Context: an optimization exercise on an open-source flow, tuned for small area and a short achievable clock period. The choices shown serve that exercise and are no tape-out recipe.
At most, simulation tests tie the RTL to the original design; equivalence was not proved.
The series may have gaps, and a smaller design here may also do less where the tests do not look.
No functional check of the RTL was part of runs 1 to 4.
Power figures rest on the tool's default switching activity, not on a simulated workload.

--- flow/design.v: outline only ---
// module fa: 4 lines
// module ha: 4 lines
// module top_fp_mul_N32_M23_E8: 1341 lines
module top_fp_mul_N32_M23_E8(input  wire clk,
                             input  wire [31:0] a1,
                             input  wire [31:0] b1,
                             output wire [31:0] y);
  // ...
==> flow/flow/run.sh <==
#!/bin/bash
bash standard.sh MATCH_CELL_FOOTPRINT=0 "BUFFER_PORTS_ARGS=-buffer_cell sky130_fd_sc_hd__buf_2" finish > standard.log 2>&1
==> flow/standard.sh <==
#!/bin/bash
# synth_recipe.tcl (not shown) runs the flow's synth.tcl, then flattens the netlist and writes it again
# the make line also repeats each setting of config.mk as NAME=value (left out here)
make -C /OpenROAD-flow-scripts/flow DESIGN_CONFIG=/design/flow/config.mk WORK_HOME=/design/flow/orfs CLKGATE_MAP_FILE= SYNTH_SCRIPT=/design/flow/synth_recipe.tcl "${@:-finish}"
==> flow/config.mk <==
export PLATFORM = sky130hd
export DESIGN_NAME = top_fp_mul_N32_M23_E8
export DESIGN_NICKNAME = top_fp_mul_N32_M23_E8
export VERILOG_FILES = /design/flow/design.v
export SDC_FILE = /design/flow/constraint.sdc
export NUM_CORES = 4
export LEC_CHECK = 0
export ABC_AREA = 1
export CAP_MARGIN = 20
export CORE_MARGIN = 2
export CORE_UTILIZATION = 40
export CTS_CLUSTER_SIZE = 30
export PLACE_DENSITY = 0.75
export SETUP_SLACK_MARGIN = 3.75
export SLEW_MARGIN = 70
export SYNTH_HIERARCHICAL = 1
==> flow/constraint.sdc <==
create_clock -name core_clock -period 8.5 [get_ports {clk}]
set_input_delay 1.7000 -clock core_clock [delete_from_list [all_inputs] [get_ports {clk}]]
set_output_delay 1.7000 -clock core_clock [all_outputs]
set_load 0.01 [all_outputs]
==> run_1/sizing.png <==
Bar = 50 um.
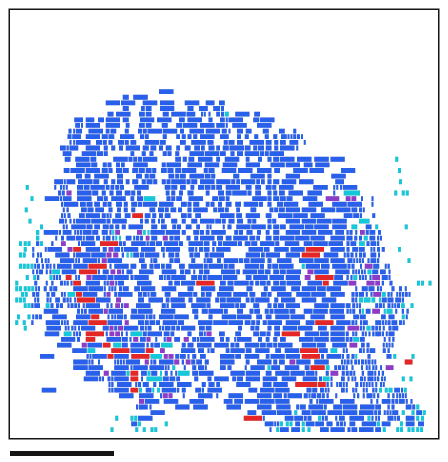
x2: drawn in cyan, cells 148, share 8.1%, most used buf_2. x1 and smaller: drawn in blue, cells 1575, share 87%, most used xor2_1. x3 and x4: drawn in purple, cells 59, share 3.2%, most used buf_4. x6 and larger: drawn in red, cells 35, share 1.9%, most used clkbuf_16.
design area: 18110 um2
PnR worst setup slack: 3.914 ns
bufs w/o clock: 137

==> run_1/layers.png <==
Bar = 50 um. Two of the layers only.
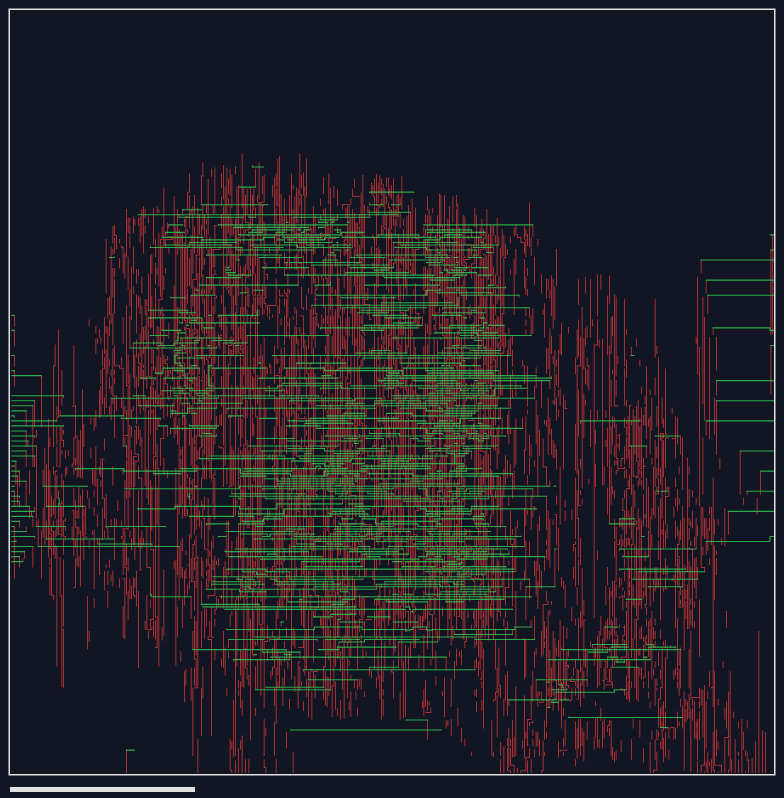
M3: drawn in green, wire length 7570 um. M2: drawn in red, wire length 22.3 mm.

==> run_1/clock_wires.png <==
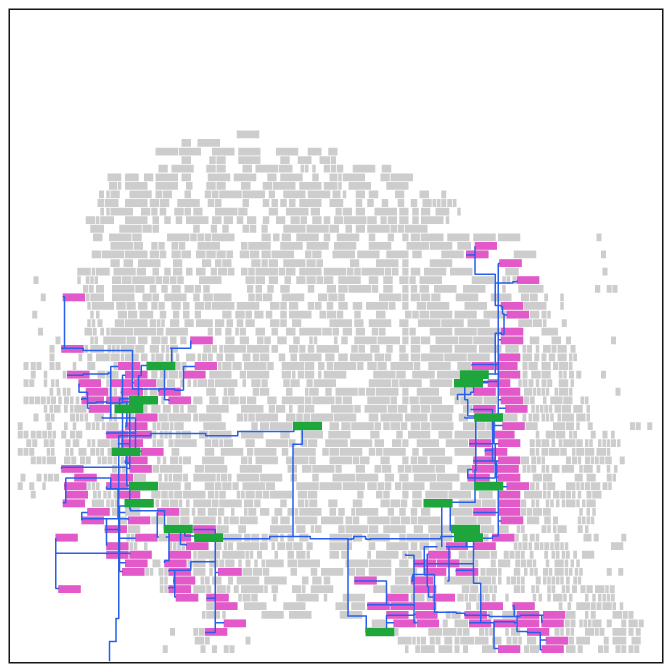
flip-flops: drawn in magenta, count 129. clock wires: drawn in blue, length 1610 um. clock-net drivers: drawn in green, count 17.
There are 18 routed clock nets.

==> run_1/ff_map.png <==
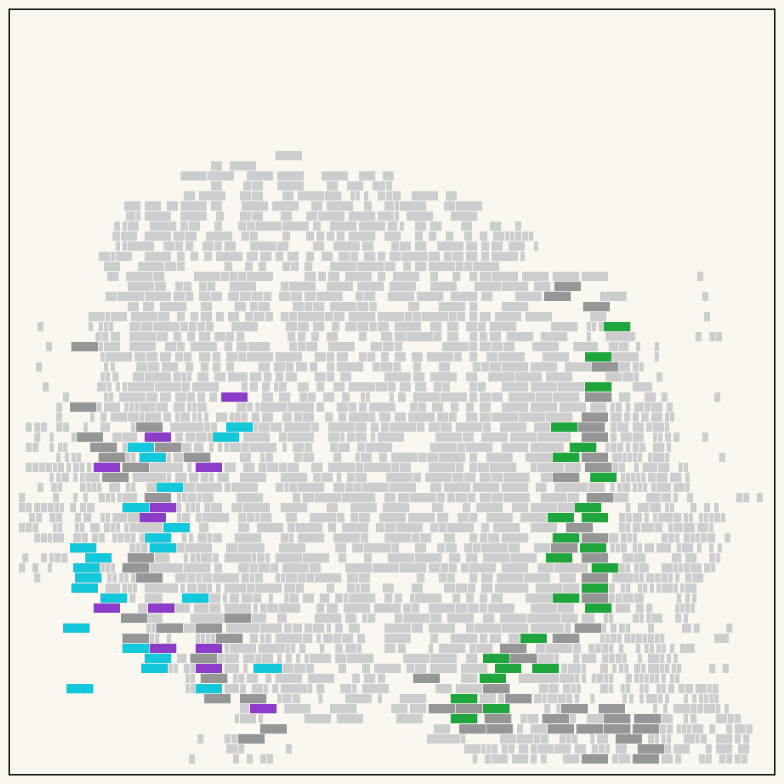
rx: drawn in green, placed flops 25. ra: drawn in cyan, placed flops 23. two: drawn in purple, placed flops 12.
Another 69 sequential cells are not coloured.

==> impl_results.md, run 1 <==
* TNS Setup at 0 ns
* Reg area at 2584 um2
* Leakage dissipation at 7.929 nW
* Status: no timing/DRC/antenna violations
* Comb power at 0.00574 W
* Max Slew Vio Count at 0
* Sequential fraction of the synthesis area at 15.71%
* Initial Utilization at 40.35%
* Clock root buffer master: clkbuf_16
* Worst min-delay path category: flip-flop to flip-flop
* GRT met3 Usage at 9.058%
* Pre-CTS WS at 3.781 ns
* Seq cells at 129
* Seq area share at 14.27%
* Initial DRC Count at 2016
* Main flop type after synthesis: dfxtp_1
* Final hold violations at 0
* # Taps at 532
* Worst Path Arrival at 2.89 ns
* Number of synthesis warnings at 7
* DR vias/cell at 5.974
* Mux cell area share after synthesis at 0.3425%
* Fmax at 218.1 MHz
* Headroom to the max-slew limit at 69.92%
* MaxCap Viol Count at 0
* P_sw at 0.003690 W
* Final min period at 4.586 ns
* Peak supply drop at 0.2349 mV
* Register share of total power at 13.6%
* Clk power at 0.000693 W
* Setup crit start kind: flip-flop
* P&R area growth vs syn at 10.18%
* Slack of the worst reg-to-reg path at 3.99 ns
* Type of the worst setup path: flip-flop to primary output
* Total GRT Usage at 24.29%
* Required time of the worst setup path at 6.80 ns
* Drt drc at 0
==> run_1/critical_path.png <==
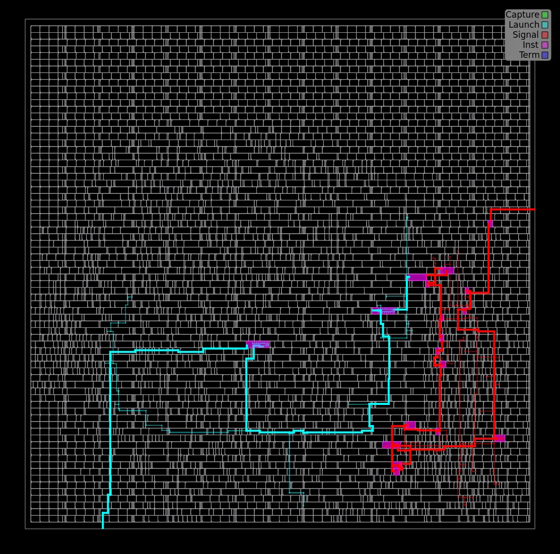

==> run 1 -> run 2 <==
--- a/flow/design.v
+++ b/flow/design.v
@@ -1233,8 +1233,8 @@
   fa u575 (.a(nneg[10]), .b(ra[20]), .ci(ra[21]), .s(s574), .co(c575));
   fa u577 (.a(pp11[23]), .b(s574), .ci(c571), .s(s576), .co(c577));
   fa u579 (.a(n11), .b(c575), .ci(pp11[24]), .s(s578), .co(c579));
-  wire [21:0] lx = {c211, c191, s188, c155, c139, c123, c109, c95, s92, c71, c61, c51, s48, c35, s32, s26, s20, s16, c13, pp1[0], pp0[1], neg[0]};
-  wire [21:0] ly = {s230, s210, s190, s172, s154, s138, s122, s108, s94, s82, s70, s60, s50, s42, s34, s28, s22, s18, s14, s12, 1'b0, pp0[0]};
+  wire [18:0] lx = {c155, c139, c123, c109, c95, s92, c71, c61, c51, s48, c35, s32, s26, s20, s16, c13, pp1[0], pp0[1], neg[0]};
+  wire [18:0] ly = {s172, s154, s138, s122, s108, s94, s82, s70, s60, s50, s42, s34, s28, s22, s18, s14, s12, 1'b0, pp0[0]};
   wire cg1 = (lx[1] & ly[1]) | ((lx[1] | ly[1]) & (lx[0] & ly[0]));
   wire cp1 = (lx[1] | ly[1]) & (lx[0] | ly[0]);
   wire cg2 = (lx[3] & ly[3]) | ((lx[3] | ly[3]) & (lx[2] & ly[2]));
@@ -1269,23 +1269,17 @@
   wire cp16 = cp13 & cp9;
   wire cg17 = cg15 | (cp15 & cg14);
   wire cp17 = cp15 & cp14;
-  wire cg18 = (lx[19] & ly[19]) | ((lx[19] | ly[19]) & cg17);
-  wire cp18 = (lx[19] | ly[19]) & cp17;
-  wire cg19 = (lx[21] & ly[21]) | ((lx[21] | ly[21]) & (lx[20] & ly[20]));
-  wire cp19 = (lx[21] | ly[21]) & (lx[20] | ly[20]);
-  wire cg20 = cg18 | (cp18 & cg16);
-  wire cp20 = cp18 & cp16;
-  wire cg21 = cg19 | (cp19 & cg20);
-  wire cp21 = cp19 & cp20;
-  wire [22:22] lsum;
-  assign lsum[22] = cg21;
-  wire [0:0] mx = {c231};
-  wire [0:0] my = {s250};
-  wire [24:0] hx = {(c579 ^ n11), (c577 ^ s578), (c573 ^ s576), (c569 ^ s572), (c563 ^ s568), (c557 ^ s562), (c549 ^ s556), (c541 ^ s548), (c531 ^ s540), (c521 ^ s530), (c509 ^ s520), (c497 ^ s508), (c483 ^ s496), (c469 ^ s482), (c453 ^ s468), (c437 ^ s452), (c419 ^ s436), (c401 ^ s418), (c381 ^ s400), (c361 ^ s380), (c339 ^ s360), (c317 ^ s338), c295, c273, s272};
-  wire [23:0] hy = {(c579 & n11), (c577 & s578), (c573 & s576), (c569 & s572), (c563 & s568), (c557 & s562), (c549 & s556), (c541 & s548), (c531 & s540), (c521 & s530), (c509 & s520), (c497 & s508), (c483 & s496), (c469 & s482), (c453 & s468), (c437 & s452), (c419 & s436), (c401 & s418), (c381 & s400), (c361 & s380), (c339 & s360), (c317 & s338), s316, s294};
+  wire cg18 = cg17 | (cp17 & cg16);
+  wire cp18 = cp17 & cp16;
+  wire [19:19] lsum;
+  assign lsum[19] = cg18;
+  wire [3:0] mx = {c231, c211, c191, s188};
+  wire [3:0] my = {s250, s230, s210, s190};
+  wire [24:0] hx = {c579, c577, c573, c569, c563, c557, c549, c541, c531, c521, c509, c497, c483, c469, c453, c437, c419, c401, c381, c361, c339, c317, c295, c273, s272};
+  wire [23:0] hy = {n11, s578, s576, s572, s568, s562, s556, s548, s540, s530, s520, s508, s496, s482, s468, s452, s436, s418, s400, s380, s360, s338, s316, s294};
   reg  [24:0] rx;           
   reg  [23:0] ry;
-  reg  [0:0] rmx, rmy;     
+  reg  [3:0] rmx, rmy;     
   reg         rcj, rS2, rs2;
   reg  [7:0]  re2;
   always @(posedge clk) begin
@@ -1293,14 +1287,14 @@
     ry   <= hy;
     rmx  <= mx;
     rmy  <= my;
-    rcj  <= lsum[22];
+    rcj  <= lsum[19];
     rS2  <= rS;
     rs2  <= rs;
     re2  <= re;
   end
-  wire [0+1:0] msum = {1'b0, rmx} + {1'b0, rmy} + {{(0+1){1'b0}}, rcj};
-  wire q_p22 = msum[0];
-  wire q_c23 = msum[0+1];
+  wire [3+1:0] msum = {1'b0, rmx} + {1'b0, rmy} + {{(3+1){1'b0}}, rcj};
+  wire q_p22 = msum[3];
+  wire q_c23 = msum[3+1];
   wire r1 = q_p22 | rS2;
   wire r0 = q_p22 & rS2;
   wire q_p0 = rx[0] ^ q_c23;
@@ -1311,7 +1305,7 @@
   wire [24:1] p, g;
   genvar b;
   generate for (b = 1; b <= 24; b = b + 1) begin : g_pg
-    if (b > 2) begin : g_reg
+    if (b > 24) begin : g_reg
       assign p[b] = rx[b];
       assign g[b] = ry[b-1];
     end else begin : g_add
--- a/flow/config.mk
+++ b/flow/config.mk
@@ -9,8 +9,6 @@
 export CAP_MARGIN = 20
 export CORE_MARGIN = 2
 export CORE_UTILIZATION = 40
-export CTS_CLUSTER_SIZE = 30
-export PLACE_DENSITY = 0.75
 export SETUP_SLACK_MARGIN = 3.75
 export SLEW_MARGIN = 70
 export SYNTH_HIERARCHICAL = 1
==> run_2/critical_path.png <==
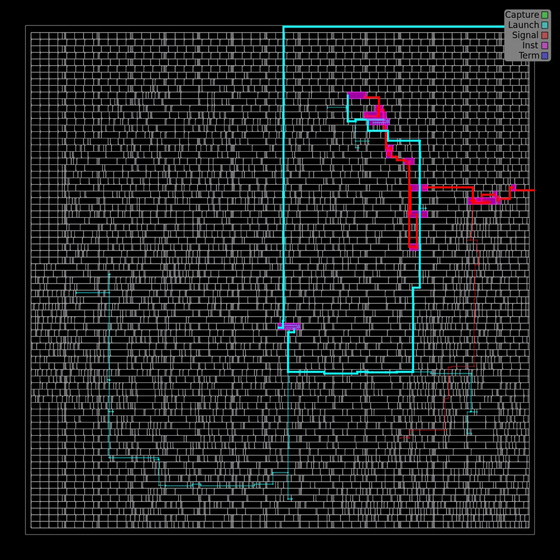
PnR worst setup slack: 3.918 ns
Final min period: 4.582 ns
end-of-flow core utilization: 45.43%
Final Instance Count excl. Fillers: 2472
TNS Setup: 0 ns

==> run_2/layers.png <==
Bar = 50 um. Two of the layers only.
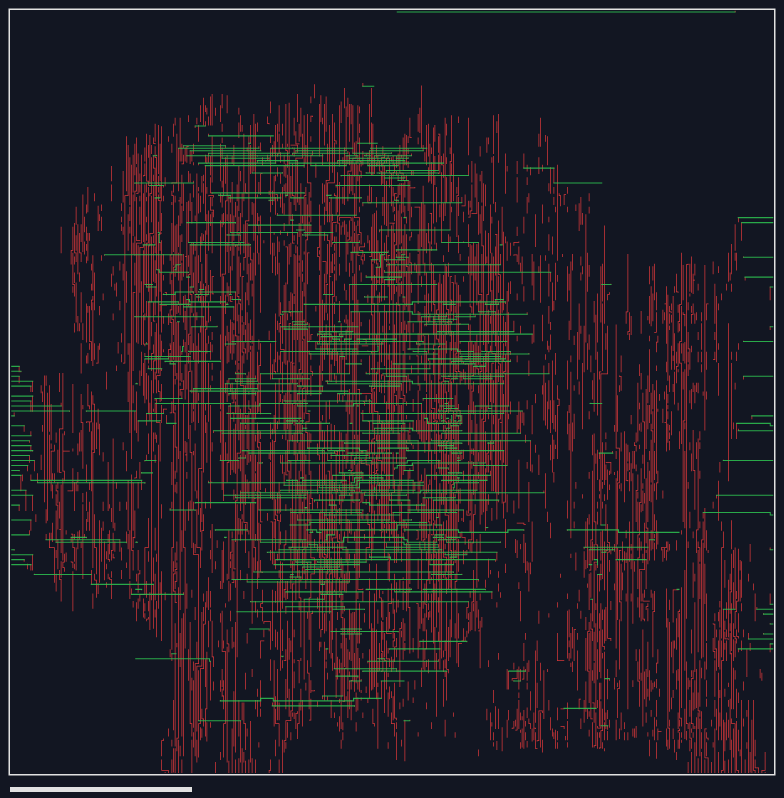
M2: drawn in red, wire length 23.2 mm. M3: drawn in green, wire length 5300 um.
DR vias: 14140
Routed WL: 53.32 mm
DR WL/cell: 21.57 um
Total GRT Usage: 24.57%

==> run_2/ff_map.png <==
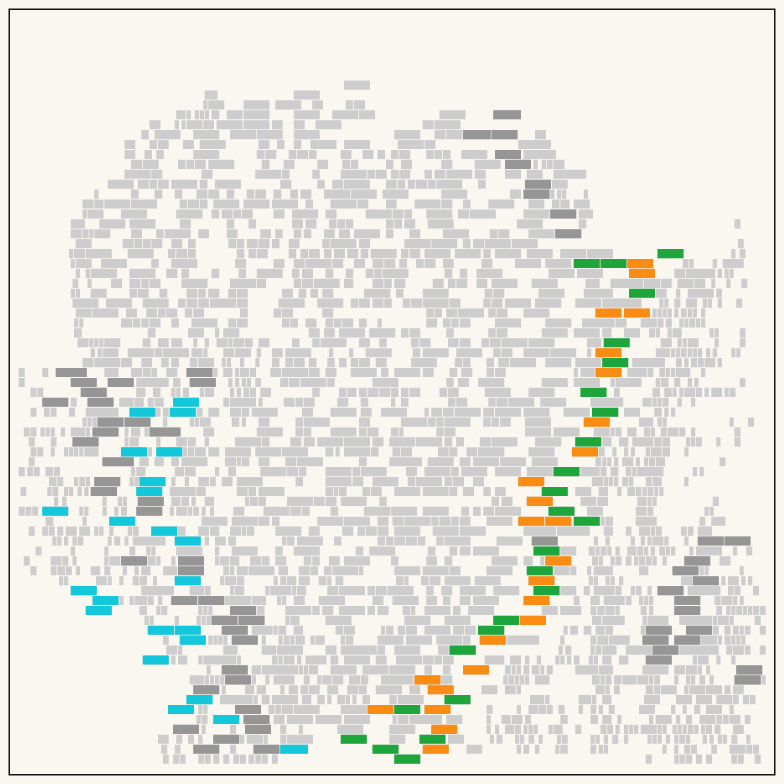
ra: drawn in cyan, placed flops 23. rx: drawn in green, placed flops 25. ry: drawn in orange, placed flops 24.
Reg area: 2738 um2
Seq area share: 14.40%
sequential power: 0.000989 W

==> impl_results.md, run 2 <==
* Status: no timing/DRC/antenna violations
* Leakage dissipation at 8.406 nW (+6.0%)
* MaxCap Viol Count at 0 (unchanged)
* Slack of the worst reg-to-reg path at 3.93 ns (-0.06 ns)
* Worst clock skew at 0.009276 ns
* Register share of total power at 12.5% (-1.1 points)
* Seq cells at 136 (+5.4%)
* Hold Crit Depth at 0
* # rows at 75
* Power Total at 0.007947 W
* Peak supply drop at 0.2460 mV (+4.7%)
* # Taps at 539 (+1.3%)
* Sequential fraction of the synthesis area at 16.10% (+0.38 points)
* Final period util at 53.91%
* Clock root buffer master: clkbuf_16
* Main combinational cell family by area after synthesis: adder cells
* Type of the worst setup path: flip-flop to primary output
* Max Slew Vio Count at 0 (unchanged)
* Slowest-stage cell, CP: fa_2
* Final setup vio count at 0
* Worst Path Arrival at 2.88 ns (about the same)
* Placed Instances at 2416
* M2 GR Usage at 36.87%
* P&R area growth vs syn at 12.40%
* Main flop type after synthesis: dfxtp_1
* H-tree depth reported by CTS at 4
* GRT met3 Usage at 5.432% (-3.6 points)
* Setup crit start kind: flip-flop
* Initial Utilization at 40.42% (+0.068 points)
* Final hold violations at 0 (unchanged)
* DR vias/cell at 5.722 (-4.2%)
* Pre-CTS WS at 3.863 ns (+0.08134 ns)
* Required time of the worst setup path at 6.80 ns (about the same)
* Mux cell area share after synthesis at 0.3329% (-0.0097 points)
* Worst min-delay path category: flip-flop to flip-flop
* Dominant cell type by area after synthesis: fa_1
* Design area at 19010 um2 (+5.0%)
* Headroom to the max-slew limit at 68.72% (-1.2 points)
* PwrDens at 418.0 nW/um2
* Most frequent cells in the layout: 293 x xor2_1, 266 x fa_1, 264 x o22ai_1, 241 x nand2_1, 147 x inv_1
* P_sw at 0.003984 W (+8.0%)
* Post-synthesis register bit count at 136
* Initial antenna violation count at 0
* Drt drc at 0 (unchanged)
* WHS at 0.3247 ns
* GRT Residual Overflow at 0
* Placer congestion estimate at 0.9072
* Post-synthesis compound-gate area fraction at 13.83%
* Comb power at 0.00624 W (+8.7%)
* Top post-synthesis cells by area: fa_1 32%, dfxtp_1 16%, xor2_1 16%, o22ai_1 9.8%, nand2_1 5.7%
* Bufs w/o clock at 158 (+15%)
* Initial DRC Count at 1307 (-35%)
* Total core area at 41850 um2
* Clk power at 0.000719 W (+3.8%)
* Largest net degree at the start of global routing at 27
* Fmax at 218.2 MHz (about the same)
* Number of synthesis warnings at 7 (unchanged)
==> run_2/clock_wires.png <==
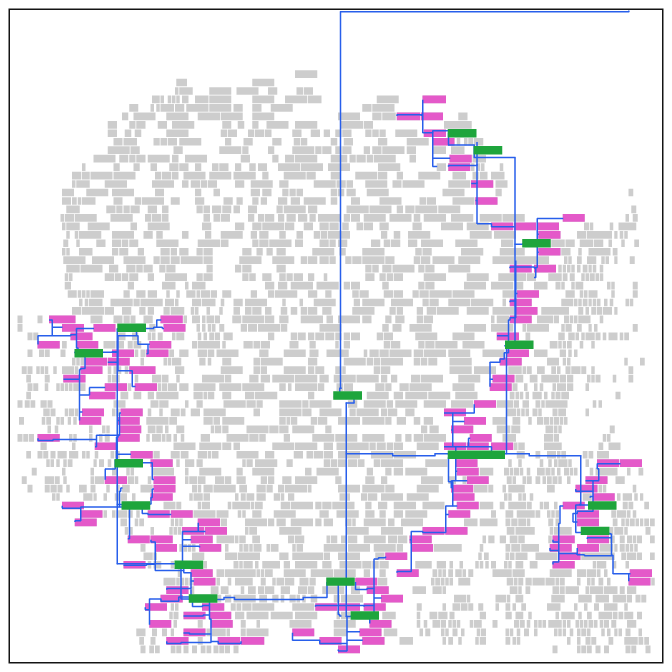

==> run 2 -> run 3 <==
--- a/flow/design.v
+++ b/flow/design.v
@@ -951,124 +951,124 @@
   assign n11 = ~ra[22];
   ha u13 (.a(neg[1]), .b(pp0[2]), .s(s12), .co(c13));
   ha u15 (.a(pp0[3]), .b(pp1[1]), .s(s14), .co(c15));
-  fa u17 (.a(neg[2]), .b(pp0[4]), .ci(pp1[2]), .s(s16), .co(c17));
-  ha u19 (.a(pp2[0]), .b(c15), .s(s18), .co(c19));
-  fa u21 (.a(pp0[5]), .b(pp1[3]), .ci(pp2[1]), .s(s20), .co(c21));
-  ha u23 (.a(c17), .b(c19), .s(s22), .co(c23));
-  fa u25 (.a(neg[3]), .b(pp0[6]), .ci(pp1[4]), .s(s24), .co(c25));
-  fa u27 (.a(pp2[2]), .b(pp3[0]), .ci(c21), .s(s26), .co(c27));
-  ha u29 (.a(s24), .b(c23), .s(s28), .co(c29));
-  fa u31 (.a(pp0[7]), .b(pp1[5]), .ci(pp2[3]), .s(s30), .co(c31));
-  fa u33 (.a(pp3[1]), .b(c25), .ci(s30), .s(s32), .co(c33));
-  ha u35 (.a(c27), .b(c29), .s(s34), .co(c35));
-  fa u37 (.a(neg[4]), .b(pp0[8]), .ci(pp1[6]), .s(s36), .co(c37));
-  fa u39 (.a(pp2[4]), .b(pp3[2]), .ci(pp4[0]), .s(s38), .co(c39));
-  fa u41 (.a(c31), .b(s36), .ci(s38), .s(s40), .co(c41));
-  ha u43 (.a(c33), .b(s40), .s(s42), .co(c43));
-  fa u45 (.a(pp0[9]), .b(pp1[7]), .ci(pp2[5]), .s(s44), .co(c45));
-  fa u47 (.a(pp3[3]), .b(pp4[1]), .ci(c37), .s(s46), .co(c47));
-  fa u49 (.a(c39), .b(s44), .ci(s46), .s(s48), .co(c49));
-  ha u51 (.a(c41), .b(c43), .s(s50), .co(c51));
-  fa u53 (.a(neg[5]), .b(pp0[10]), .ci(pp1[8]), .s(s52), .co(c53));
-  fa u55 (.a(pp2[6]), .b(pp3[4]), .ci(pp4[2]), .s(s54), .co(c55));
-  fa u57 (.a(pp5[0]), .b(c45), .ci(s52), .s(s56), .co(c57));
-  fa u59 (.a(s54), .b(c47), .ci(s56), .s(s58), .co(c59));
-  ha u61 (.a(c49), .b(s58), .s(s60), .co(c61));
-  fa u63 (.a(pp0[11]), .b(pp1[9]), .ci(pp2[7]), .s(s62), .co(c63));
-  fa u65 (.a(pp3[5]), .b(pp4[3]), .ci(pp5[1]), .s(s64), .co(c65));
-  fa u67 (.a(c53), .b(c55), .ci(s62), .s(s66), .co(c67));
-  fa u69 (.a(s64), .b(c57), .ci(s66), .s(s68), .co(c69));
-  ha u71 (.a(c59), .b(s68), .s(s70), .co(c71));
-  fa u73 (.a(neg[6]), .b(pp0[12]), .ci(pp1[10]), .s(s72), .co(c73));
-  fa u75 (.a(pp2[8]), .b(pp3[6]), .ci(pp4[4]), .s(s74), .co(c75));
-  fa u77 (.a(pp5[2]), .b(pp6[0]), .ci(c63), .s(s76), .co(c77));
-  fa u79 (.a(c65), .b(s72), .ci(s74), .s(s78), .co(c79));
-  fa u81 (.a(s76), .b(c67), .ci(s78), .s(s80), .co(c81));
-  ha u83 (.a(c69), .b(s80), .s(s82), .co(c83));
-  fa u85 (.a(pp0[13]), .b(pp1[11]), .ci(pp2[9]), .s(s84), .co(c85));
-  fa u87 (.a(pp3[7]), .b(pp4[5]), .ci(pp5[3]), .s(s86), .co(c87));
-  fa u89 (.a(pp6[1]), .b(c73), .ci(c75), .s(s88), .co(c89));
-  fa u91 (.a(s84), .b(s86), .ci(c77), .s(s90), .co(c91));
-  fa u93 (.a(c79), .b(s88), .ci(s90), .s(s92), .co(c93));
-  ha u95 (.a(c81), .b(c83), .s(s94), .co(c95));
-  fa u97 (.a(neg[7]), .b(pp0[14]), .ci(pp1[12]), .s(s96), .co(c97));
-  fa u99 (.a(pp2[10]), .b(pp3[8]), .ci(pp4[6]), .s(s98), .co(c99));
-  fa u101 (.a(pp5[4]), .b(pp6[2]), .ci(pp7[0]), .s(s100), .co(c101));
-  fa u103 (.a(c85), .b(c87), .ci(s100), .s(s102), .co(c103));
-  fa u105 (.a(s96), .b(s98), .ci(c89), .s(s104), .co(c105));
-  fa u107 (.a(s102), .b(c91), .ci(s104), .s(s106), .co(c107));
-  ha u109 (.a(c93), .b(s106), .s(s108), .co(c109));
-  fa u111 (.a(pp0[15]), .b(pp1[13]), .ci(pp2[11]), .s(s110), .co(c111));
-  fa u113 (.a(pp3[9]), .b(pp4[7]), .ci(pp5[5]), .s(s112), .co(c113));
-  fa u115 (.a(pp6[3]), .b(pp7[1]), .ci(c101), .s(s114), .co(c115));
-  fa u117 (.a(c97), .b(c99), .ci(s110), .s(s116), .co(c117));
-  fa u119 (.a(s112), .b(s114), .ci(c103), .s(s118), .co(c119));
-  fa u121 (.a(s116), .b(c105), .ci(s118), .s(s120), .co(c121));
-  ha u123 (.a(c107), .b(s120), .s(s122), .co(c123));
-  fa u125 (.a(neg[8]), .b(pp0[16]), .ci(pp1[14]), .s(s124), .co(c125));
-  fa u127 (.a(pp2[12]), .b(pp3[10]), .ci(pp4[8]), .s(s126), .co(c127));
-  fa u129 (.a(pp5[6]), .b(pp6[4]), .ci(pp7[2]), .s(s128), .co(c129));
-  fa u131 (.a(pp8[0]), .b(c111), .ci(c113), .s(s130), .co(c131));
-  fa u133 (.a(s124), .b(s126), .ci(s128), .s(s132), .co(c133));
-  fa u135 (.a(c115), .b(c117), .ci(s130), .s(s134), .co(c135));
-  fa u137 (.a(s132), .b(c119), .ci(s134), .s(s136), .co(c137));
-  ha u139 (.a(c121), .b(s136), .s(s138), .co(c139));
-  fa u141 (.a(pp0[17]), .b(pp1[15]), .ci(pp2[13]), .s(s140), .co(c141));
-  fa u143 (.a(pp3[11]), .b(pp4[9]), .ci(pp5[7]), .s(s142), .co(c143));
-  fa u145 (.a(pp6[5]), .b(pp7[3]), .ci(pp8[1]), .s(s144), .co(c145));
-  fa u147 (.a(c125), .b(c127), .ci(c129), .s(s146), .co(c147));
-  fa u149 (.a(s140), .b(s142), .ci(s144), .s(s148), .co(c149));
-  fa u151 (.a(c131), .b(c133), .ci(s146), .s(s150), .co(c151));
-  fa u153 (.a(s148), .b(c135), .ci(s150), .s(s152), .co(c153));
-  ha u155 (.a(c137), .b(s152), .s(s154), .co(c155));
-  fa u157 (.a(neg[9]), .b(pp0[18]), .ci(pp1[16]), .s(s156), .co(c157));
-  fa u159 (.a(pp2[14]), .b(pp3[12]), .ci(pp4[10]), .s(s158), .co(c159));
-  fa u161 (.a(pp5[8]), .b(pp6[6]), .ci(pp7[4]), .s(s160), .co(c161));
-  fa u163 (.a(pp8[2]), .b(pp9[0]), .ci(c141), .s(s162), .co(c163));
-  fa u165 (.a(c143), .b(c145), .ci(s156), .s(s164), .co(c165));
-  fa u167 (.a(s158), .b(s160), .ci(c147), .s(s166), .co(c167));
-  fa u169 (.a(s162), .b(c149), .ci(s164), .s(s168), .co(c169));
-  fa u171 (.a(s166), .b(c151), .ci(s168), .s(s170), .co(c171));
-  ha u173 (.a(c153), .b(s170), .s(s172), .co(c173));
-  fa u175 (.a(pp0[19]), .b(pp1[17]), .ci(pp2[15]), .s(s174), .co(c175));
-  fa u177 (.a(pp3[13]), .b(pp4[11]), .ci(pp5[9]), .s(s176), .co(c177));
-  fa u179 (.a(pp6[7]), .b(pp7[5]), .ci(pp8[3]), .s(s178), .co(c179));
-  fa u181 (.a(pp9[1]), .b(c157), .ci(c159), .s(s180), .co(c181));
-  fa u183 (.a(c161), .b(s174), .ci(s176), .s(s182), .co(c183));
-  fa u185 (.a(s178), .b(c163), .ci(c165), .s(s184), .co(c185));
-  fa u187 (.a(s180), .b(s182), .ci(c167), .s(s186), .co(c187));
-  fa u189 (.a(c169), .b(s184), .ci(s186), .s(s188), .co(c189));
-  ha u191 (.a(c171), .b(c173), .s(s190), .co(c191));
-  fa u193 (.a(neg[10]), .b(pp0[20]), .ci(pp10[0]), .s(s192), .co(c193));
-  fa u195 (.a(pp1[18]), .b(pp2[16]), .ci(pp3[14]), .s(s194), .co(c195));
-  fa u197 (.a(pp4[12]), .b(pp5[10]), .ci(pp6[8]), .s(s196), .co(c197));
-  fa u199 (.a(pp7[6]), .b(pp8[4]), .ci(pp9[2]), .s(s198), .co(c199));
-  fa u201 (.a(c175), .b(c177), .ci(c179), .s(s200), .co(c201));
-  fa u203 (.a(s192), .b(s194), .ci(s196), .s(s202), .co(c203));
-  fa u205 (.a(s198), .b(c181), .ci(c183), .s(s204), .co(c205));
-  fa u207 (.a(s200), .b(s202), .ci(c185), .s(s206), .co(c207));
-  fa u209 (.a(s204), .b(c187), .ci(s206), .s(s208), .co(c209));
-  ha u211 (.a(c189), .b(s208), .s(s210), .co(c211));
-  fa u213 (.a(pp0[21]), .b(pp10[1]), .ci(pp1[19]), .s(s212), .co(c213));
-  fa u215 (.a(pp2[17]), .b(pp3[15]), .ci(pp4[13]), .s(s214), .co(c215));
-  fa u217 (.a(pp5[11]), .b(pp6[9]), .ci(pp7[7]), .s(s216), .co(c217));
-  fa u219 (.a(pp8[5]), .b(pp9[3]), .ci(c193), .s(s218), .co(c219));
-  fa u221 (.a(c195), .b(c197), .ci(c199), .s(s220), .co(c221));
-  fa u223 (.a(s212), .b(s214), .ci(s216), .s(s222), .co(c223));
-  fa u225 (.a(c201), .b(s218), .ci(c203), .s(s224), .co(c225));
-  fa u227 (.a(s220), .b(s222), .ci(c205), .s(s226), .co(c227));
-  fa u229 (.a(s224), .b(c207), .ci(s226), .s(s228), .co(c229));
-  ha u231 (.a(c209), .b(s228), .s(s230), .co(c231));
+  ha u17 (.a(neg[2]), .b(pp0[4]), .s(s16), .co(c17));
+  fa u19 (.a(pp1[2]), .b(pp2[0]), .ci(c15), .s(s18), .co(c19));
+  ha u21 (.a(pp0[5]), .b(pp1[3]), .s(s20), .co(c21));
+  fa u23 (.a(pp2[1]), .b(c17), .ci(s20), .s(s22), .co(c23));
+  ha u25 (.a(neg[3]), .b(pp0[6]), .s(s24), .co(c25));
+  fa u27 (.a(pp1[4]), .b(pp2[2]), .ci(pp3[0]), .s(s26), .co(c27));
+  fa u29 (.a(c21), .b(s24), .ci(s26), .s(s28), .co(c29));
+  ha u31 (.a(pp0[7]), .b(pp1[5]), .s(s30), .co(c31));
+  fa u33 (.a(pp2[3]), .b(pp3[1]), .ci(c25), .s(s32), .co(c33));
+  fa u35 (.a(s30), .b(c27), .ci(s32), .s(s34), .co(c35));
+  ha u37 (.a(neg[4]), .b(pp0[8]), .s(s36), .co(c37));
+  fa u39 (.a(pp1[6]), .b(pp2[4]), .ci(pp3[2]), .s(s38), .co(c39));
+  fa u41 (.a(pp4[0]), .b(c31), .ci(s36), .s(s40), .co(c41));
+  fa u43 (.a(s38), .b(c33), .ci(s40), .s(s42), .co(c43));
+  ha u45 (.a(pp0[9]), .b(pp1[7]), .s(s44), .co(c45));
+  fa u47 (.a(pp2[5]), .b(pp3[3]), .ci(pp4[1]), .s(s46), .co(c47));
+  fa u49 (.a(c37), .b(s44), .ci(c39), .s(s48), .co(c49));
+  fa u51 (.a(s46), .b(c41), .ci(s48), .s(s50), .co(c51));
+  ha u53 (.a(neg[5]), .b(pp0[10]), .s(s52), .co(c53));
+  fa u55 (.a(pp1[8]), .b(pp2[6]), .ci(pp3[4]), .s(s54), .co(c55));
+  fa u57 (.a(pp4[2]), .b(pp5[0]), .ci(c45), .s(s56), .co(c57));
+  fa u59 (.a(s52), .b(c47), .ci(s54), .s(s58), .co(c59));
+  fa u61 (.a(s56), .b(c49), .ci(s58), .s(s60), .co(c61));
+  ha u63 (.a(pp0[11]), .b(pp1[9]), .s(s62), .co(c63));
+  fa u65 (.a(pp2[7]), .b(pp3[5]), .ci(pp4[3]), .s(s64), .co(c65));
+  fa u67 (.a(pp5[1]), .b(c53), .ci(s62), .s(s66), .co(c67));
+  fa u69 (.a(c55), .b(s64), .ci(c57), .s(s68), .co(c69));
+  fa u71 (.a(s66), .b(c59), .ci(s68), .s(s70), .co(c71));
+  ha u73 (.a(neg[6]), .b(pp0[12]), .s(s72), .co(c73));
+  fa u75 (.a(pp1[10]), .b(pp2[8]), .ci(pp3[6]), .s(s74), .co(c75));
+  fa u77 (.a(pp4[4]), .b(pp5[2]), .ci(pp6[0]), .s(s76), .co(c77));
+  fa u79 (.a(c63), .b(s72), .ci(c65), .s(s78), .co(c79));
+  fa u81 (.a(s74), .b(s76), .ci(c67), .s(s80), .co(c81));
+  fa u83 (.a(s78), .b(c69), .ci(s80), .s(s82), .co(c83));
+  ha u85 (.a(pp0[13]), .b(pp1[11]), .s(s84), .co(c85));
+  fa u87 (.a(pp2[9]), .b(pp3[7]), .ci(pp4[5]), .s(s86), .co(c87));
+  fa u89 (.a(pp5[3]), .b(pp6[1]), .ci(c73), .s(s88), .co(c89));
+  fa u91 (.a(s84), .b(c75), .ci(c77), .s(s90), .co(c91));
+  fa u93 (.a(s86), .b(s88), .ci(c79), .s(s92), .co(c93));
+  fa u95 (.a(s90), .b(c81), .ci(s92), .s(s94), .co(c95));
+  ha u97 (.a(neg[7]), .b(pp0[14]), .s(s96), .co(c97));
+  fa u99 (.a(pp1[12]), .b(pp2[10]), .ci(pp3[8]), .s(s98), .co(c99));
+  fa u101 (.a(pp4[6]), .b(pp5[4]), .ci(pp6[2]), .s(s100), .co(c101));
+  fa u103 (.a(pp7[0]), .b(c85), .ci(s96), .s(s102), .co(c103));
+  fa u105 (.a(c87), .b(s100), .ci(s98), .s(s104), .co(c105));
+  fa u107 (.a(c89), .b(s102), .ci(c91), .s(s106), .co(c107));
+  fa u109 (.a(s104), .b(c93), .ci(s106), .s(s108), .co(c109));
+  ha u111 (.a(pp0[15]), .b(pp1[13]), .s(s110), .co(c111));
+  fa u113 (.a(pp2[11]), .b(pp3[9]), .ci(pp4[7]), .s(s112), .co(c113));
+  fa u115 (.a(pp5[5]), .b(pp6[3]), .ci(pp7[1]), .s(s114), .co(c115));
+  fa u117 (.a(c97), .b(s110), .ci(c101), .s(s116), .co(c117));
+  fa u119 (.a(c99), .b(s112), .ci(s114), .s(s118), .co(c119));
+  fa u121 (.a(c103), .b(s116), .ci(c105), .s(s120), .co(c121));
+  fa u123 (.a(s118), .b(c107), .ci(s120), .s(s122), .co(c123));
+  ha u125 (.a(neg[8]), .b(pp0[16]), .s(s124), .co(c125));
+  fa u127 (.a(pp1[14]), .b(pp2[12]), .ci(pp3[10]), .s(s126), .co(c127));
+  fa u129 (.a(pp4[8]), .b(pp5[6]), .ci(pp6[4]), .s(s128), .co(c129));
+  fa u131 (.a(pp7[2]), .b(pp8[0]), .ci(c111), .s(s130), .co(c131));
+  fa u133 (.a(s124), .b(c113), .ci(c115), .s(s132), .co(c133));
+  fa u135 (.a(s126), .b(s128), .ci(s130), .s(s134), .co(c135));
+  fa u137 (.a(c117), .b(c119), .ci(s132), .s(s136), .co(c137));
+  fa u139 (.a(s134), .b(c121), .ci(s136), .s(s138), .co(c139));
+  ha u141 (.a(pp0[17]), .b(pp1[15]), .s(s140), .co(c141));
+  fa u143 (.a(pp2[13]), .b(pp3[11]), .ci(pp4[9]), .s(s142), .co(c143));
+  fa u145 (.a(pp5[7]), .b(pp6[5]), .ci(pp7[3]), .s(s144), .co(c145));
+  fa u147 (.a(pp8[1]), .b(c125), .ci(s140), .s(s146), .co(c147));
+  fa u149 (.a(c127), .b(c129), .ci(s142), .s(s148), .co(c149));
+  fa u151 (.a(s144), .b(c131), .ci(s146), .s(s150), .co(c151));
+  fa u153 (.a(c133), .b(s148), .ci(c135), .s(s152), .co(c153));
+  fa u155 (.a(s150), .b(c137), .ci(s152), .s(s154), .co(c155));
+  ha u157 (.a(neg[9]), .b(pp0[18]), .s(s156), .co(c157));
+  fa u159 (.a(pp1[16]), .b(pp2[14]), .ci(pp3[12]), .s(s158), .co(c159));
+  fa u161 (.a(pp4[10]), .b(pp5[8]), .ci(pp6[6]), .s(s160), .co(c161));
+  fa u163 (.a(pp7[4]), .b(pp8[2]), .ci(pp9[0]), .s(s162), .co(c163));
+  fa u165 (.a(c141), .b(s156), .ci(c143), .s(s164), .co(c165));
+  fa u167 (.a(c145), .b(s158), .ci(s160), .s(s166), .co(c167));
+  fa u169 (.a(s162), .b(c147), .ci(s164), .s(s168), .co(c169));
+  fa u171 (.a(c149), .b(s166), .ci(c151), .s(s170), .co(c171));
+  fa u173 (.a(s168), .b(c153), .ci(s170), .s(s172), .co(c173));
+  ha u175 (.a(pp0[19]), .b(pp1[17]), .s(s174), .co(c175));
+  fa u177 (.a(pp2[15]), .b(pp3[13]), .ci(pp4[11]), .s(s176), .co(c177));
+  fa u179 (.a(pp5[9]), .b(pp6[7]), .ci(pp7[5]), .s(s178), .co(c179));
+  fa u181 (.a(pp8[3]), .b(pp9[1]), .ci(c157), .s(s180), .co(c181));
+  fa u183 (.a(s174), .b(c159), .ci(c161), .s(s182), .co(c183));
+  fa u185 (.a(c163), .b(s176), .ci(s178), .s(s184), .co(c185));
+  fa u187 (.a(s180), .b(c165), .ci(c167), .s(s186), .co(c187));
+  fa u189 (.a(s182), .b(s184), .ci(c169), .s(s188), .co(c189));
+  fa u191 (.a(s186), .b(c171), .ci(s188), .s(s190), .co(c191));
+  ha u193 (.a(neg[10]), .b(pp0[20]), .s(s192), .co(c193));
+  fa u195 (.a(pp10[0]), .b(pp1[18]), .ci(pp2[16]), .s(s194), .co(c195));
+  fa u197 (.a(pp3[14]), .b(pp4[12]), .ci(pp5[10]), .s(s196), .co(c197));
+  fa u199 (.a(pp6[8]), .b(pp7[6]), .ci(pp8[4]), .s(s198), .co(c199));
+  fa u201 (.a(pp9[2]), .b(c175), .ci(s192), .s(s200), .co(c201));
+  fa u203 (.a(c177), .b(c179), .ci(s194), .s(s202), .co(c203));
+  fa u205 (.a(s196), .b(s198), .ci(c181), .s(s204), .co(c205));
+  fa u207 (.a(s200), .b(c183), .ci(c185), .s(s206), .co(c207));
+  fa u209 (.a(s202), .b(s204), .ci(c187), .s(s208), .co(c209));
+  fa u211 (.a(s206), .b(c189), .ci(s208), .s(s210), .co(c211));
+  ha u213 (.a(pp0[21]), .b(pp10[1]), .s(s212), .co(c213));
+  fa u215 (.a(pp1[19]), .b(pp2[17]), .ci(pp3[15]), .s(s214), .co(c215));
+  fa u217 (.a(pp4[13]), .b(pp5[11]), .ci(pp6[9]), .s(s216), .co(c217));
+  fa u219 (.a(pp7[7]), .b(pp8[5]), .ci(pp9[3]), .s(s218), .co(c219));
+  fa u221 (.a(c193), .b(s212), .ci(c195), .s(s220), .co(c221));
+  fa u223 (.a(c197), .b(c199), .ci(s214), .s(s222), .co(c223));
+  fa u225 (.a(s216), .b(s218), .ci(c201), .s(s224), .co(c225));
+  fa u227 (.a(s220), .b(c203), .ci(s222), .s(s226), .co(c227));
+  fa u229 (.a(c205), .b(s224), .ci(c207), .s(s228), .co(c229));
+  fa u231 (.a(s226), .b(c209), .ci(s228), .s(s230), .co(c231));
   fa u233 (.a(pp10[2]), .b(pp11[0]), .ci(pp1[20]), .s(s232), .co(c233));
   fa u235 (.a(pp2[18]), .b(pp3[16]), .ci(pp4[14]), .s(s234), .co(c235));
   fa u237 (.a(pp5[12]), .b(pp6[10]), .ci(pp7[8]), .s(s236), .co(c237));
   fa u239 (.a(pp8[6]), .b(pp9[4]), .ci(n1), .s(s238), .co(c239));
   fa u241 (.a(c213), .b(c215), .ci(c217), .s(s240), .co(c241));
-  fa u243 (.a(s232), .b(s234), .ci(s236), .s(s242), .co(c243));
-  fa u245 (.a(s238), .b(c219), .ci(c221), .s(s244), .co(c245));
+  fa u243 (.a(c219), .b(s232), .ci(s234), .s(s242), .co(c243));
+  fa u245 (.a(s236), .b(s238), .ci(c221), .s(s244), .co(c245));
   fa u247 (.a(c223), .b(s240), .ci(s242), .s(s246), .co(c247));
-  fa u249 (.a(c225), .b(s244), .ci(s246), .s(s248), .co(c249));
-  fa u251 (.a(c227), .b(s248), .ci(c229), .s(s250), .co(c251));
+  fa u249 (.a(c225), .b(s244), .ci(c227), .s(s248), .co(c249));
+  fa u251 (.a(s246), .b(c229), .ci(s248), .s(s250), .co(c251));
   fa u253 (.a(pp0[22]), .b(pp0[23]), .ci(pp10[3]), .s(s252), .co(c253));
   fa u255 (.a(pp11[1]), .b(pp1[21]), .ci(pp2[19]), .s(s254), .co(c255));
   fa u257 (.a(pp3[17]), .b(pp4[15]), .ci(pp5[13]), .s(s256), .co(c257));
@@ -1233,8 +1233,8 @@
   fa u575 (.a(nneg[10]), .b(ra[20]), .ci(ra[21]), .s(s574), .co(c575));
   fa u577 (.a(pp11[23]), .b(s574), .ci(c571), .s(s576), .co(c577));
   fa u579 (.a(n11), .b(c575), .ci(pp11[24]), .s(s578), .co(c579));
-  wire [18:0] lx = {c155, c139, c123, c109, c95, s92, c71, c61, c51, s48, c35, s32, s26, s20, s16, c13, pp1[0], pp0[1], neg[0]};
-  wire [18:0] ly = {s172, s154, s138, s122, s108, s94, s82, s70, s60, s50, s42, s34, s28, s22, s18, s14, s12, 1'b0, pp0[0]};
+  wire [21:0] lx = {c211, c191, c173, c155, c139, c123, c109, c95, c83, c71, c61, c51, c43, c35, c29, c23, c19, s16, c13, pp1[0], pp0[1], neg[0]};
+  wire [21:0] ly = {s230, s210, s190, s172, s154, s138, s122, s108, s94, s82, s70, s60, s50, s42, s34, s28, s22, s18, s14, s12, 1'b0, pp0[0]};
   wire cg1 = (lx[1] & ly[1]) | ((lx[1] | ly[1]) & (lx[0] & ly[0]));
   wire cp1 = (lx[1] | ly[1]) & (lx[0] | ly[0]);
   wire cg2 = (lx[3] & ly[3]) | ((lx[3] | ly[3]) & (lx[2] & ly[2]));
@@ -1251,35 +1251,41 @@
   wire cp7 = (lx[7] | ly[7]) & cp6;
   wire cg8 = (lx[8] & ly[8]) | ((lx[8] | ly[8]) & cg7);
   wire cp8 = (lx[8] | ly[8]) & cp7;
-  wire cg9 = (lx[9] & ly[9]) | ((lx[9] | ly[9]) & cg8);
-  wire cp9 = (lx[9] | ly[9]) & cp8;
-  wire cg10 = (lx[11] & ly[11]) | ((lx[11] | ly[11]) & (lx[10] & ly[10]));
-  wire cp10 = (lx[11] | ly[11]) & (lx[10] | ly[10]);
+  wire cg9 = (lx[10] & ly[10]) | ((lx[10] | ly[10]) & (lx[9] & ly[9]));
+  wire cp9 = (lx[10] | ly[10]) & (lx[9] | ly[9]);
+  wire cg10 = (lx[11] & ly[11]) | ((lx[11] | ly[11]) & cg9);
+  wire cp10 = (lx[11] | ly[11]) & cp9;
   wire cg11 = (lx[12] & ly[12]) | ((lx[12] | ly[12]) & cg10);
   wire cp11 = (lx[12] | ly[12]) & cp10;
-  wire cg12 = (lx[13] & ly[13]) | ((lx[13] | ly[13]) & cg11);
-  wire cp12 = (lx[13] | ly[13]) & cp11;
-  wire cg13 = (lx[14] & ly[14]) | ((lx[14] | ly[14]) & cg12);
-  wire cp13 = (lx[14] | ly[14]) & cp12;
-  wire cg14 = (lx[16] & ly[16]) | ((lx[16] | ly[16]) & (lx[15] & ly[15]));
-  wire cp14 = (lx[16] | ly[16]) & (lx[15] | ly[15]);
-  wire cg15 = (lx[18] & ly[18]) | ((lx[18] | ly[18]) & (lx[17] & ly[17]));
-  wire cp15 = (lx[18] | ly[18]) & (lx[17] | ly[17]);
-  wire cg16 = cg13 | (cp13 & cg9);
-  wire cp16 = cp13 & cp9;
-  wire cg17 = cg15 | (cp15 & cg14);
-  wire cp17 = cp15 & cp14;
-  wire cg18 = cg17 | (cp17 & cg16);
-  wire cp18 = cp17 & cp16;
-  wire [19:19] lsum;
-  assign lsum[19] = cg18;
-  wire [3:0] mx = {c231, c211, c191, s188};
-  wire [3:0] my = {s250, s230, s210, s190};
-  wire [24:0] hx = {c579, c577, c573, c569, c563, c557, c549, c541, c531, c521, c509, c497, c483, c469, c453, c437, c419, c401, c381, c361, c339, c317, c295, c273, s272};
-  wire [23:0] hy = {n11, s578, s576, s572, s568, s562, s556, s548, s540, s530, s520, s508, s496, s482, s468, s452, s436, s418, s400, s380, s360, s338, s316, s294};
+  wire cg12 = (lx[14] & ly[14]) | ((lx[14] | ly[14]) & (lx[13] & ly[13]));
+  wire cp12 = (lx[14] | ly[14]) & (lx[13] | ly[13]);
+  wire cg13 = cg11 | (cp11 & cg8);
+  wire cp13 = cp11 & cp8;
+  wire cg14 = (lx[15] & ly[15]) | ((lx[15] | ly[15]) & cg12);
+  wire cp14 = (lx[15] | ly[15]) & cp12;
+  wire cg15 = (lx[17] & ly[17]) | ((lx[17] | ly[17]) & (lx[16] & ly[16]));
+  wire cp15 = (lx[17] | ly[17]) & (lx[16] | ly[16]);
+  wire cg16 = cg14 | (cp14 & cg13);
+  wire cp16 = cp14 & cp13;
+  wire cg17 = (lx[18] & ly[18]) | ((lx[18] | ly[18]) & cg15);
+  wire cp17 = (lx[18] | ly[18]) & cp15;
+  wire cg18 = (lx[21] & ly[21]) | ((lx[21] | ly[21]) & (lx[20] & ly[20]));
+  wire cp18 = (lx[21] | ly[21]) & (lx[20] | ly[20]);
+  wire cg19 = (lx[19] & ly[19]) | ((lx[19] | ly[19]) & cg17);
+  wire cp19 = (lx[19] | ly[19]) & cp17;
+  wire cg20 = cg18 | (cp18 & cg19);
+  wire cp20 = cp18 & cp19;
+  wire cg21 = cg20 | (cp20 & cg16);
+  wire cp21 = cp20 & cp16;
+  wire [22:22] lsum;
+  assign lsum[22] = cg21;
+  wire [0:0] mx = {c231};
+  wire [0:0] my = {s250};
+  wire [24:0] hx = {(c579 ^ n11), (c577 ^ s578), (c573 ^ s576), (c569 ^ s572), (c563 ^ s568), (c557 ^ s562), (c549 ^ s556), (c541 ^ s548), (c531 ^ s540), (c521 ^ s530), (c509 ^ s520), (c497 ^ s508), (c483 ^ s496), (c469 ^ s482), (c453 ^ s468), (c437 ^ s452), (c419 ^ s436), (c401 ^ s418), (c381 ^ s400), (c361 ^ s380), (c339 ^ s360), (c317 ^ s338), c295, c273, s272};
+  wire [23:0] hy = {(c579 & n11), (c577 & s578), (c573 & s576), (c569 & s572), (c563 & s568), (c557 & s562), (c549 & s556), (c541 & s548), (c531 & s540), (c521 & s530), (c509 & s520), (c497 & s508), (c483 & s496), (c469 & s482), (c453 & s468), (c437 & s452), (c419 & s436), (c401 & s418), (c381 & s400), (c361 & s380), (c339 & s360), (c317 & s338), s316, s294};
   reg  [24:0] rx;           
   reg  [23:0] ry;
-  reg  [3:0] rmx, rmy;     
+  reg  [0:0] rmx, rmy;     
   reg         rcj, rS2, rs2;
   reg  [7:0]  re2;
   always @(posedge clk) begin
@@ -1287,14 +1293,14 @@
     ry   <= hy;
     rmx  <= mx;
     rmy  <= my;
-    rcj  <= lsum[19];
+    rcj  <= lsum[22];
     rS2  <= rS;
     rs2  <= rs;
     re2  <= re;
   end
-  wire [3+1:0] msum = {1'b0, rmx} + {1'b0, rmy} + {{(3+1){1'b0}}, rcj};
-  wire q_p22 = msum[3];
-  wire q_c23 = msum[3+1];
+  wire [0+1:0] msum = {1'b0, rmx} + {1'b0, rmy} + {{(0+1){1'b0}}, rcj};
+  wire q_p22 = msum[0];
+  wire q_c23 = msum[0+1];
   wire r1 = q_p22 | rS2;
   wire r0 = q_p22 & rS2;
   wire q_p0 = rx[0] ^ q_c23;
@@ -1305,7 +1311,7 @@
   wire [24:1] p, g;
   genvar b;
   generate for (b = 1; b <= 24; b = b + 1) begin : g_pg
-    if (b > 24) begin : g_reg
+    if (b > 2) begin : g_reg
       assign p[b] = rx[b];
       assign g[b] = ry[b-1];
     end else begin : g_add
--- a/flow/config.mk
+++ b/flow/config.mk
@@ -9,6 +9,8 @@
 export CAP_MARGIN = 20
 export CORE_MARGIN = 2
 export CORE_UTILIZATION = 40
+export CTS_CLUSTER_SIZE = 30
+export PLACE_DENSITY = 0.75
 export SETUP_SLACK_MARGIN = 3.75
 export SLEW_MARGIN = 70
 export SYNTH_HIERARCHICAL = 1
==> run_3/clock_wires.png <==
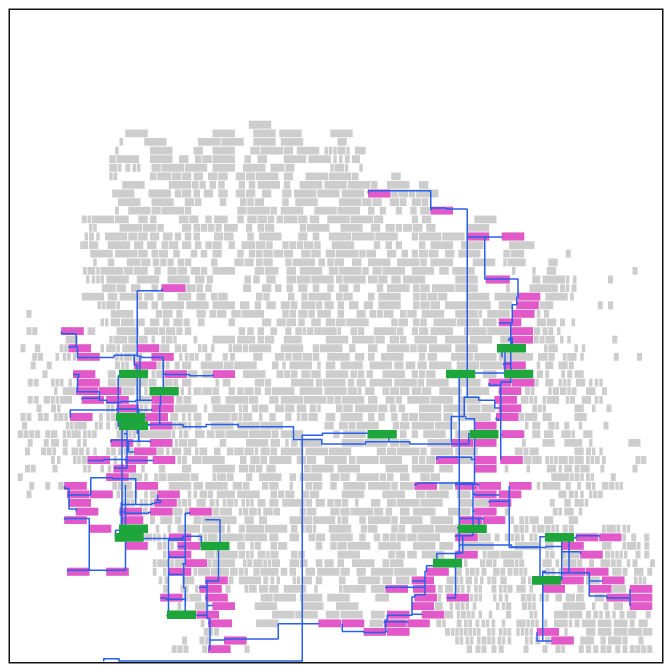
worst clock skew: 0.01224 ns
Clk network pwr share: 11.0%
Clk Latency, worst-skew pair: 0.43 ns

==> run_3/layers.png <==
Bar = 50 um. Two of the layers only.
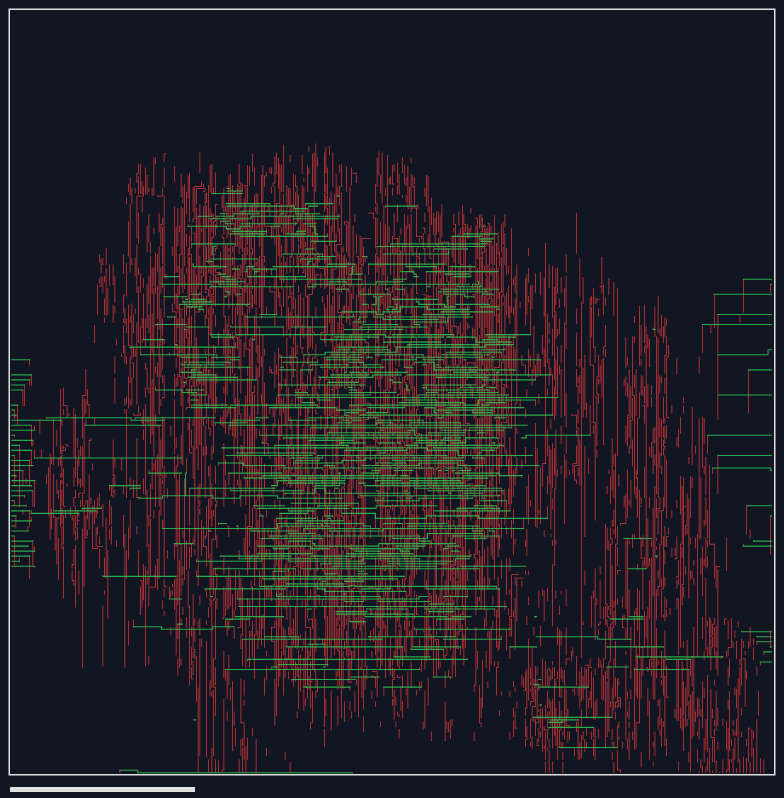
M3: drawn in green, wire length 6600 um. M2: drawn in red, wire length 21.8 mm.
DR vias: 13730
Routed WL: 50.16 mm
DR WL/cell: 21.41 um
Total GRT Usage: 23.98%

==> impl_results.md, run 3 <==
* Clock root buffer master: clkbuf_16
* Status: no timing/DRC/antenna violations
* Setup crit start kind: flip-flop
* Final Instance Count excl. Fillers at 2343 (-5.2%)
* MaxCap Viol Count at 0 (unchanged)
* PwrDens at 391.7 nW/um2 (-6.3%)
* WHS at 0.3249 ns (+0.0001290 ns)
* Main flop type after synthesis: dfxtp_1
* Max Slew Vio Count at 0 (unchanged)
* Initial antenna violation count at 0 (unchanged)
* Register share of total power at 14.2% (+1.7 points)
* Headroom to the max-slew limit at 68.52% (-0.19 points)
* Sequential power at 0.00101 W (about the same)
* Placer congestion estimate at 0.9555 (+5.3%)
* End-of-flow core utilization at 44.70% (-0.73 points)
* Number of synthesis warnings at 7 (unchanged)
* Placed Instances at 2304 (-4.6%)
* Post-synthesis register bit count at 129 (-5.1%)
* Slowest-stage cell, CP: fa_1
* Post-synthesis compound-gate area fraction at 14.15% (+0.31 points)
* Initial Utilization at 40.28% (-0.14 points)
* Type of the worst setup path: flip-flop to primary output
* Initial DRC Count at 1759 (+35%)
* Fmax at 219.7 MHz (+0.67%)
* Peak supply drop at 0.2352 mV (-4.4%)
* Drt drc at 0 (unchanged)
* DR vias/cell at 5.861 (+2.4%)
* Leakage dissipation at 7.951 nW (-5.4%)
* Final hold violations at 0 (unchanged)
* # Taps at 532 (-1.3%)
* Pre-CTS WS at 3.929 ns (+0.06631 ns)
* Dominant cell type by area after synthesis: fa_1
* Slack of the worst reg-to-reg path at 4.19 ns (+0.26 ns)
* Total core area at 40650 um2 (-2.9%)
* Seq cells at 129 (-5.1%)
* Final period util at 53.55% (-0.36 points)
* Worst Path Arrival at 2.85 ns (-0.03 ns)
* Largest net degree at the start of global routing at 27 (unchanged)
* Final min period at 4.552 ns (-0.03033 ns)
* M2 GR Usage at 36.25% (-0.61 points)
* H-tree depth reported by CTS at 4 (unchanged)
* Comb power at 0.00532 W (-15%)
* Reg area at 2586 um2 (-5.5%)
==> run_3/sizing.png <==
Bar = 50 um.
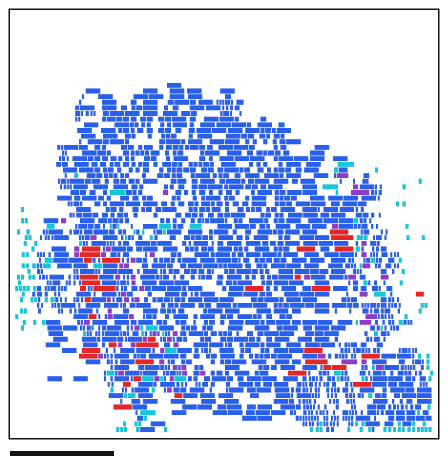
design area: 18170 um2
PnR worst setup slack: 3.948 ns
P&R area growth vs syn: 10.97%
bufs w/o clock: 139

==> run_3/critical_path.png <==
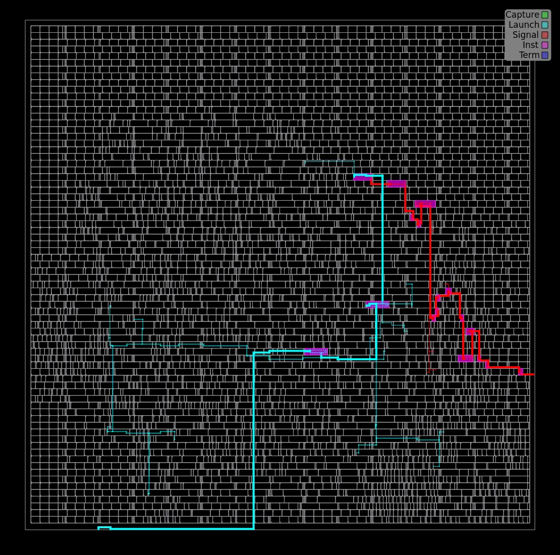

--- run 4: outline of the changes from run 3 ---
flow/design.v: 1350 -> 1350 lines; modules unchanged: 2
  top_fp_mul_N32_M23_E8: edited, 1341 -> 1341 lines
==> run_4/critical_path.png <==
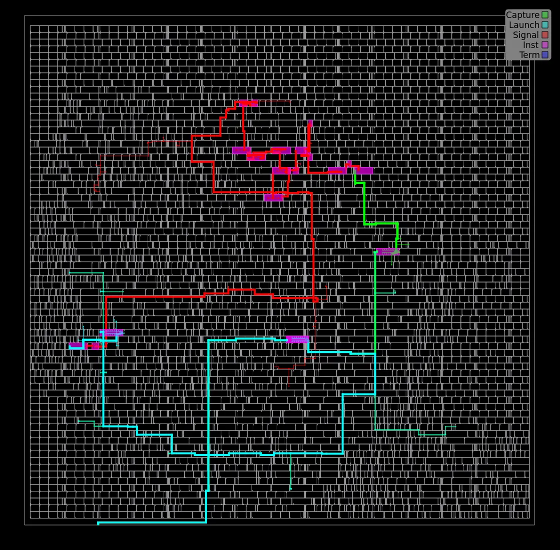
end-of-flow core utilization: 45.11%
PnR worst setup slack: 3.853 ns

==> run_4/layers.png <==
Bar = 50 um. Two of the layers only.
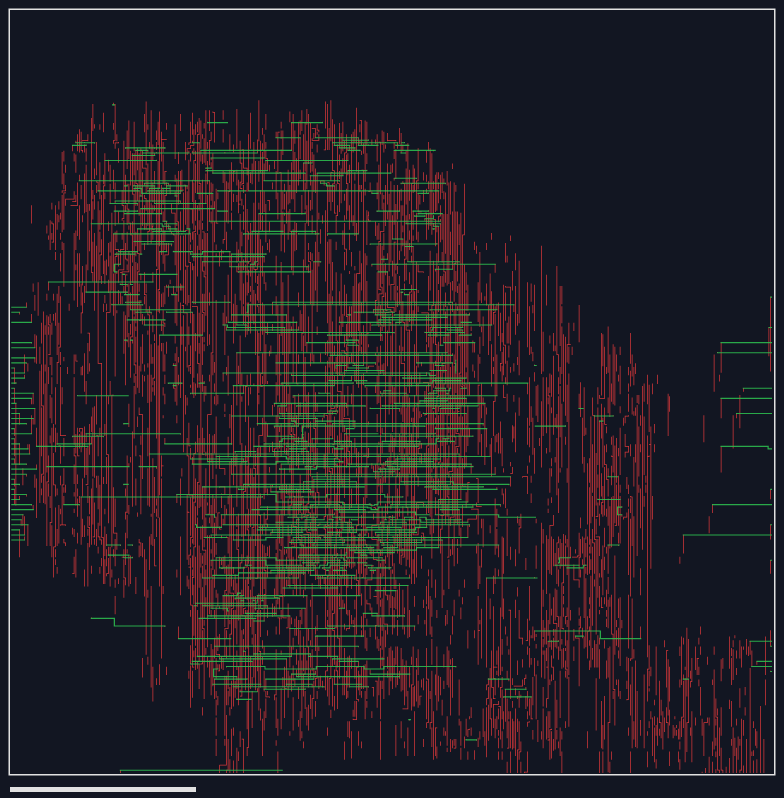
M2: drawn in red, wire length 21.8 mm. M3: drawn in green, wire length 5760 um.

==> run_4/clock_wires.png <==
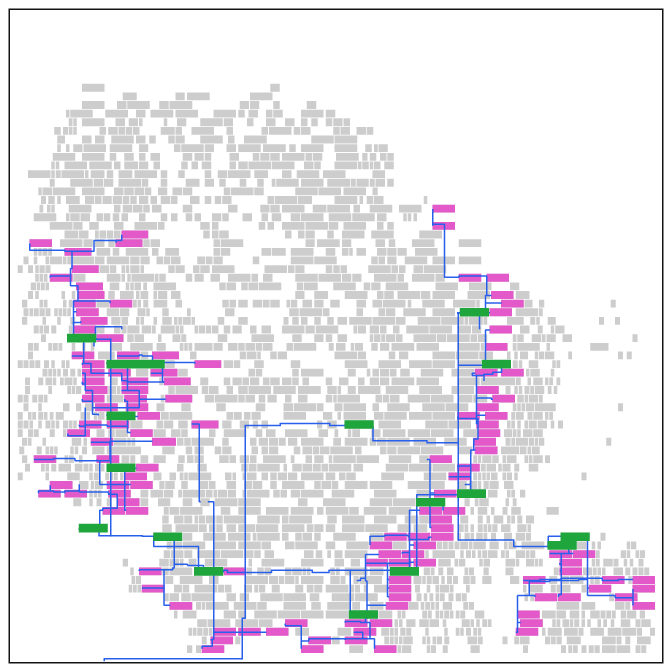
Clk power: 0.000724 W
Clk network pwr share: 10.1%
Clk Latency, worst-skew pair: 0.44 ns

==> impl_results.md, run 4 <==
* # Taps at 525 (-1.3%)
* H-tree depth reported by CTS at 4 (unchanged)
* Seq cells at 128 (-0.78%)
* DR WL/cell at 21.32 um (-0.40%)
* Comb power at 0.00542 W (+2%)
* Routed WL at 49.02 mm (-2.3%)
* Max Slew Vio Count at 0 (unchanged)
* Final min period at 4.647 ns (+0.09533 ns)
* Slowest-stage cell, CP: fa_1
* Pre-CTS WS at 3.898 ns (-0.03063 ns)
* Placed Instances at 2257 (-2.0%)
* Leakage dissipation at 7.786 nW (-2.1%)
* Slack of the worst reg-to-reg path at 3.85 ns (-0.34 ns)
* Total GRT Usage at 23.43% (-0.55 points)
* Post-synthesis register bit count at 128 (-0.78%)
* Worst clock skew at 0.02247 ns (+0.01023 ns)
* Post-Synthesis Cell Area at 16220 um2
* Bufs w/o clock at 146 (+5.0%)
* Drt drc at 0 (unchanged)
* Status: no timing/DRC/antenna violations
* Register share of total power at 14.2% (about the same)
* Post-synthesis compound-gate area fraction at 15.12% (+0.98 points)
* Peak supply drop at 0.2089 mV (-11%)
* #MultiIn Comb at 1327
* Sequential power at 0.00102 W (about the same)
* Final Instance Count excl. Fillers at 2299 (-1.9%)
* Reg area at 2624 um2 (+1.5%)
* Largest net degree at the start of global routing at 43 (+59%)
* DR vias/cell at 5.829 (-0.56%)
* Fmax at 215.2 MHz (-2.1%)
* Placer congestion estimate at 0.9407 (-1.5%)
* DR vias at 13400 (-2.4%)
* Number of synthesis warnings at 7 (unchanged)
* WHS at 0.3254 ns (+0.0005370 ns)
* Worst Path Arrival at 5.02 ns (+2.17 ns)
* EDFF count, synth at 0
* Final hold violations at 0 (unchanged)
* Main flop type after synthesis: dfxtp_1
* M2 GR Usage at 35.63% (-0.62 points)
* Setup crit start kind: flip-flop
* Initial DRC Count at 1535 (-13%)
* Headroom to the max-slew limit at 69.40% (+0.88 points)
* Clock root buffer master: clkbuf_16
* Type of the worst setup path: flip-flop to flip-flop
* Final period util at 54.67% (+1.1 points)
* Total core area at 39910 um2 (-1.8%)
* P&R area growth vs syn at 11.02% (about the same)
* Top Metal Used: met4
==> run_4/sizing.png <==
Bar = 50 um.
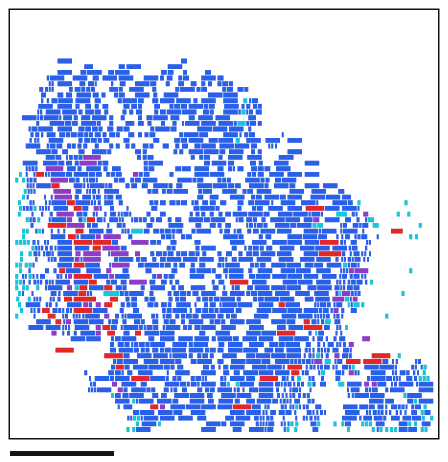

==> run 4 -> run 5 <==
--- a/flow/design.v
+++ b/flow/design.v
@@ -1280,27 +1280,27 @@
   wire cp21 = cp20 & cp16;
   wire [22:22] lsum;
   assign lsum[22] = cg21;
-  wire q_h22 = c231 ^ s250;
-  wire q_k22 = c231 & s250;
-  wire q_p22s = q_h22 ^ lsum[22];
-  wire q_c23s = q_k22 | (q_h22 & lsum[22]);
+  wire [0:0] mx = {c231 ^ s250};    
+  wire [0:0] my = {c231 & s250};    
   wire [24:0] hx = {(c579 ^ n11), (c577 ^ s578), (c573 ^ s576), (c569 ^ s572), (c563 ^ s568), (c557 ^ s562), (c549 ^ s556), (c541 ^ s548), (c531 ^ s540), (c521 ^ s530), (c509 ^ s520), (c497 ^ s508), (c483 ^ s496), (c469 ^ s482), (c453 ^ s468), (c437 ^ s452), (c419 ^ s436), (c401 ^ s418), (c381 ^ s400), (c361 ^ s380), (c339 ^ s360), (c317 ^ s338), c295, c273, s272};
   wire [23:0] hy = {(c579 & n11), (c577 & s578), (c573 & s576), (c569 & s572), (c563 & s568), (c557 & s562), (c549 & s556), (c541 & s548), (c531 & s540), (c521 & s530), (c509 & s520), (c497 & s508), (c483 & s496), (c469 & s482), (c453 & s468), (c437 & s452), (c419 & s436), (c401 & s418), (c381 & s400), (c361 & s380), (c339 & s360), (c317 & s338), s316, s294};
   reg  [24:0] rx;           
   reg  [23:0] ry;
-  reg         rp22, rc23, rS2, rs2;
+  reg  [0:0] rmx, rmy;     
+  reg         rcj, rS2, rs2;
   reg  [7:0]  re2;
   always @(posedge clk) begin
     rx   <= hx;
     ry   <= hy;
-    rp22 <= q_p22s;
-    rc23 <= q_c23s;
+    rmx  <= mx;
+    rmy  <= my;
+    rcj  <= lsum[22];
     rS2  <= rS;
     rs2  <= rs;
     re2  <= re;
   end
-  wire q_p22 = rp22;
-  wire q_c23 = rc23;
+  wire q_p22 = rmx[0] ^ rcj;
+  wire q_c23 = rmy[0] | (rmx[0] & rcj);
   wire r1 = q_p22 | rS2;
   wire r0 = q_p22 & rS2;
   wire q_p0 = rx[0] ^ q_c23;
==> run_5/sizing.png <==
Bar = 50 um.
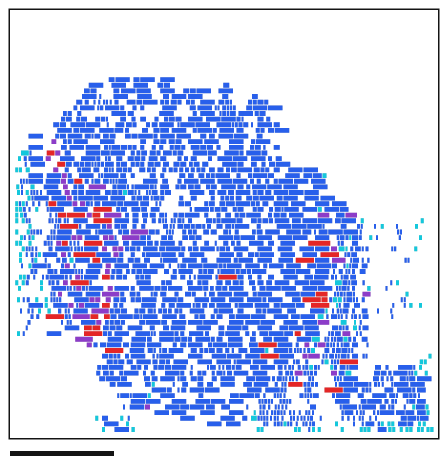
bufs w/o clock: 146
P&R area growth vs syn: 10.43%
PnR worst setup slack: 3.955 ns
design area: 18070 um2

==> run_5/clock_wires.png <==
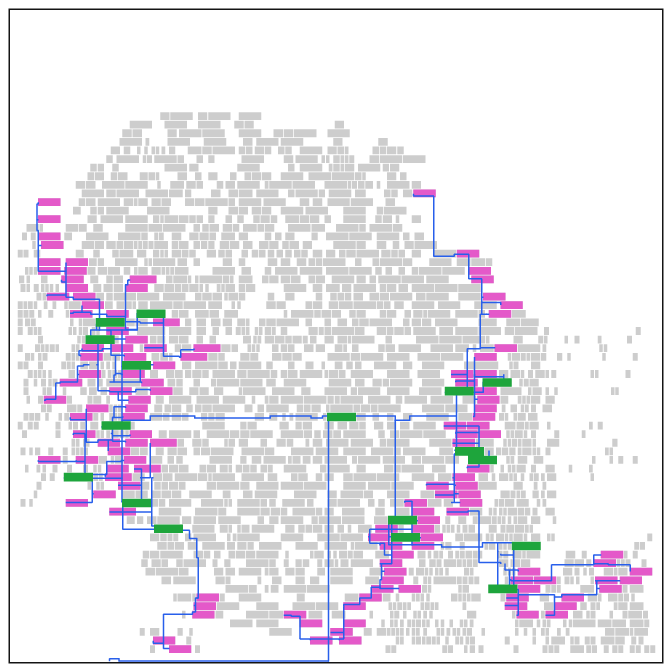
clock-net drivers: drawn in green, count 17. flip-flops: drawn in magenta, count 129. clock wires: drawn in blue, length 1670 um.
There are 18 routed clock nets.
Clk power: 0.000740 W
worst clock skew: 0.009440 ns
Clk Latency, worst-skew pair: 0.43 ns
Clk network pwr share: 10.3%

==> impl_results.md, run 5 <==
* Leakage dissipation at 7.900 nW (+1.5%)
* DR vias/cell at 5.941 (+1.9%)
* WHS at 0.3272 ns (+0.001778 ns)
* Max Slew Vio Count at 0 (unchanged)
* CP cell instances: ha_1 -> a21o_1 -> a21oi_2 -> o21bai_4 -> nand2_1 -> nand2_2 -> nand2_2 -> nand2_2 -> nand2_1 -> nand3_1 -> nand2_4 -> nand2_4 -> o21ai_2 -> buf_2
* Met1 Routed Length at 19.02 mm
* Cell depth of the worst flop-to-flop path at 16
* Ant. Diodes at 0
* Clock root buffer master: clkbuf_16
* Top post-synthesis cells by area: fa_1 33%, dfxtp_1 16%, xor2_1 16%, o22ai_1 9.3%, nand2_1 5.0%
* Sw Ratio at 48.88%
* Final min period at 4.545 ns (-0.1027 ns)
* Post-synthesis register bit count at 129 (+0.78%)
* Deepest clock path buffer count at 2
* H-tree depth reported by CTS at 4 (unchanged)
* TritonCTS clock tree: done
* M2 GR Usage at 35.07% (-0.56 points)
* Drt drc at 0 (unchanged)
* Slack of the worst reg-to-reg path at 4.40 ns (+0.55 ns)
* Number of synthesis warnings at 7 (unchanged)
* Post-Syn Nets at 2157
* Sequential power at 0.00101 W (about the same)
* Total core area at 40650 um2 (+1.8%)
* Main flop type after synthesis: dfxtp_1
* Top Metal Used: met4
* Peak supply drop at 0.2105 mV (+0.74%)
* Post-Synthesis Cell Area at 16370 um2 (+0.91%)
* End-of-flow core utilization at 44.46% (-0.65 points)
* Comb power at 0.00541 W (about the same)
* CTS Hold Buffers Added at 0
* Worst Path Arrival at 2.84 ns (-2.18 ns)
* Placer congestion estimate at 0.8995 (-4.4%)
* Reg area at 2613 um2 (-0.43%)
* Pre-CTS WS at 4.063 ns (+0.1642 ns)
* #MultiIn Comb at 1368 (+3.1%)
* Initial DRC Count at 1504 (-2.0%)
* RSZ-0062 raised after global routing: true
* Fmax at 220.0 MHz (+2.3%)
* Status: no timing/DRC/antenna violations
* Largest net degree at the start of global routing at 42 (-2.3%)
* Slowest-stage cell, CP: ha_1
* Final Instance Count excl. Fillers at 2337 (+1.7%)
* Final period util at 53.47% (-1.2 points)
* Post-synthesis compound-gate area fraction at 14.76% (-0.37 points)
* Placed Instances at 2301 (+1.9%)
* Type of the worst setup path: flip-flop to primary output
* Headroom to the max-slew limit at 70.48% (+1.1 points)
* # Taps at 532 (+1.3%)
* Synth Area in XOR/XNOR at 17.02%
* Most frequent cells in the layout: 294 x xor2_1, 268 x fa_1, 243 x o22ai_1, 217 x nand2_1, 121 x dfxtp_1
* EDFF count, synth at 0 (unchanged)
* DP Area at 17370 um2
* Seq cells at 129 (+0.78%)
* Synth top area share at 32.78%
* Register share of total power at 14.1% (about the same)
* Setup crit start kind: flip-flop
* Final hold violations at 0 (unchanged)
==> run_5/layers.png <==
Bar = 50 um. Two of the layers only.
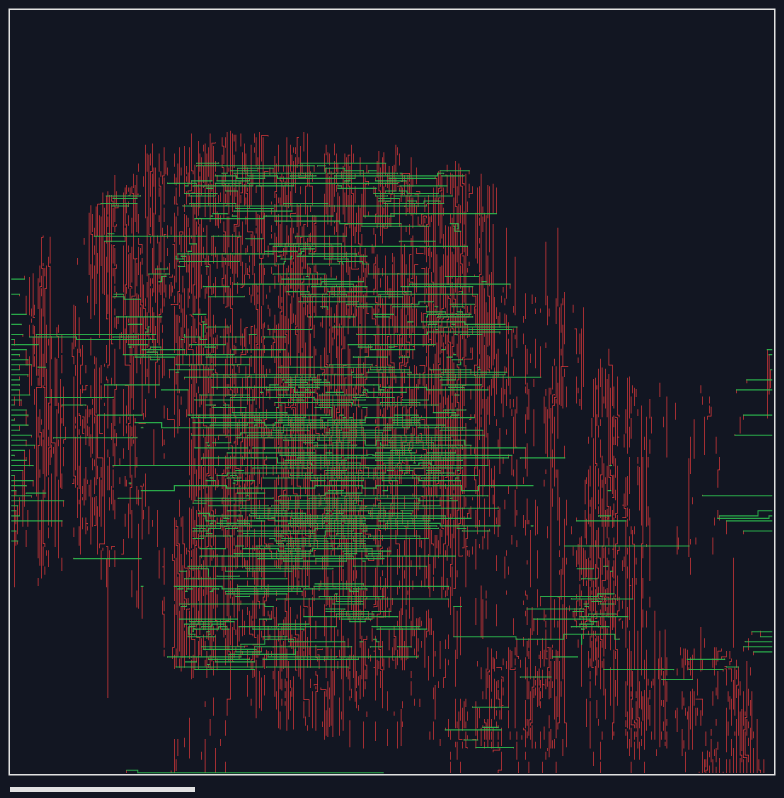
Routed WL: 49.21 mm
Total GRT Usage: 23.33%
DR WL/cell: 21.06 um
DR vias: 13890

==> run_5/ff_map.png <==
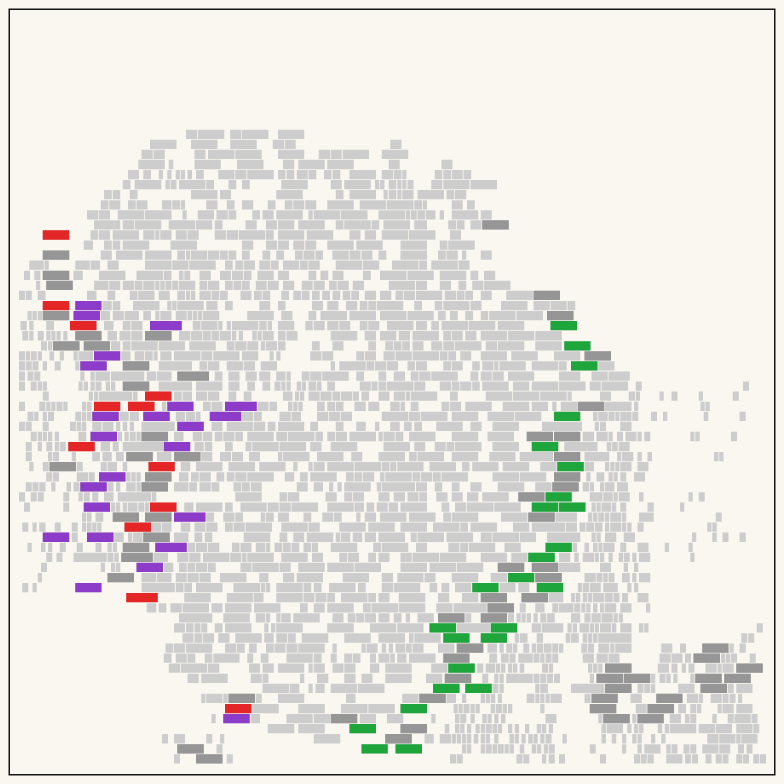

==> run 5 -> run 6 <==
--- a/flow/config.mk
+++ b/flow/config.mk
@@ -5,7 +5,7 @@
 export SDC_FILE = /design/flow/constraint.sdc
 export NUM_CORES = 4
 export LEC_CHECK = 0
-export ABC_AREA = 1
+export ABC_AREA = 0
 export CAP_MARGIN = 20
 export CORE_MARGIN = 2
 export CORE_UTILIZATION = 40
==> run_6/ff_map.png <==
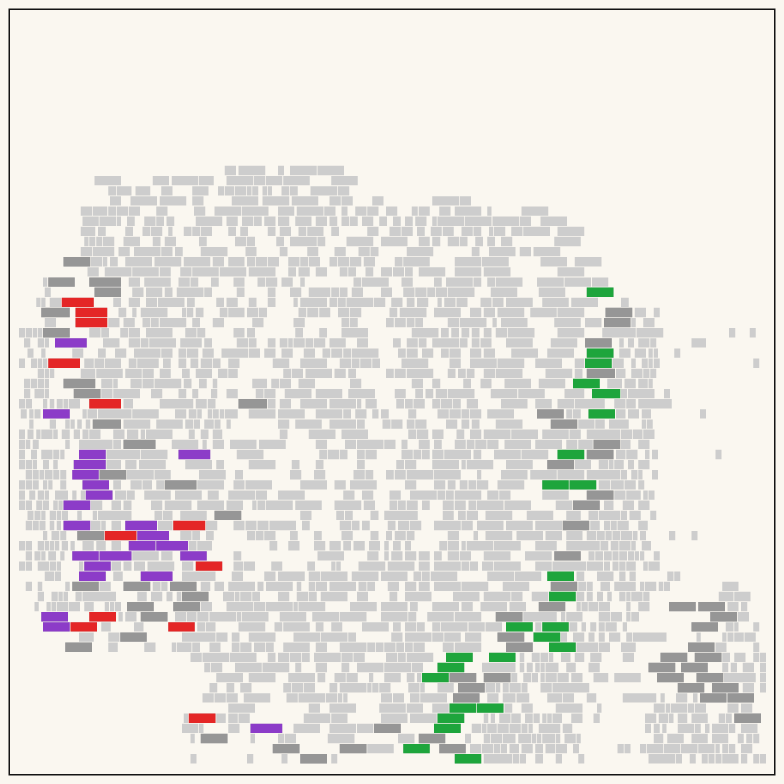
rx: drawn in green, placed flops 25. ra_n: drawn in purple, placed flops 23. one_n: drawn in red, placed flops 12.
Another 69 sequential cells are not coloured.

==> run_6/critical_path.png <==
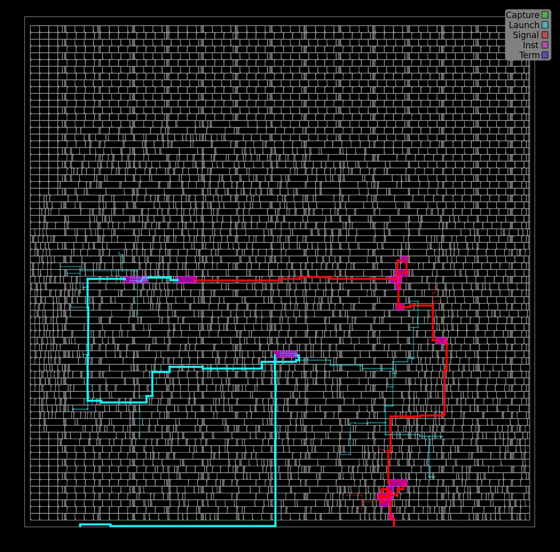
Final Instance Count excl. Fillers: 2172
end-of-flow core utilization: 45.16%

==> impl_results.md, run 6 <==
* #MultiIn Comb at 1270 (-7.2%)
* PnR worst setup slack at 3.850 ns (-0.1055 ns)
* Bufs w/o clock at 141 (-3.4%)
* TritonCTS clock tree: done
* Final min period at 4.650 ns (+0.1055 ns)
* Total GRT Usage at 24.19% (+0.86 points)
* Top post-synthesis cells by area: fa_1 33%, xnor2_1 17%, dfxtp_1 16%, o22ai_1 9.5%, ha_1 4.7%
* Sequential power at 0.00112 W (+11%)
* Synth top area share at 33.24% (+0.45 points)
* # Taps at 525 (-1.3%)
* Status: no timing/DRC/antenna violations
* Clk network pwr share at 9.4% (-0.9 points)
* Final hold violations at 0 (unchanged)
* Clock root buffer master: clkbuf_16
* Post-Syn Nets at 2020 (-6.4%)
* Type of the worst setup path: flip-flop to primary output
* EDFF count, synth at 0 (unchanged)
* Post-Synthesis Cell Area at 16140 um2 (-1.4%)
* Post-synthesis compound-gate area fraction at 16.74% (+2.0 points)
* DR vias/cell at 6.084 (+2.4%)
* Most frequent cells in the layout: 314 x xnor2_1, 267 x fa_1, 246 x o22ai_1, 104 x dfxtp_1, 96 x buf_2
* Register share of total power at 14.7% (+0.6 points)
* CP cell instances: ha_1 -> or2_2 -> ha_2 -> o21ai_0 -> nand2b_2 -> buf_6 -> a211oi_4 -> or4b_1 -> a41oi_2 -> a21o_1 -> buf_2
* Total core area at 39820 um2 (-2.0%)
* Synth Area in XOR/XNOR at 18.34% (+1.3 points)
* Main flop type after synthesis: dfxtp_1
* DR vias at 13210 (-4.8%)
* Pre-CTS WS at 3.645 ns (-0.4176 ns)
* Worst Path Arrival at 2.95 ns (+0.11 ns)
* Clk power at 0.000721 W (-3%)
* Largest net degree at the start of global routing at 38 (-9.5%)
* Reg area at 2664 um2 (+2.0%)
* Deepest clock path buffer count at 2 (unchanged)
* Seq cells at 129 (unchanged)
* Ant. Diodes at 0 (unchanged)
* Cell depth of the worst flop-to-flop path at 13 (-3)
* Setup crit start kind: flip-flop
* RSZ-0062 raised after global routing: true
* Design area at 17980 um2 (-0.49%)
* Final period util at 54.71% (+1.2 points)
* M2 GR Usage at 38.03% (+3.0 points)
* Placer congestion estimate at 1.044 (+16%)
* Sw Ratio at 47.78% (-1.1 points)
* DR WL/cell at 23.07 um (+9.6%)
* Routed WL at 50.11 mm (+1.8%)
* Met1 Routed Length at 19.60 mm (+3.1%)
* Max Slew Vio Count at 0 (unchanged)
* Number of synthesis warnings at 7 (unchanged)
* Slack of the worst reg-to-reg path at 3.87 ns (-0.53 ns)
* Clk Latency, worst-skew pair at 0.44 ns (about the same)
==> run_6/layers.png <==
Bar = 50 um. Two of the layers only.
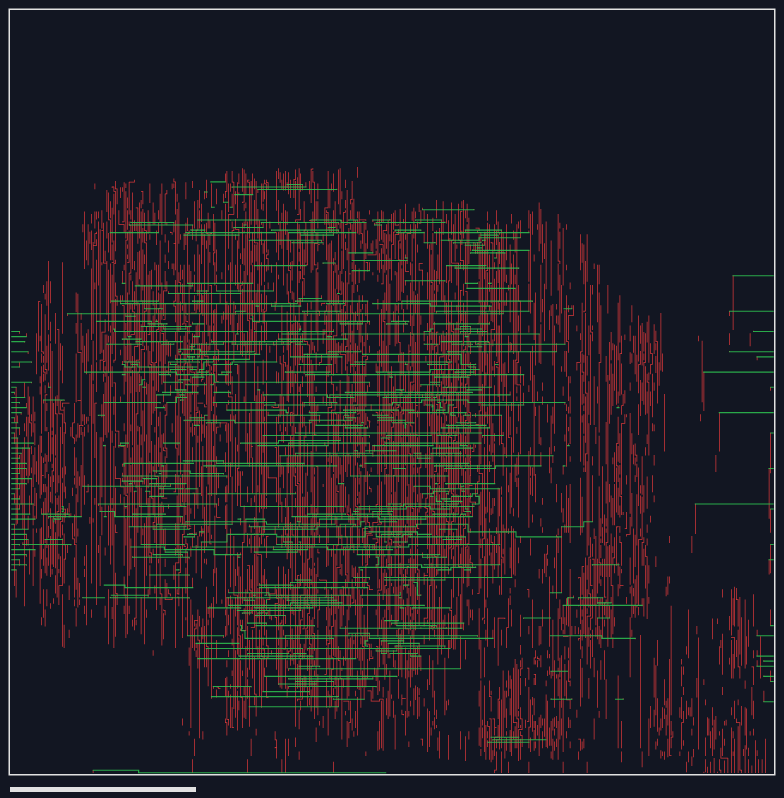
M2: drawn in red, wire length 22.7 mm. M3: drawn in green, wire length 5640 um.

==> run_6/sizing.png <==
Bar = 50 um.
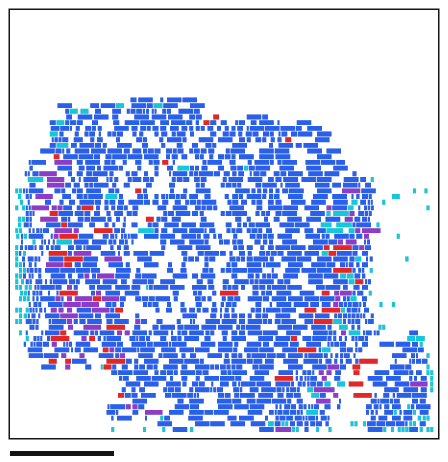

==> run 6 -> run 7 <==
--- a/flow/config.mk
+++ b/flow/config.mk
@@ -5,12 +5,12 @@
 export SDC_FILE = /design/flow/constraint.sdc
 export NUM_CORES = 4
 export LEC_CHECK = 0
-export ABC_AREA = 0
+export ABC_AREA = 1
 export CAP_MARGIN = 20
 export CORE_MARGIN = 2
 export CORE_UTILIZATION = 40
 export CTS_CLUSTER_SIZE = 30
 export PLACE_DENSITY = 0.75
-export SETUP_SLACK_MARGIN = 3.75
+export SETUP_SLACK_MARGIN = 4.0
 export SLEW_MARGIN = 70
 export SYNTH_HIERARCHICAL = 1
==> run_7/sizing.png <==
Bar = 50 um.
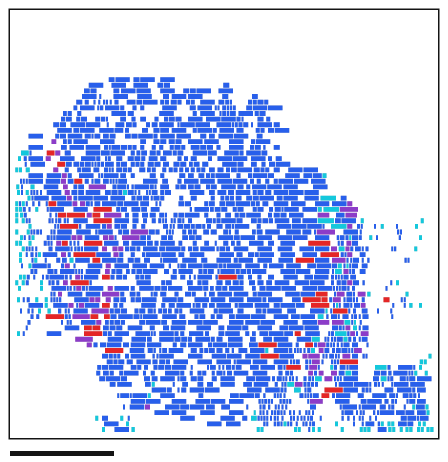
x2: drawn in cyan, cells 134, share 7.4%, most used buf_2. x3 and x4: drawn in purple, cells 83, share 4.6%, most used buf_4. x1 and smaller: drawn in blue, cells 1563, share 86%, most used xor2_1. x6 and larger: drawn in red, cells 42, share 2.3%, most used clkbuf_16.
design area: 18350 um2
bufs w/o clock: 159

==> run_7/layers.png <==
Bar = 50 um. Two of the layers only.
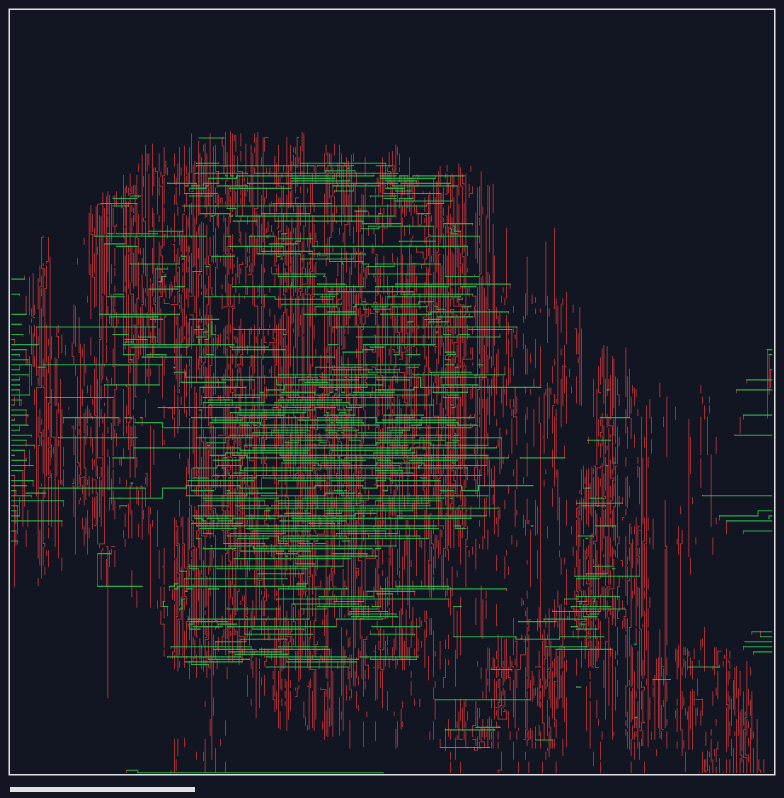
M3: drawn in green, wire length 6810 um. M2: drawn in red, wire length 22.0 mm.
DR WL/cell: 21.32 um
Total GRT Usage: 23.69%
Routed WL: 50.18 mm
DR vias: 14050

==> run_7/critical_path.png <==
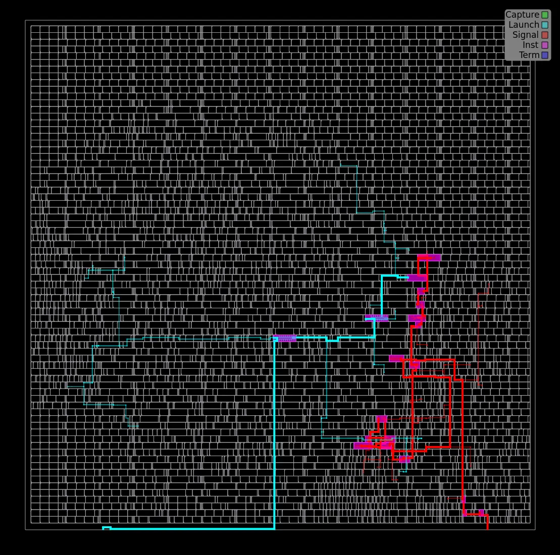
PnR worst setup slack: 4.063 ns
Final Instance Count excl. Fillers: 2354

==> impl_results.md, run 7 <==
* Status: no timing/DRC/antenna violations
* End-of-flow core utilization at 45.15% (about the same)
* Slack of the worst reg-to-reg path at 4.38 ns (+0.51 ns)
* Setup crit start kind: flip-flop
* #MultiIn Comb at 1370 (+7.9%)
* Placer congestion estimate at 0.8995 (-14%)
* Seq cells at 129 (unchanged)
* Clk network pwr share at 10.1% (+0.7 points)
* Clock root buffer master: clkbuf_16
* CP cell instances: ha_4 -> a21o_1 -> a21oi_2 -> o21bai_4 -> nand2_2 -> nand2_4 -> nand2_4 -> nand2_4 -> nand2_4 -> nand4_1 -> buf_6 -> nand2_8 -> clkinv_8 -> nand2_1 -> nand2_1 -> buf_2
* Clk sinks at 129
* Clk power at 0.000740 W (+3%)
* Sequential power at 0.00102 W (-9%)
* Cell depth of the worst flop-to-flop path at 16 (+3)
* M2 GR Usage at 35.87% (-2.2 points)
* Top post-synthesis cells by area: fa_1 33%, dfxtp_1 16%, xor2_1 16%, o22ai_1 9.3%, nand2_1 5.0%
* DR vias/cell at 5.970 (-1.9%)
* Sw Ratio at 48.79% (+1.0 points)
* Pre-CTS WS at 4.063 ns (+0.4176 ns)
* Final period util at 52.21% (-2.5 points)
* Met1 Routed Length at 19.49 mm (-0.54%)
* Post-Syn Nets at 2157 (+6.8%)
* Number of synthesis warnings at 7 (unchanged)
* Final hold violations at 0 (unchanged)
* RSZ-0062 raised after global routing: true
* Synth Area in XOR/XNOR at 17.02% (-1.3 points)
* Final min period at 4.437 ns (-0.2127 ns)
* Type of the worst setup path: flip-flop to primary output
* Initial antenna violation count at 0
* Max Slew Vio Count at 0 (unchanged)
* Largest net degree at the start of global routing at 28 (-26%)
* Post_cts resized at 18
* Most frequent cells in the layout: 294 x xor2_1, 267 x fa_1, 243 x o22ai_1, 215 x nand2_1, 120 x inv_1
* Main flop type after synthesis: dfxtp_1
* # Taps at 532 (+1.3%)
* Ant. Diodes at 0 (unchanged)
* Reg area at 2616 um2 (-1.8%)
* Synth top area share at 32.78% (-0.45 points)
* Setup bufs post-CTS at 4
* Clk Latency, worst-skew pair at 0.43 ns (about the same)
==> run_7/ff_map.png <==
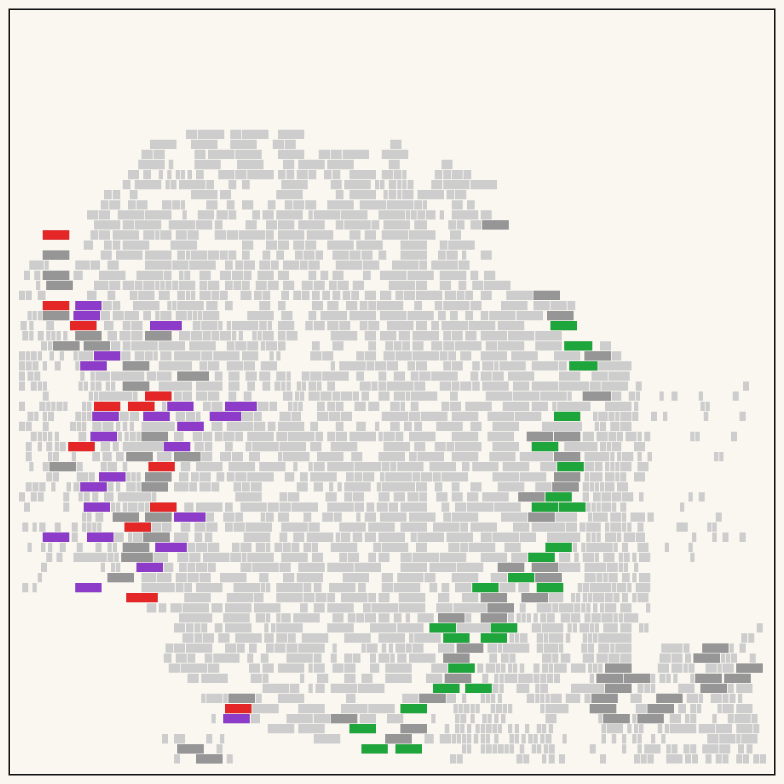

==> run 7 -> run 8 <==
--- a/flow/config.mk
+++ b/flow/config.mk
@@ -11,6 +11,6 @@
 export CORE_UTILIZATION = 40
 export CTS_CLUSTER_SIZE = 30
 export PLACE_DENSITY = 0.75
-export SETUP_SLACK_MARGIN = 4.0
+export SETUP_SLACK_MARGIN = 4.25
 export SLEW_MARGIN = 70
 export SYNTH_HIERARCHICAL = 1
==> run_8/ff_map.png <==
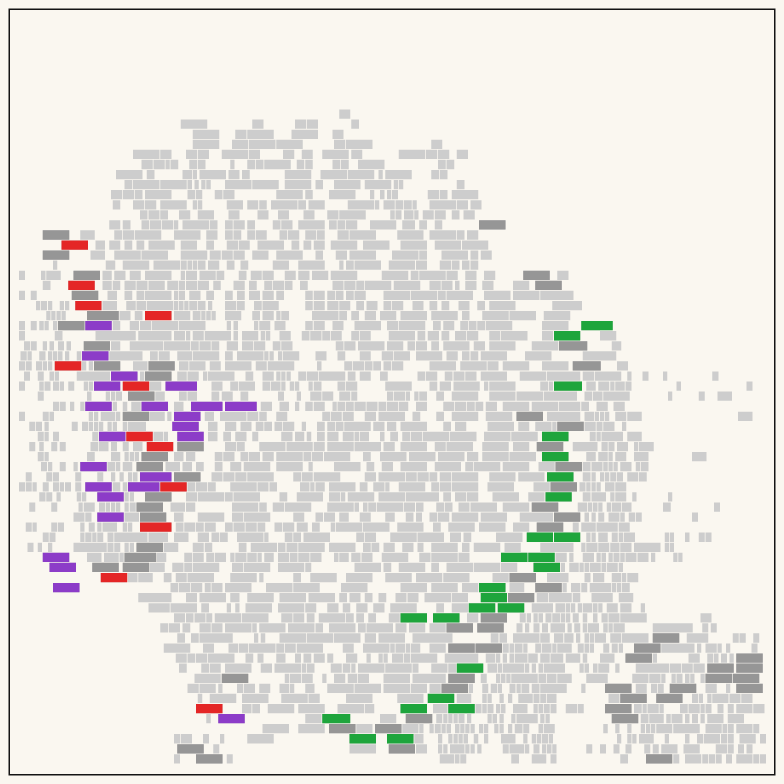
ra_n: drawn in purple, placed flops 23, where middle left. one_n: drawn in red, placed flops 12, where middle left. rx: drawn in green, placed flops 25.
Another 69 sequential cells are not coloured.
sequential power: 0.00103 W
Reg area: 2621 um2

==> run_8/sizing.png <==
Bar = 50 um.
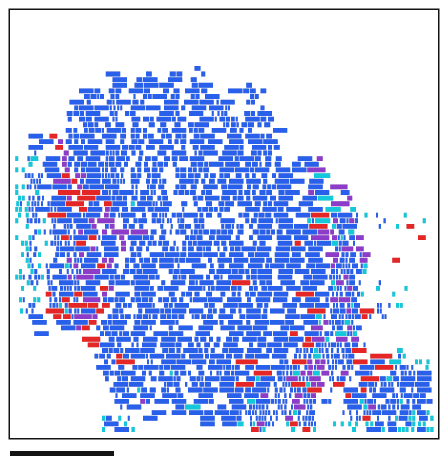
x6 and larger: drawn in red, cells 64, share 3.5%, most used buf_6. x3 and x4: drawn in purple, cells 93, share 5.1%, most used buf_4. x1 and smaller: drawn in blue, cells 1535, share 84%, most used xor2_1. x2: drawn in cyan, cells 136, share 7.4%, most used buf_2.
P&R area growth vs syn: 14.23%
bufs w/o clock: 163
PnR worst setup slack: 4.148 ns

==> run_8/clock_wires.png <==
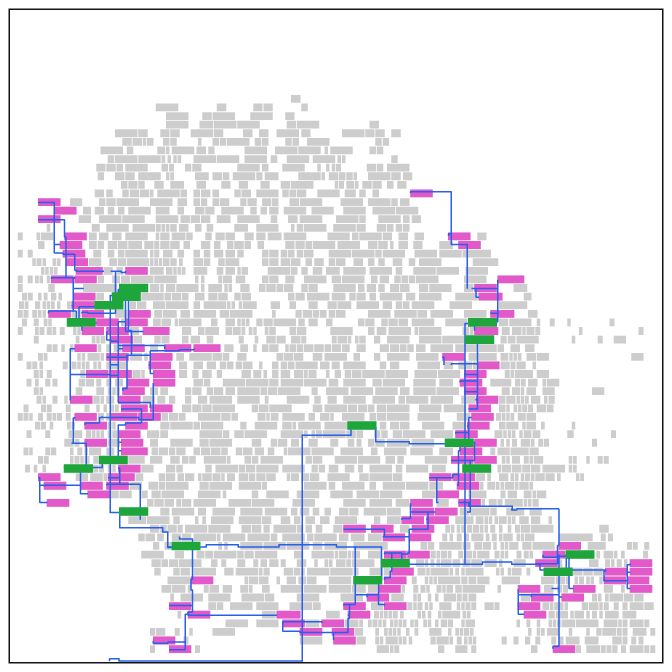
flip-flops: drawn in magenta, count 129. clock-net drivers: drawn in green, count 17. clock wires: drawn in blue, length 1720 um.
There are 18 routed clock nets.
Clk Latency, worst-skew pair: 0.44 ns
worst clock skew: 0.02153 ns
Clk power: 0.000779 W

==> impl_results.md, run 8 <==
* Pre-CTS WS at 4.070 ns (+0.007550 ns)
* Met1 Routed Length at 19.55 mm (+0.28%)
* Status: no timing/DRC/antenna violations
* Final hold violations at 0 (unchanged)
* Sw Ratio at 48.74% (about the same)
* Setup crit start kind: flip-flop
* Cell depth of the worst flop-to-flop path at 9 (-7)
* Max Slew Vio Count at 0 (unchanged)
* Crit path buffers/inverters at 3
* Number of synthesis warnings at 7 (unchanged)
* Clk sinks at 129 (unchanged)
* Async set-reset flop share out of synthesis at 0%
* End-of-flow core utilization at 45.99% (+0.85 points)
* RSZ-0062 raised after global routing: true
* Routed WL at 51.28 mm (+2.2%)
* Final Instance Count excl. Fillers at 2360 (+0.25%)
* Type of the worst setup path: flip-flop to primary output
* Clock root buffer master: clkbuf_16
* Required time of the worst setup path at 6.80 ns
* DR WL/cell at 21.73 um (+1.9%)
* Main flop type after synthesis: dfxtp_1
* TNS Setup at 0 ns
* Slack of the worst reg-to-reg path at 4.38 ns (about the same)
* Initial antenna violation count at 0 (unchanged)
* Final min period at 4.352 ns (-0.08513 ns)
* Post-Syn Nets at 2157 (unchanged)
* Dominant cell type by area after synthesis: fa_1
* Seq cells at 129 (unchanged)
* Synth Area in XOR/XNOR at 17.02% (unchanged)
* Largest cell class: multi-input combinational cells
* Total GRT Usage at 24.11% (+0.42 points)
* Final period util at 51.20% (-1.0 points)
* Hold Crit Depth at 0
* #MultiIn Comb at 1371 (+0.073%)
* Ant. Diodes at 0 (unchanged)
* Placer congestion estimate at 0.9035 (+0.44%)
* DP Area at 17380 um2
* Met3 WL at 6.569 mm
* Synth top area share at 32.78% (unchanged)
* Post_cts resized at 54 (+36)
* Clk network pwr share at 10.3% (+0.2 points)
* Setup bufs post-CTS at 12 (+8)
* Least-Margin Pin Slew at 0.4557 ns
* Non-clock buffer share at 5.943%
* CP cell instances: ha_1 -> a21o_1 -> a21oi_2 -> o21bai_4 -> nand2_2 -> nand2_4 -> nand2_4 -> nand2_4 -> nand2_4 -> nand4_1 -> buf_12 -> nand2_8 -> clkinv_8 -> nand2_2 -> nand2_1 -> buf_2
* Top post-synthesis cells by area: fa_1 33%, dfxtp_1 16%, xor2_1 16%, o22ai_1 9.3%, nand2_1 5.0%
* DR vias at 14080 (+0.21%)
* DR vias/cell at 5.967 (about the same)
* Largest net degree at the start of global routing at 28 (unchanged)
* Post-synthesis register bit count at 129
* Design area at 18690 um2 (+1.9%)
==> run_8/layers.png <==
Bar = 50 um. Two of the layers only.
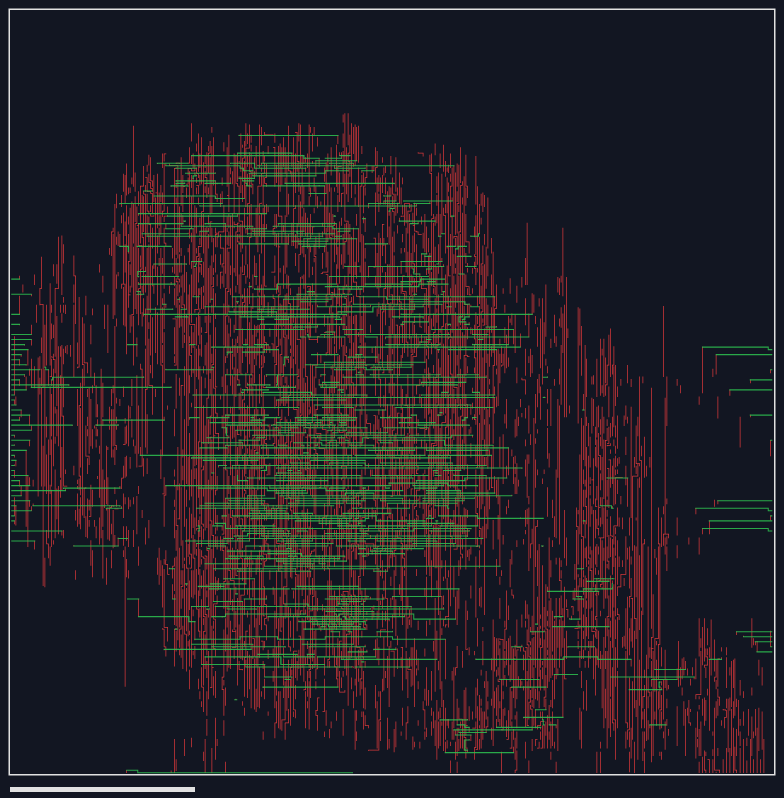

==> run 8 -> run 9 <==
--- a/flow/config.mk
+++ b/flow/config.mk
@@ -8,9 +8,9 @@
 export ABC_AREA = 1
 export CAP_MARGIN = 20
 export CORE_MARGIN = 2
-export CORE_UTILIZATION = 40
+export CORE_UTILIZATION = 50
 export CTS_CLUSTER_SIZE = 30
-export PLACE_DENSITY = 0.75
-export SETUP_SLACK_MARGIN = 4.25
+export PLACE_DENSITY = 0.8
+export SETUP_SLACK_MARGIN = 4.0
 export SLEW_MARGIN = 70
 export SYNTH_HIERARCHICAL = 1
==> run_9/layers.png <==
Bar = 50 um. Two of the layers only.
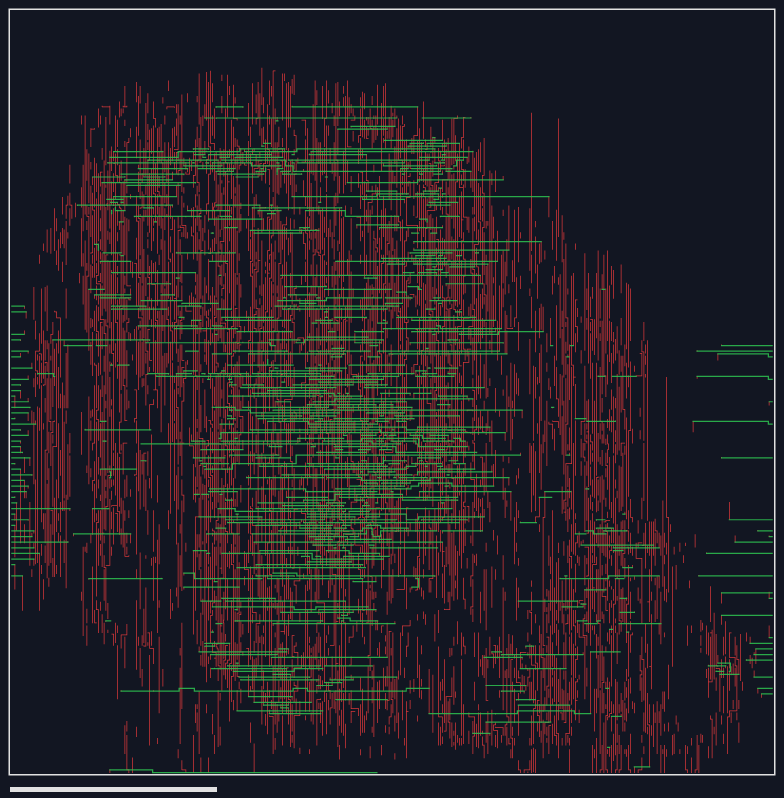
DR vias: 14020
Total GRT Usage: 28.18%
DR WL/cell: 21.19 um
Routed WL: 47.84 mm

==> run_9/ff_map.png <==
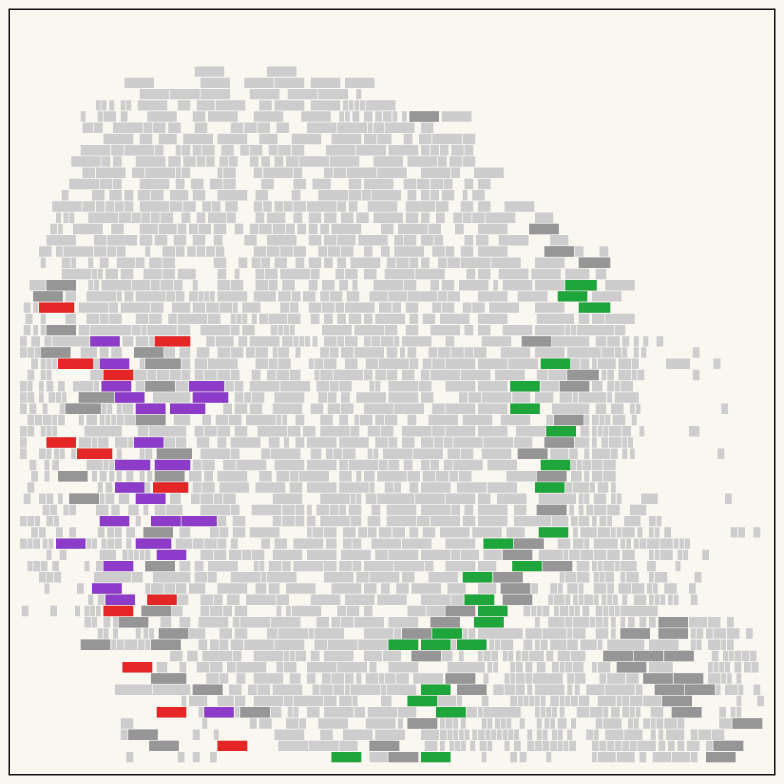
rx: drawn in green, placed flops 25. ra_n: drawn in purple, placed flops 23. one_n: drawn in red, placed flops 12.
end-of-flow core utilization: 56.28%
Seq area share: 14.55%

==> impl_results.md, run 9 <==
* Number of synthesis warnings at 7 (unchanged)
* P&R area growth vs syn at 11.32%
* Slack of the worst reg-to-reg path at 4.30 ns (-0.08 ns)
* Final min period at 4.422 ns (+0.06957 ns)
* PnR worst setup slack at 4.078 ns (-0.06957 ns)
* Least-Margin Pin Slew at 0.4458 ns (-0.009868 ns)
* Clk Latency, worst-skew pair at 0.44 ns (about the same)
* Synth top area share at 32.78% (unchanged)
* Dominant cell type by area after synthesis: fa_1
* Bufs w/o clock at 152 (-6.7%)
* Cell depth of the worst flop-to-flop path at 10 (+1)
* Status: no timing/DRC/antenna violations
* Placer congestion estimate at 0.9223 (+2.1%)
* Final Instance Count excl. Fillers at 2258 (-4.3%)
* Synth Area in XOR/XNOR at 17.02% (unchanged)
* Met3 WL at 5.943 mm (-9.5%)
* DP Area at 17250 um2 (-0.78%)
* Post-synthesis register bit count at 129 (unchanged)
* Max Slew Vio Count at 0 (unchanged)
* Main flop type after synthesis: dfxtp_1
* Ant. Diodes at 0 (unchanged)
* Post-Syn Nets at 2157 (unchanged)
* Largest net degree at the start of global routing at 28 (unchanged)
* Sequential power at 0.00105 W (about the same)
* Async set-reset flop share out of synthesis at 0% (unchanged)
* Post_cts resized at 18 (-67%)
* CP cell instances: ha_4 -> a21o_1 -> a21oi_2 -> o21bai_4 -> nand2_2 -> nand2_4 -> nand2_4 -> nand2_4 -> nand2_2 -> nand3_2 -> nand2_8 -> nand2_4 -> inv_8 -> nand2_1 -> nand2_1 -> buf_2
* Seq cells at 129 (unchanged)
* Largest cell class: multi-input combinational cells
* Crit path buffers/inverters at 2 (-1)
* Sw Ratio at 48.92% (+0.17 points)
* Final period util at 52.02% (+0.82 points)
==> run_9/clock_wires.png <==
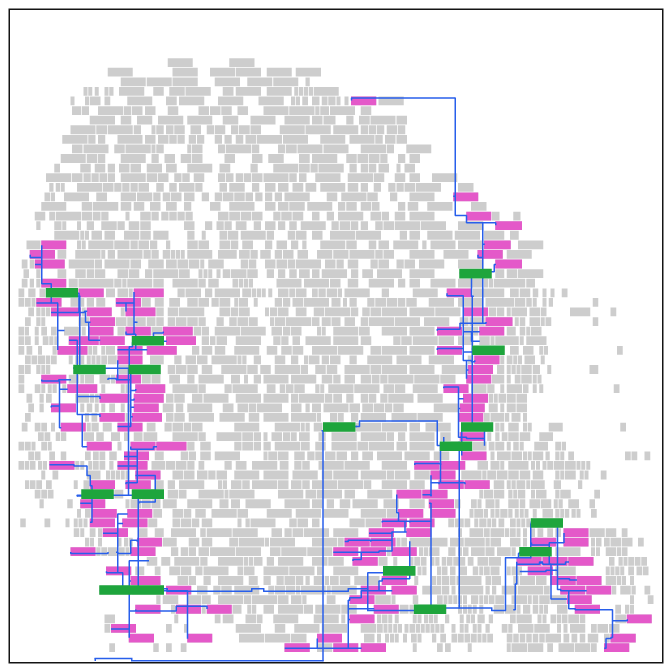
clock wires: drawn in blue, length 1660 um. clock-net drivers: drawn in green, count 17. flip-flops: drawn in magenta, count 129.
There are 18 routed clock nets.
worst clock skew: 0.01323 ns
Clk network pwr share: 9.9%

==> run_9/sizing.png <==
Bar = 50 um.
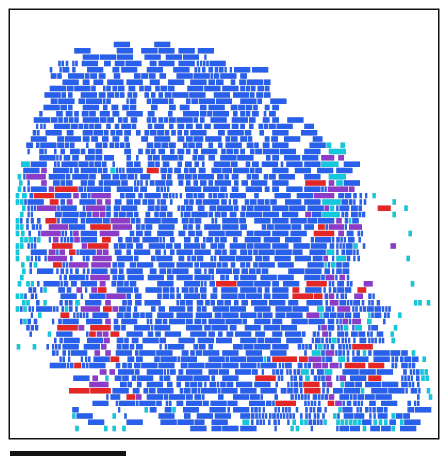

==> run 9 -> run 10 <==
--- a/flow/config.mk
+++ b/flow/config.mk
@@ -11,6 +11,6 @@
 export CORE_UTILIZATION = 50
 export CTS_CLUSTER_SIZE = 30
 export PLACE_DENSITY = 0.8
-export SETUP_SLACK_MARGIN = 4.0
+export SETUP_SLACK_MARGIN = 4.5
 export SLEW_MARGIN = 70
 export SYNTH_HIERARCHICAL = 1
==> run_10/sizing.png <==
Bar = 50 um.
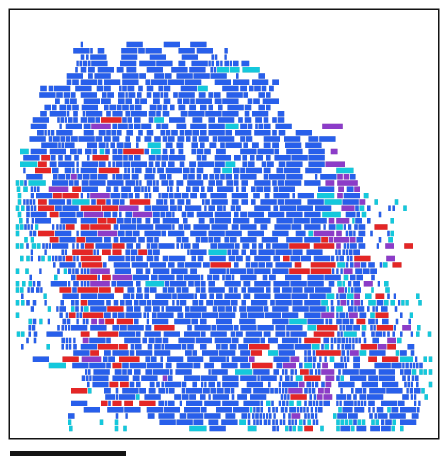
x2: drawn in cyan, cells 168, share 9.1%, most used buf_2. x1 and smaller: drawn in blue, cells 1511, share 82%, most used xor2_1. x6 and larger: drawn in red, cells 94, share 5.1%, most used buf_6. x3 and x4: drawn in purple, cells 65, share 3.5%, most used buf_4.
design area: 19020 um2
bufs w/o clock: 173
PnR worst setup slack: 4.084 ns
P&R area growth vs syn: 16.20%

==> run_10/clock_wires.png <==
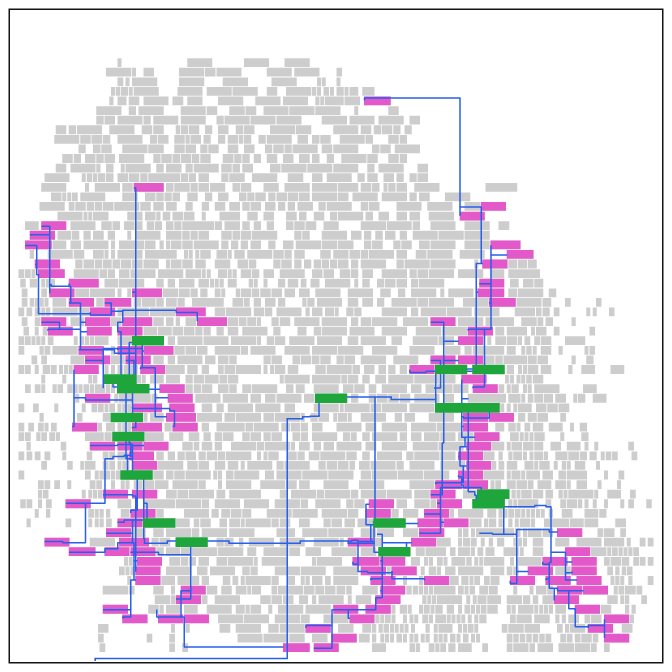
clock wires: drawn in blue, length 1840 um. flip-flops: drawn in magenta, count 129. clock-net drivers: drawn in green, count 17.
There are 18 routed clock nets.

==> impl_results.md, run 10 <==
* Synth top area share at 32.78% (unchanged)
* Dominant cell type by area after synthesis: fa_1
* Post-Syn Nets at 2157 (unchanged)
* Post-synthesis register bit count at 129 (unchanged)
* Met3 WL at 6.897 mm (+16%)
* Post_cts resized at 59 (+41)
* Final Instance Count excl. Fillers at 2280 (+0.97%)
* Placer congestion estimate at 0.9327 (+1.1%)
* Synth Area in XOR/XNOR at 17.02% (unchanged)
* Int Power at 0.003968 W
* Most Crowded Layer GR: met2
* WP depth at 16
* Gate power share at 76.1%
* Final min period at 4.416 ns (-0.006390 ns)
* Least-Margin Pin Slew at 0.3950 ns (-0.05085 ns)
* Final period util at 51.95% (-0.075 points)
* Multi-input combinational area share at 69.14%
* Pre-CTS WS at 4.106 ns
* Clk network pwr share at 10.3% (+0.4 points)
* CP cell instances: ha_4 -> a21o_1 -> a21oi_2 -> o21bai_4 -> nand2_1 -> nand2_2 -> nand2_2 -> nand2_4 -> nand2_4 -> nand4_1 -> buf_6 -> nand2_8 -> clkinv_8 -> nand2_1 -> nand2_1 -> buf_2
* Ant. Diodes at 0 (unchanged)
* DR WL/cell at 22.19 um (+4.7%)
* Slack of the worst reg-to-reg path at 4.53 ns (+0.23 ns)
* Clk Latency, worst-skew pair at 0.42 ns (-0.02 ns)
* Number of synthesis warnings at 7 (unchanged)
* Largest net degree at the start of global routing at 28 (unchanged)
* Leakage dissipation at 8.338 nW
* Crit path buffers/inverters at 3 (+1)
* Non-clock buffer share at 7.777%
* Routed WL at 50.60 mm (+5.8%)
* Largest cell class: multi-input combinational cells
* Cell depth of the worst flop-to-flop path at 9 (-1)
* Async set-reset flop share out of synthesis at 0% (unchanged)
* Number of buffers added on ports at 96
* Most frequent cells in the layout: 292 x xor2_1, 265 x fa_1, 237 x o22ai_1, 194 x nand2_1, 119 x inv_1
* Worst clock skew at 0.01854 ns (+0.005311 ns)
* Post-Synthesis Cell Area at 16370 um2
* Sw Ratio at 48.50% (-0.42 points)
* Total GRT Usage at 28.87% (+0.69 points)
* Crit path top cell by count: nand2_1
* Seq cells at 129 (unchanged)
* # rows at 66
* CP top delay family: simple AND/OR/NAND/NOR gates
* Max Slew Vio Count at 0 (unchanged)
* Status: no timing/DRC/antenna violations
==> run_10/ff_map.png <==
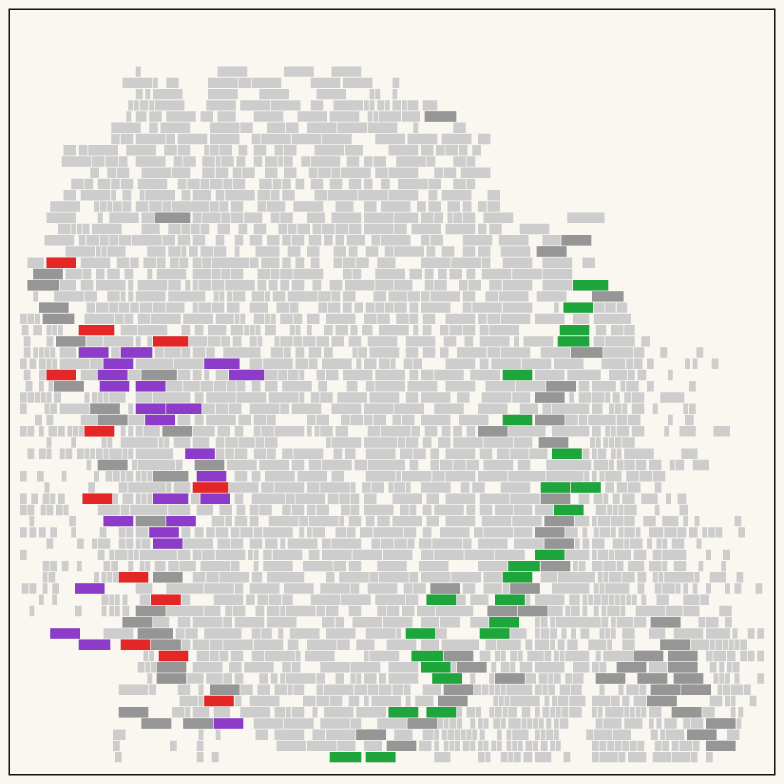
rx: drawn in green, placed flops 25. one_n: drawn in red, placed flops 12. ra_n: drawn in purple, placed flops 23.
end-of-flow core utilization: 58.75%
Seq area share: 13.89%
sequential power: 0.00105 W
Reg area: 2641 um2

[static timing again, ports no longer ideal]
The results above use ideal ports. As a check the final layouts listed here were re-extracted and re-timed, cells and wires unchanged. Step 1 assumes that a clkbuf_16 drives the clock port and a buf_2 every other input. Step 2, shift: input delay + t, output delay - t, t = (earliest + latest rising clock arrival at the registers) / 2. This alone moves slack from input paths to output paths. Three values: ideal, step 1, step 2; two values: the first two.
run	t (ns)	setup slack, ns	worst setup path after step 2	pins driven straight from the clock port
run 1	0.464	3.914 / 3.867 / 3.990	register to register	1
run 2	0.497	3.918 / 3.861 / 3.929	register to register	1
run 3	0.475	3.948 / 3.901 / 4.188	register to register	1
run 4	0.477	3.853 / 3.853 / 3.853	register to register	1
run 5	0.466	3.955 / 3.911 / 4.377	register to output	1
run 6	0.474	3.850 / 3.806 / 3.870	register to register	1
run 7	0.468	4.063 / 4.018 / 4.381	register to register	1
run 8	0.479	4.148 / 4.101 / 4.382	register to register	1
run 9	0.480	4.078 / 4.036 / 4.302	register to register	1
run 10	0.458	4.084 / 4.040 / 4.498	register to output	1
After both steps setup and hold are still met in every run listed.
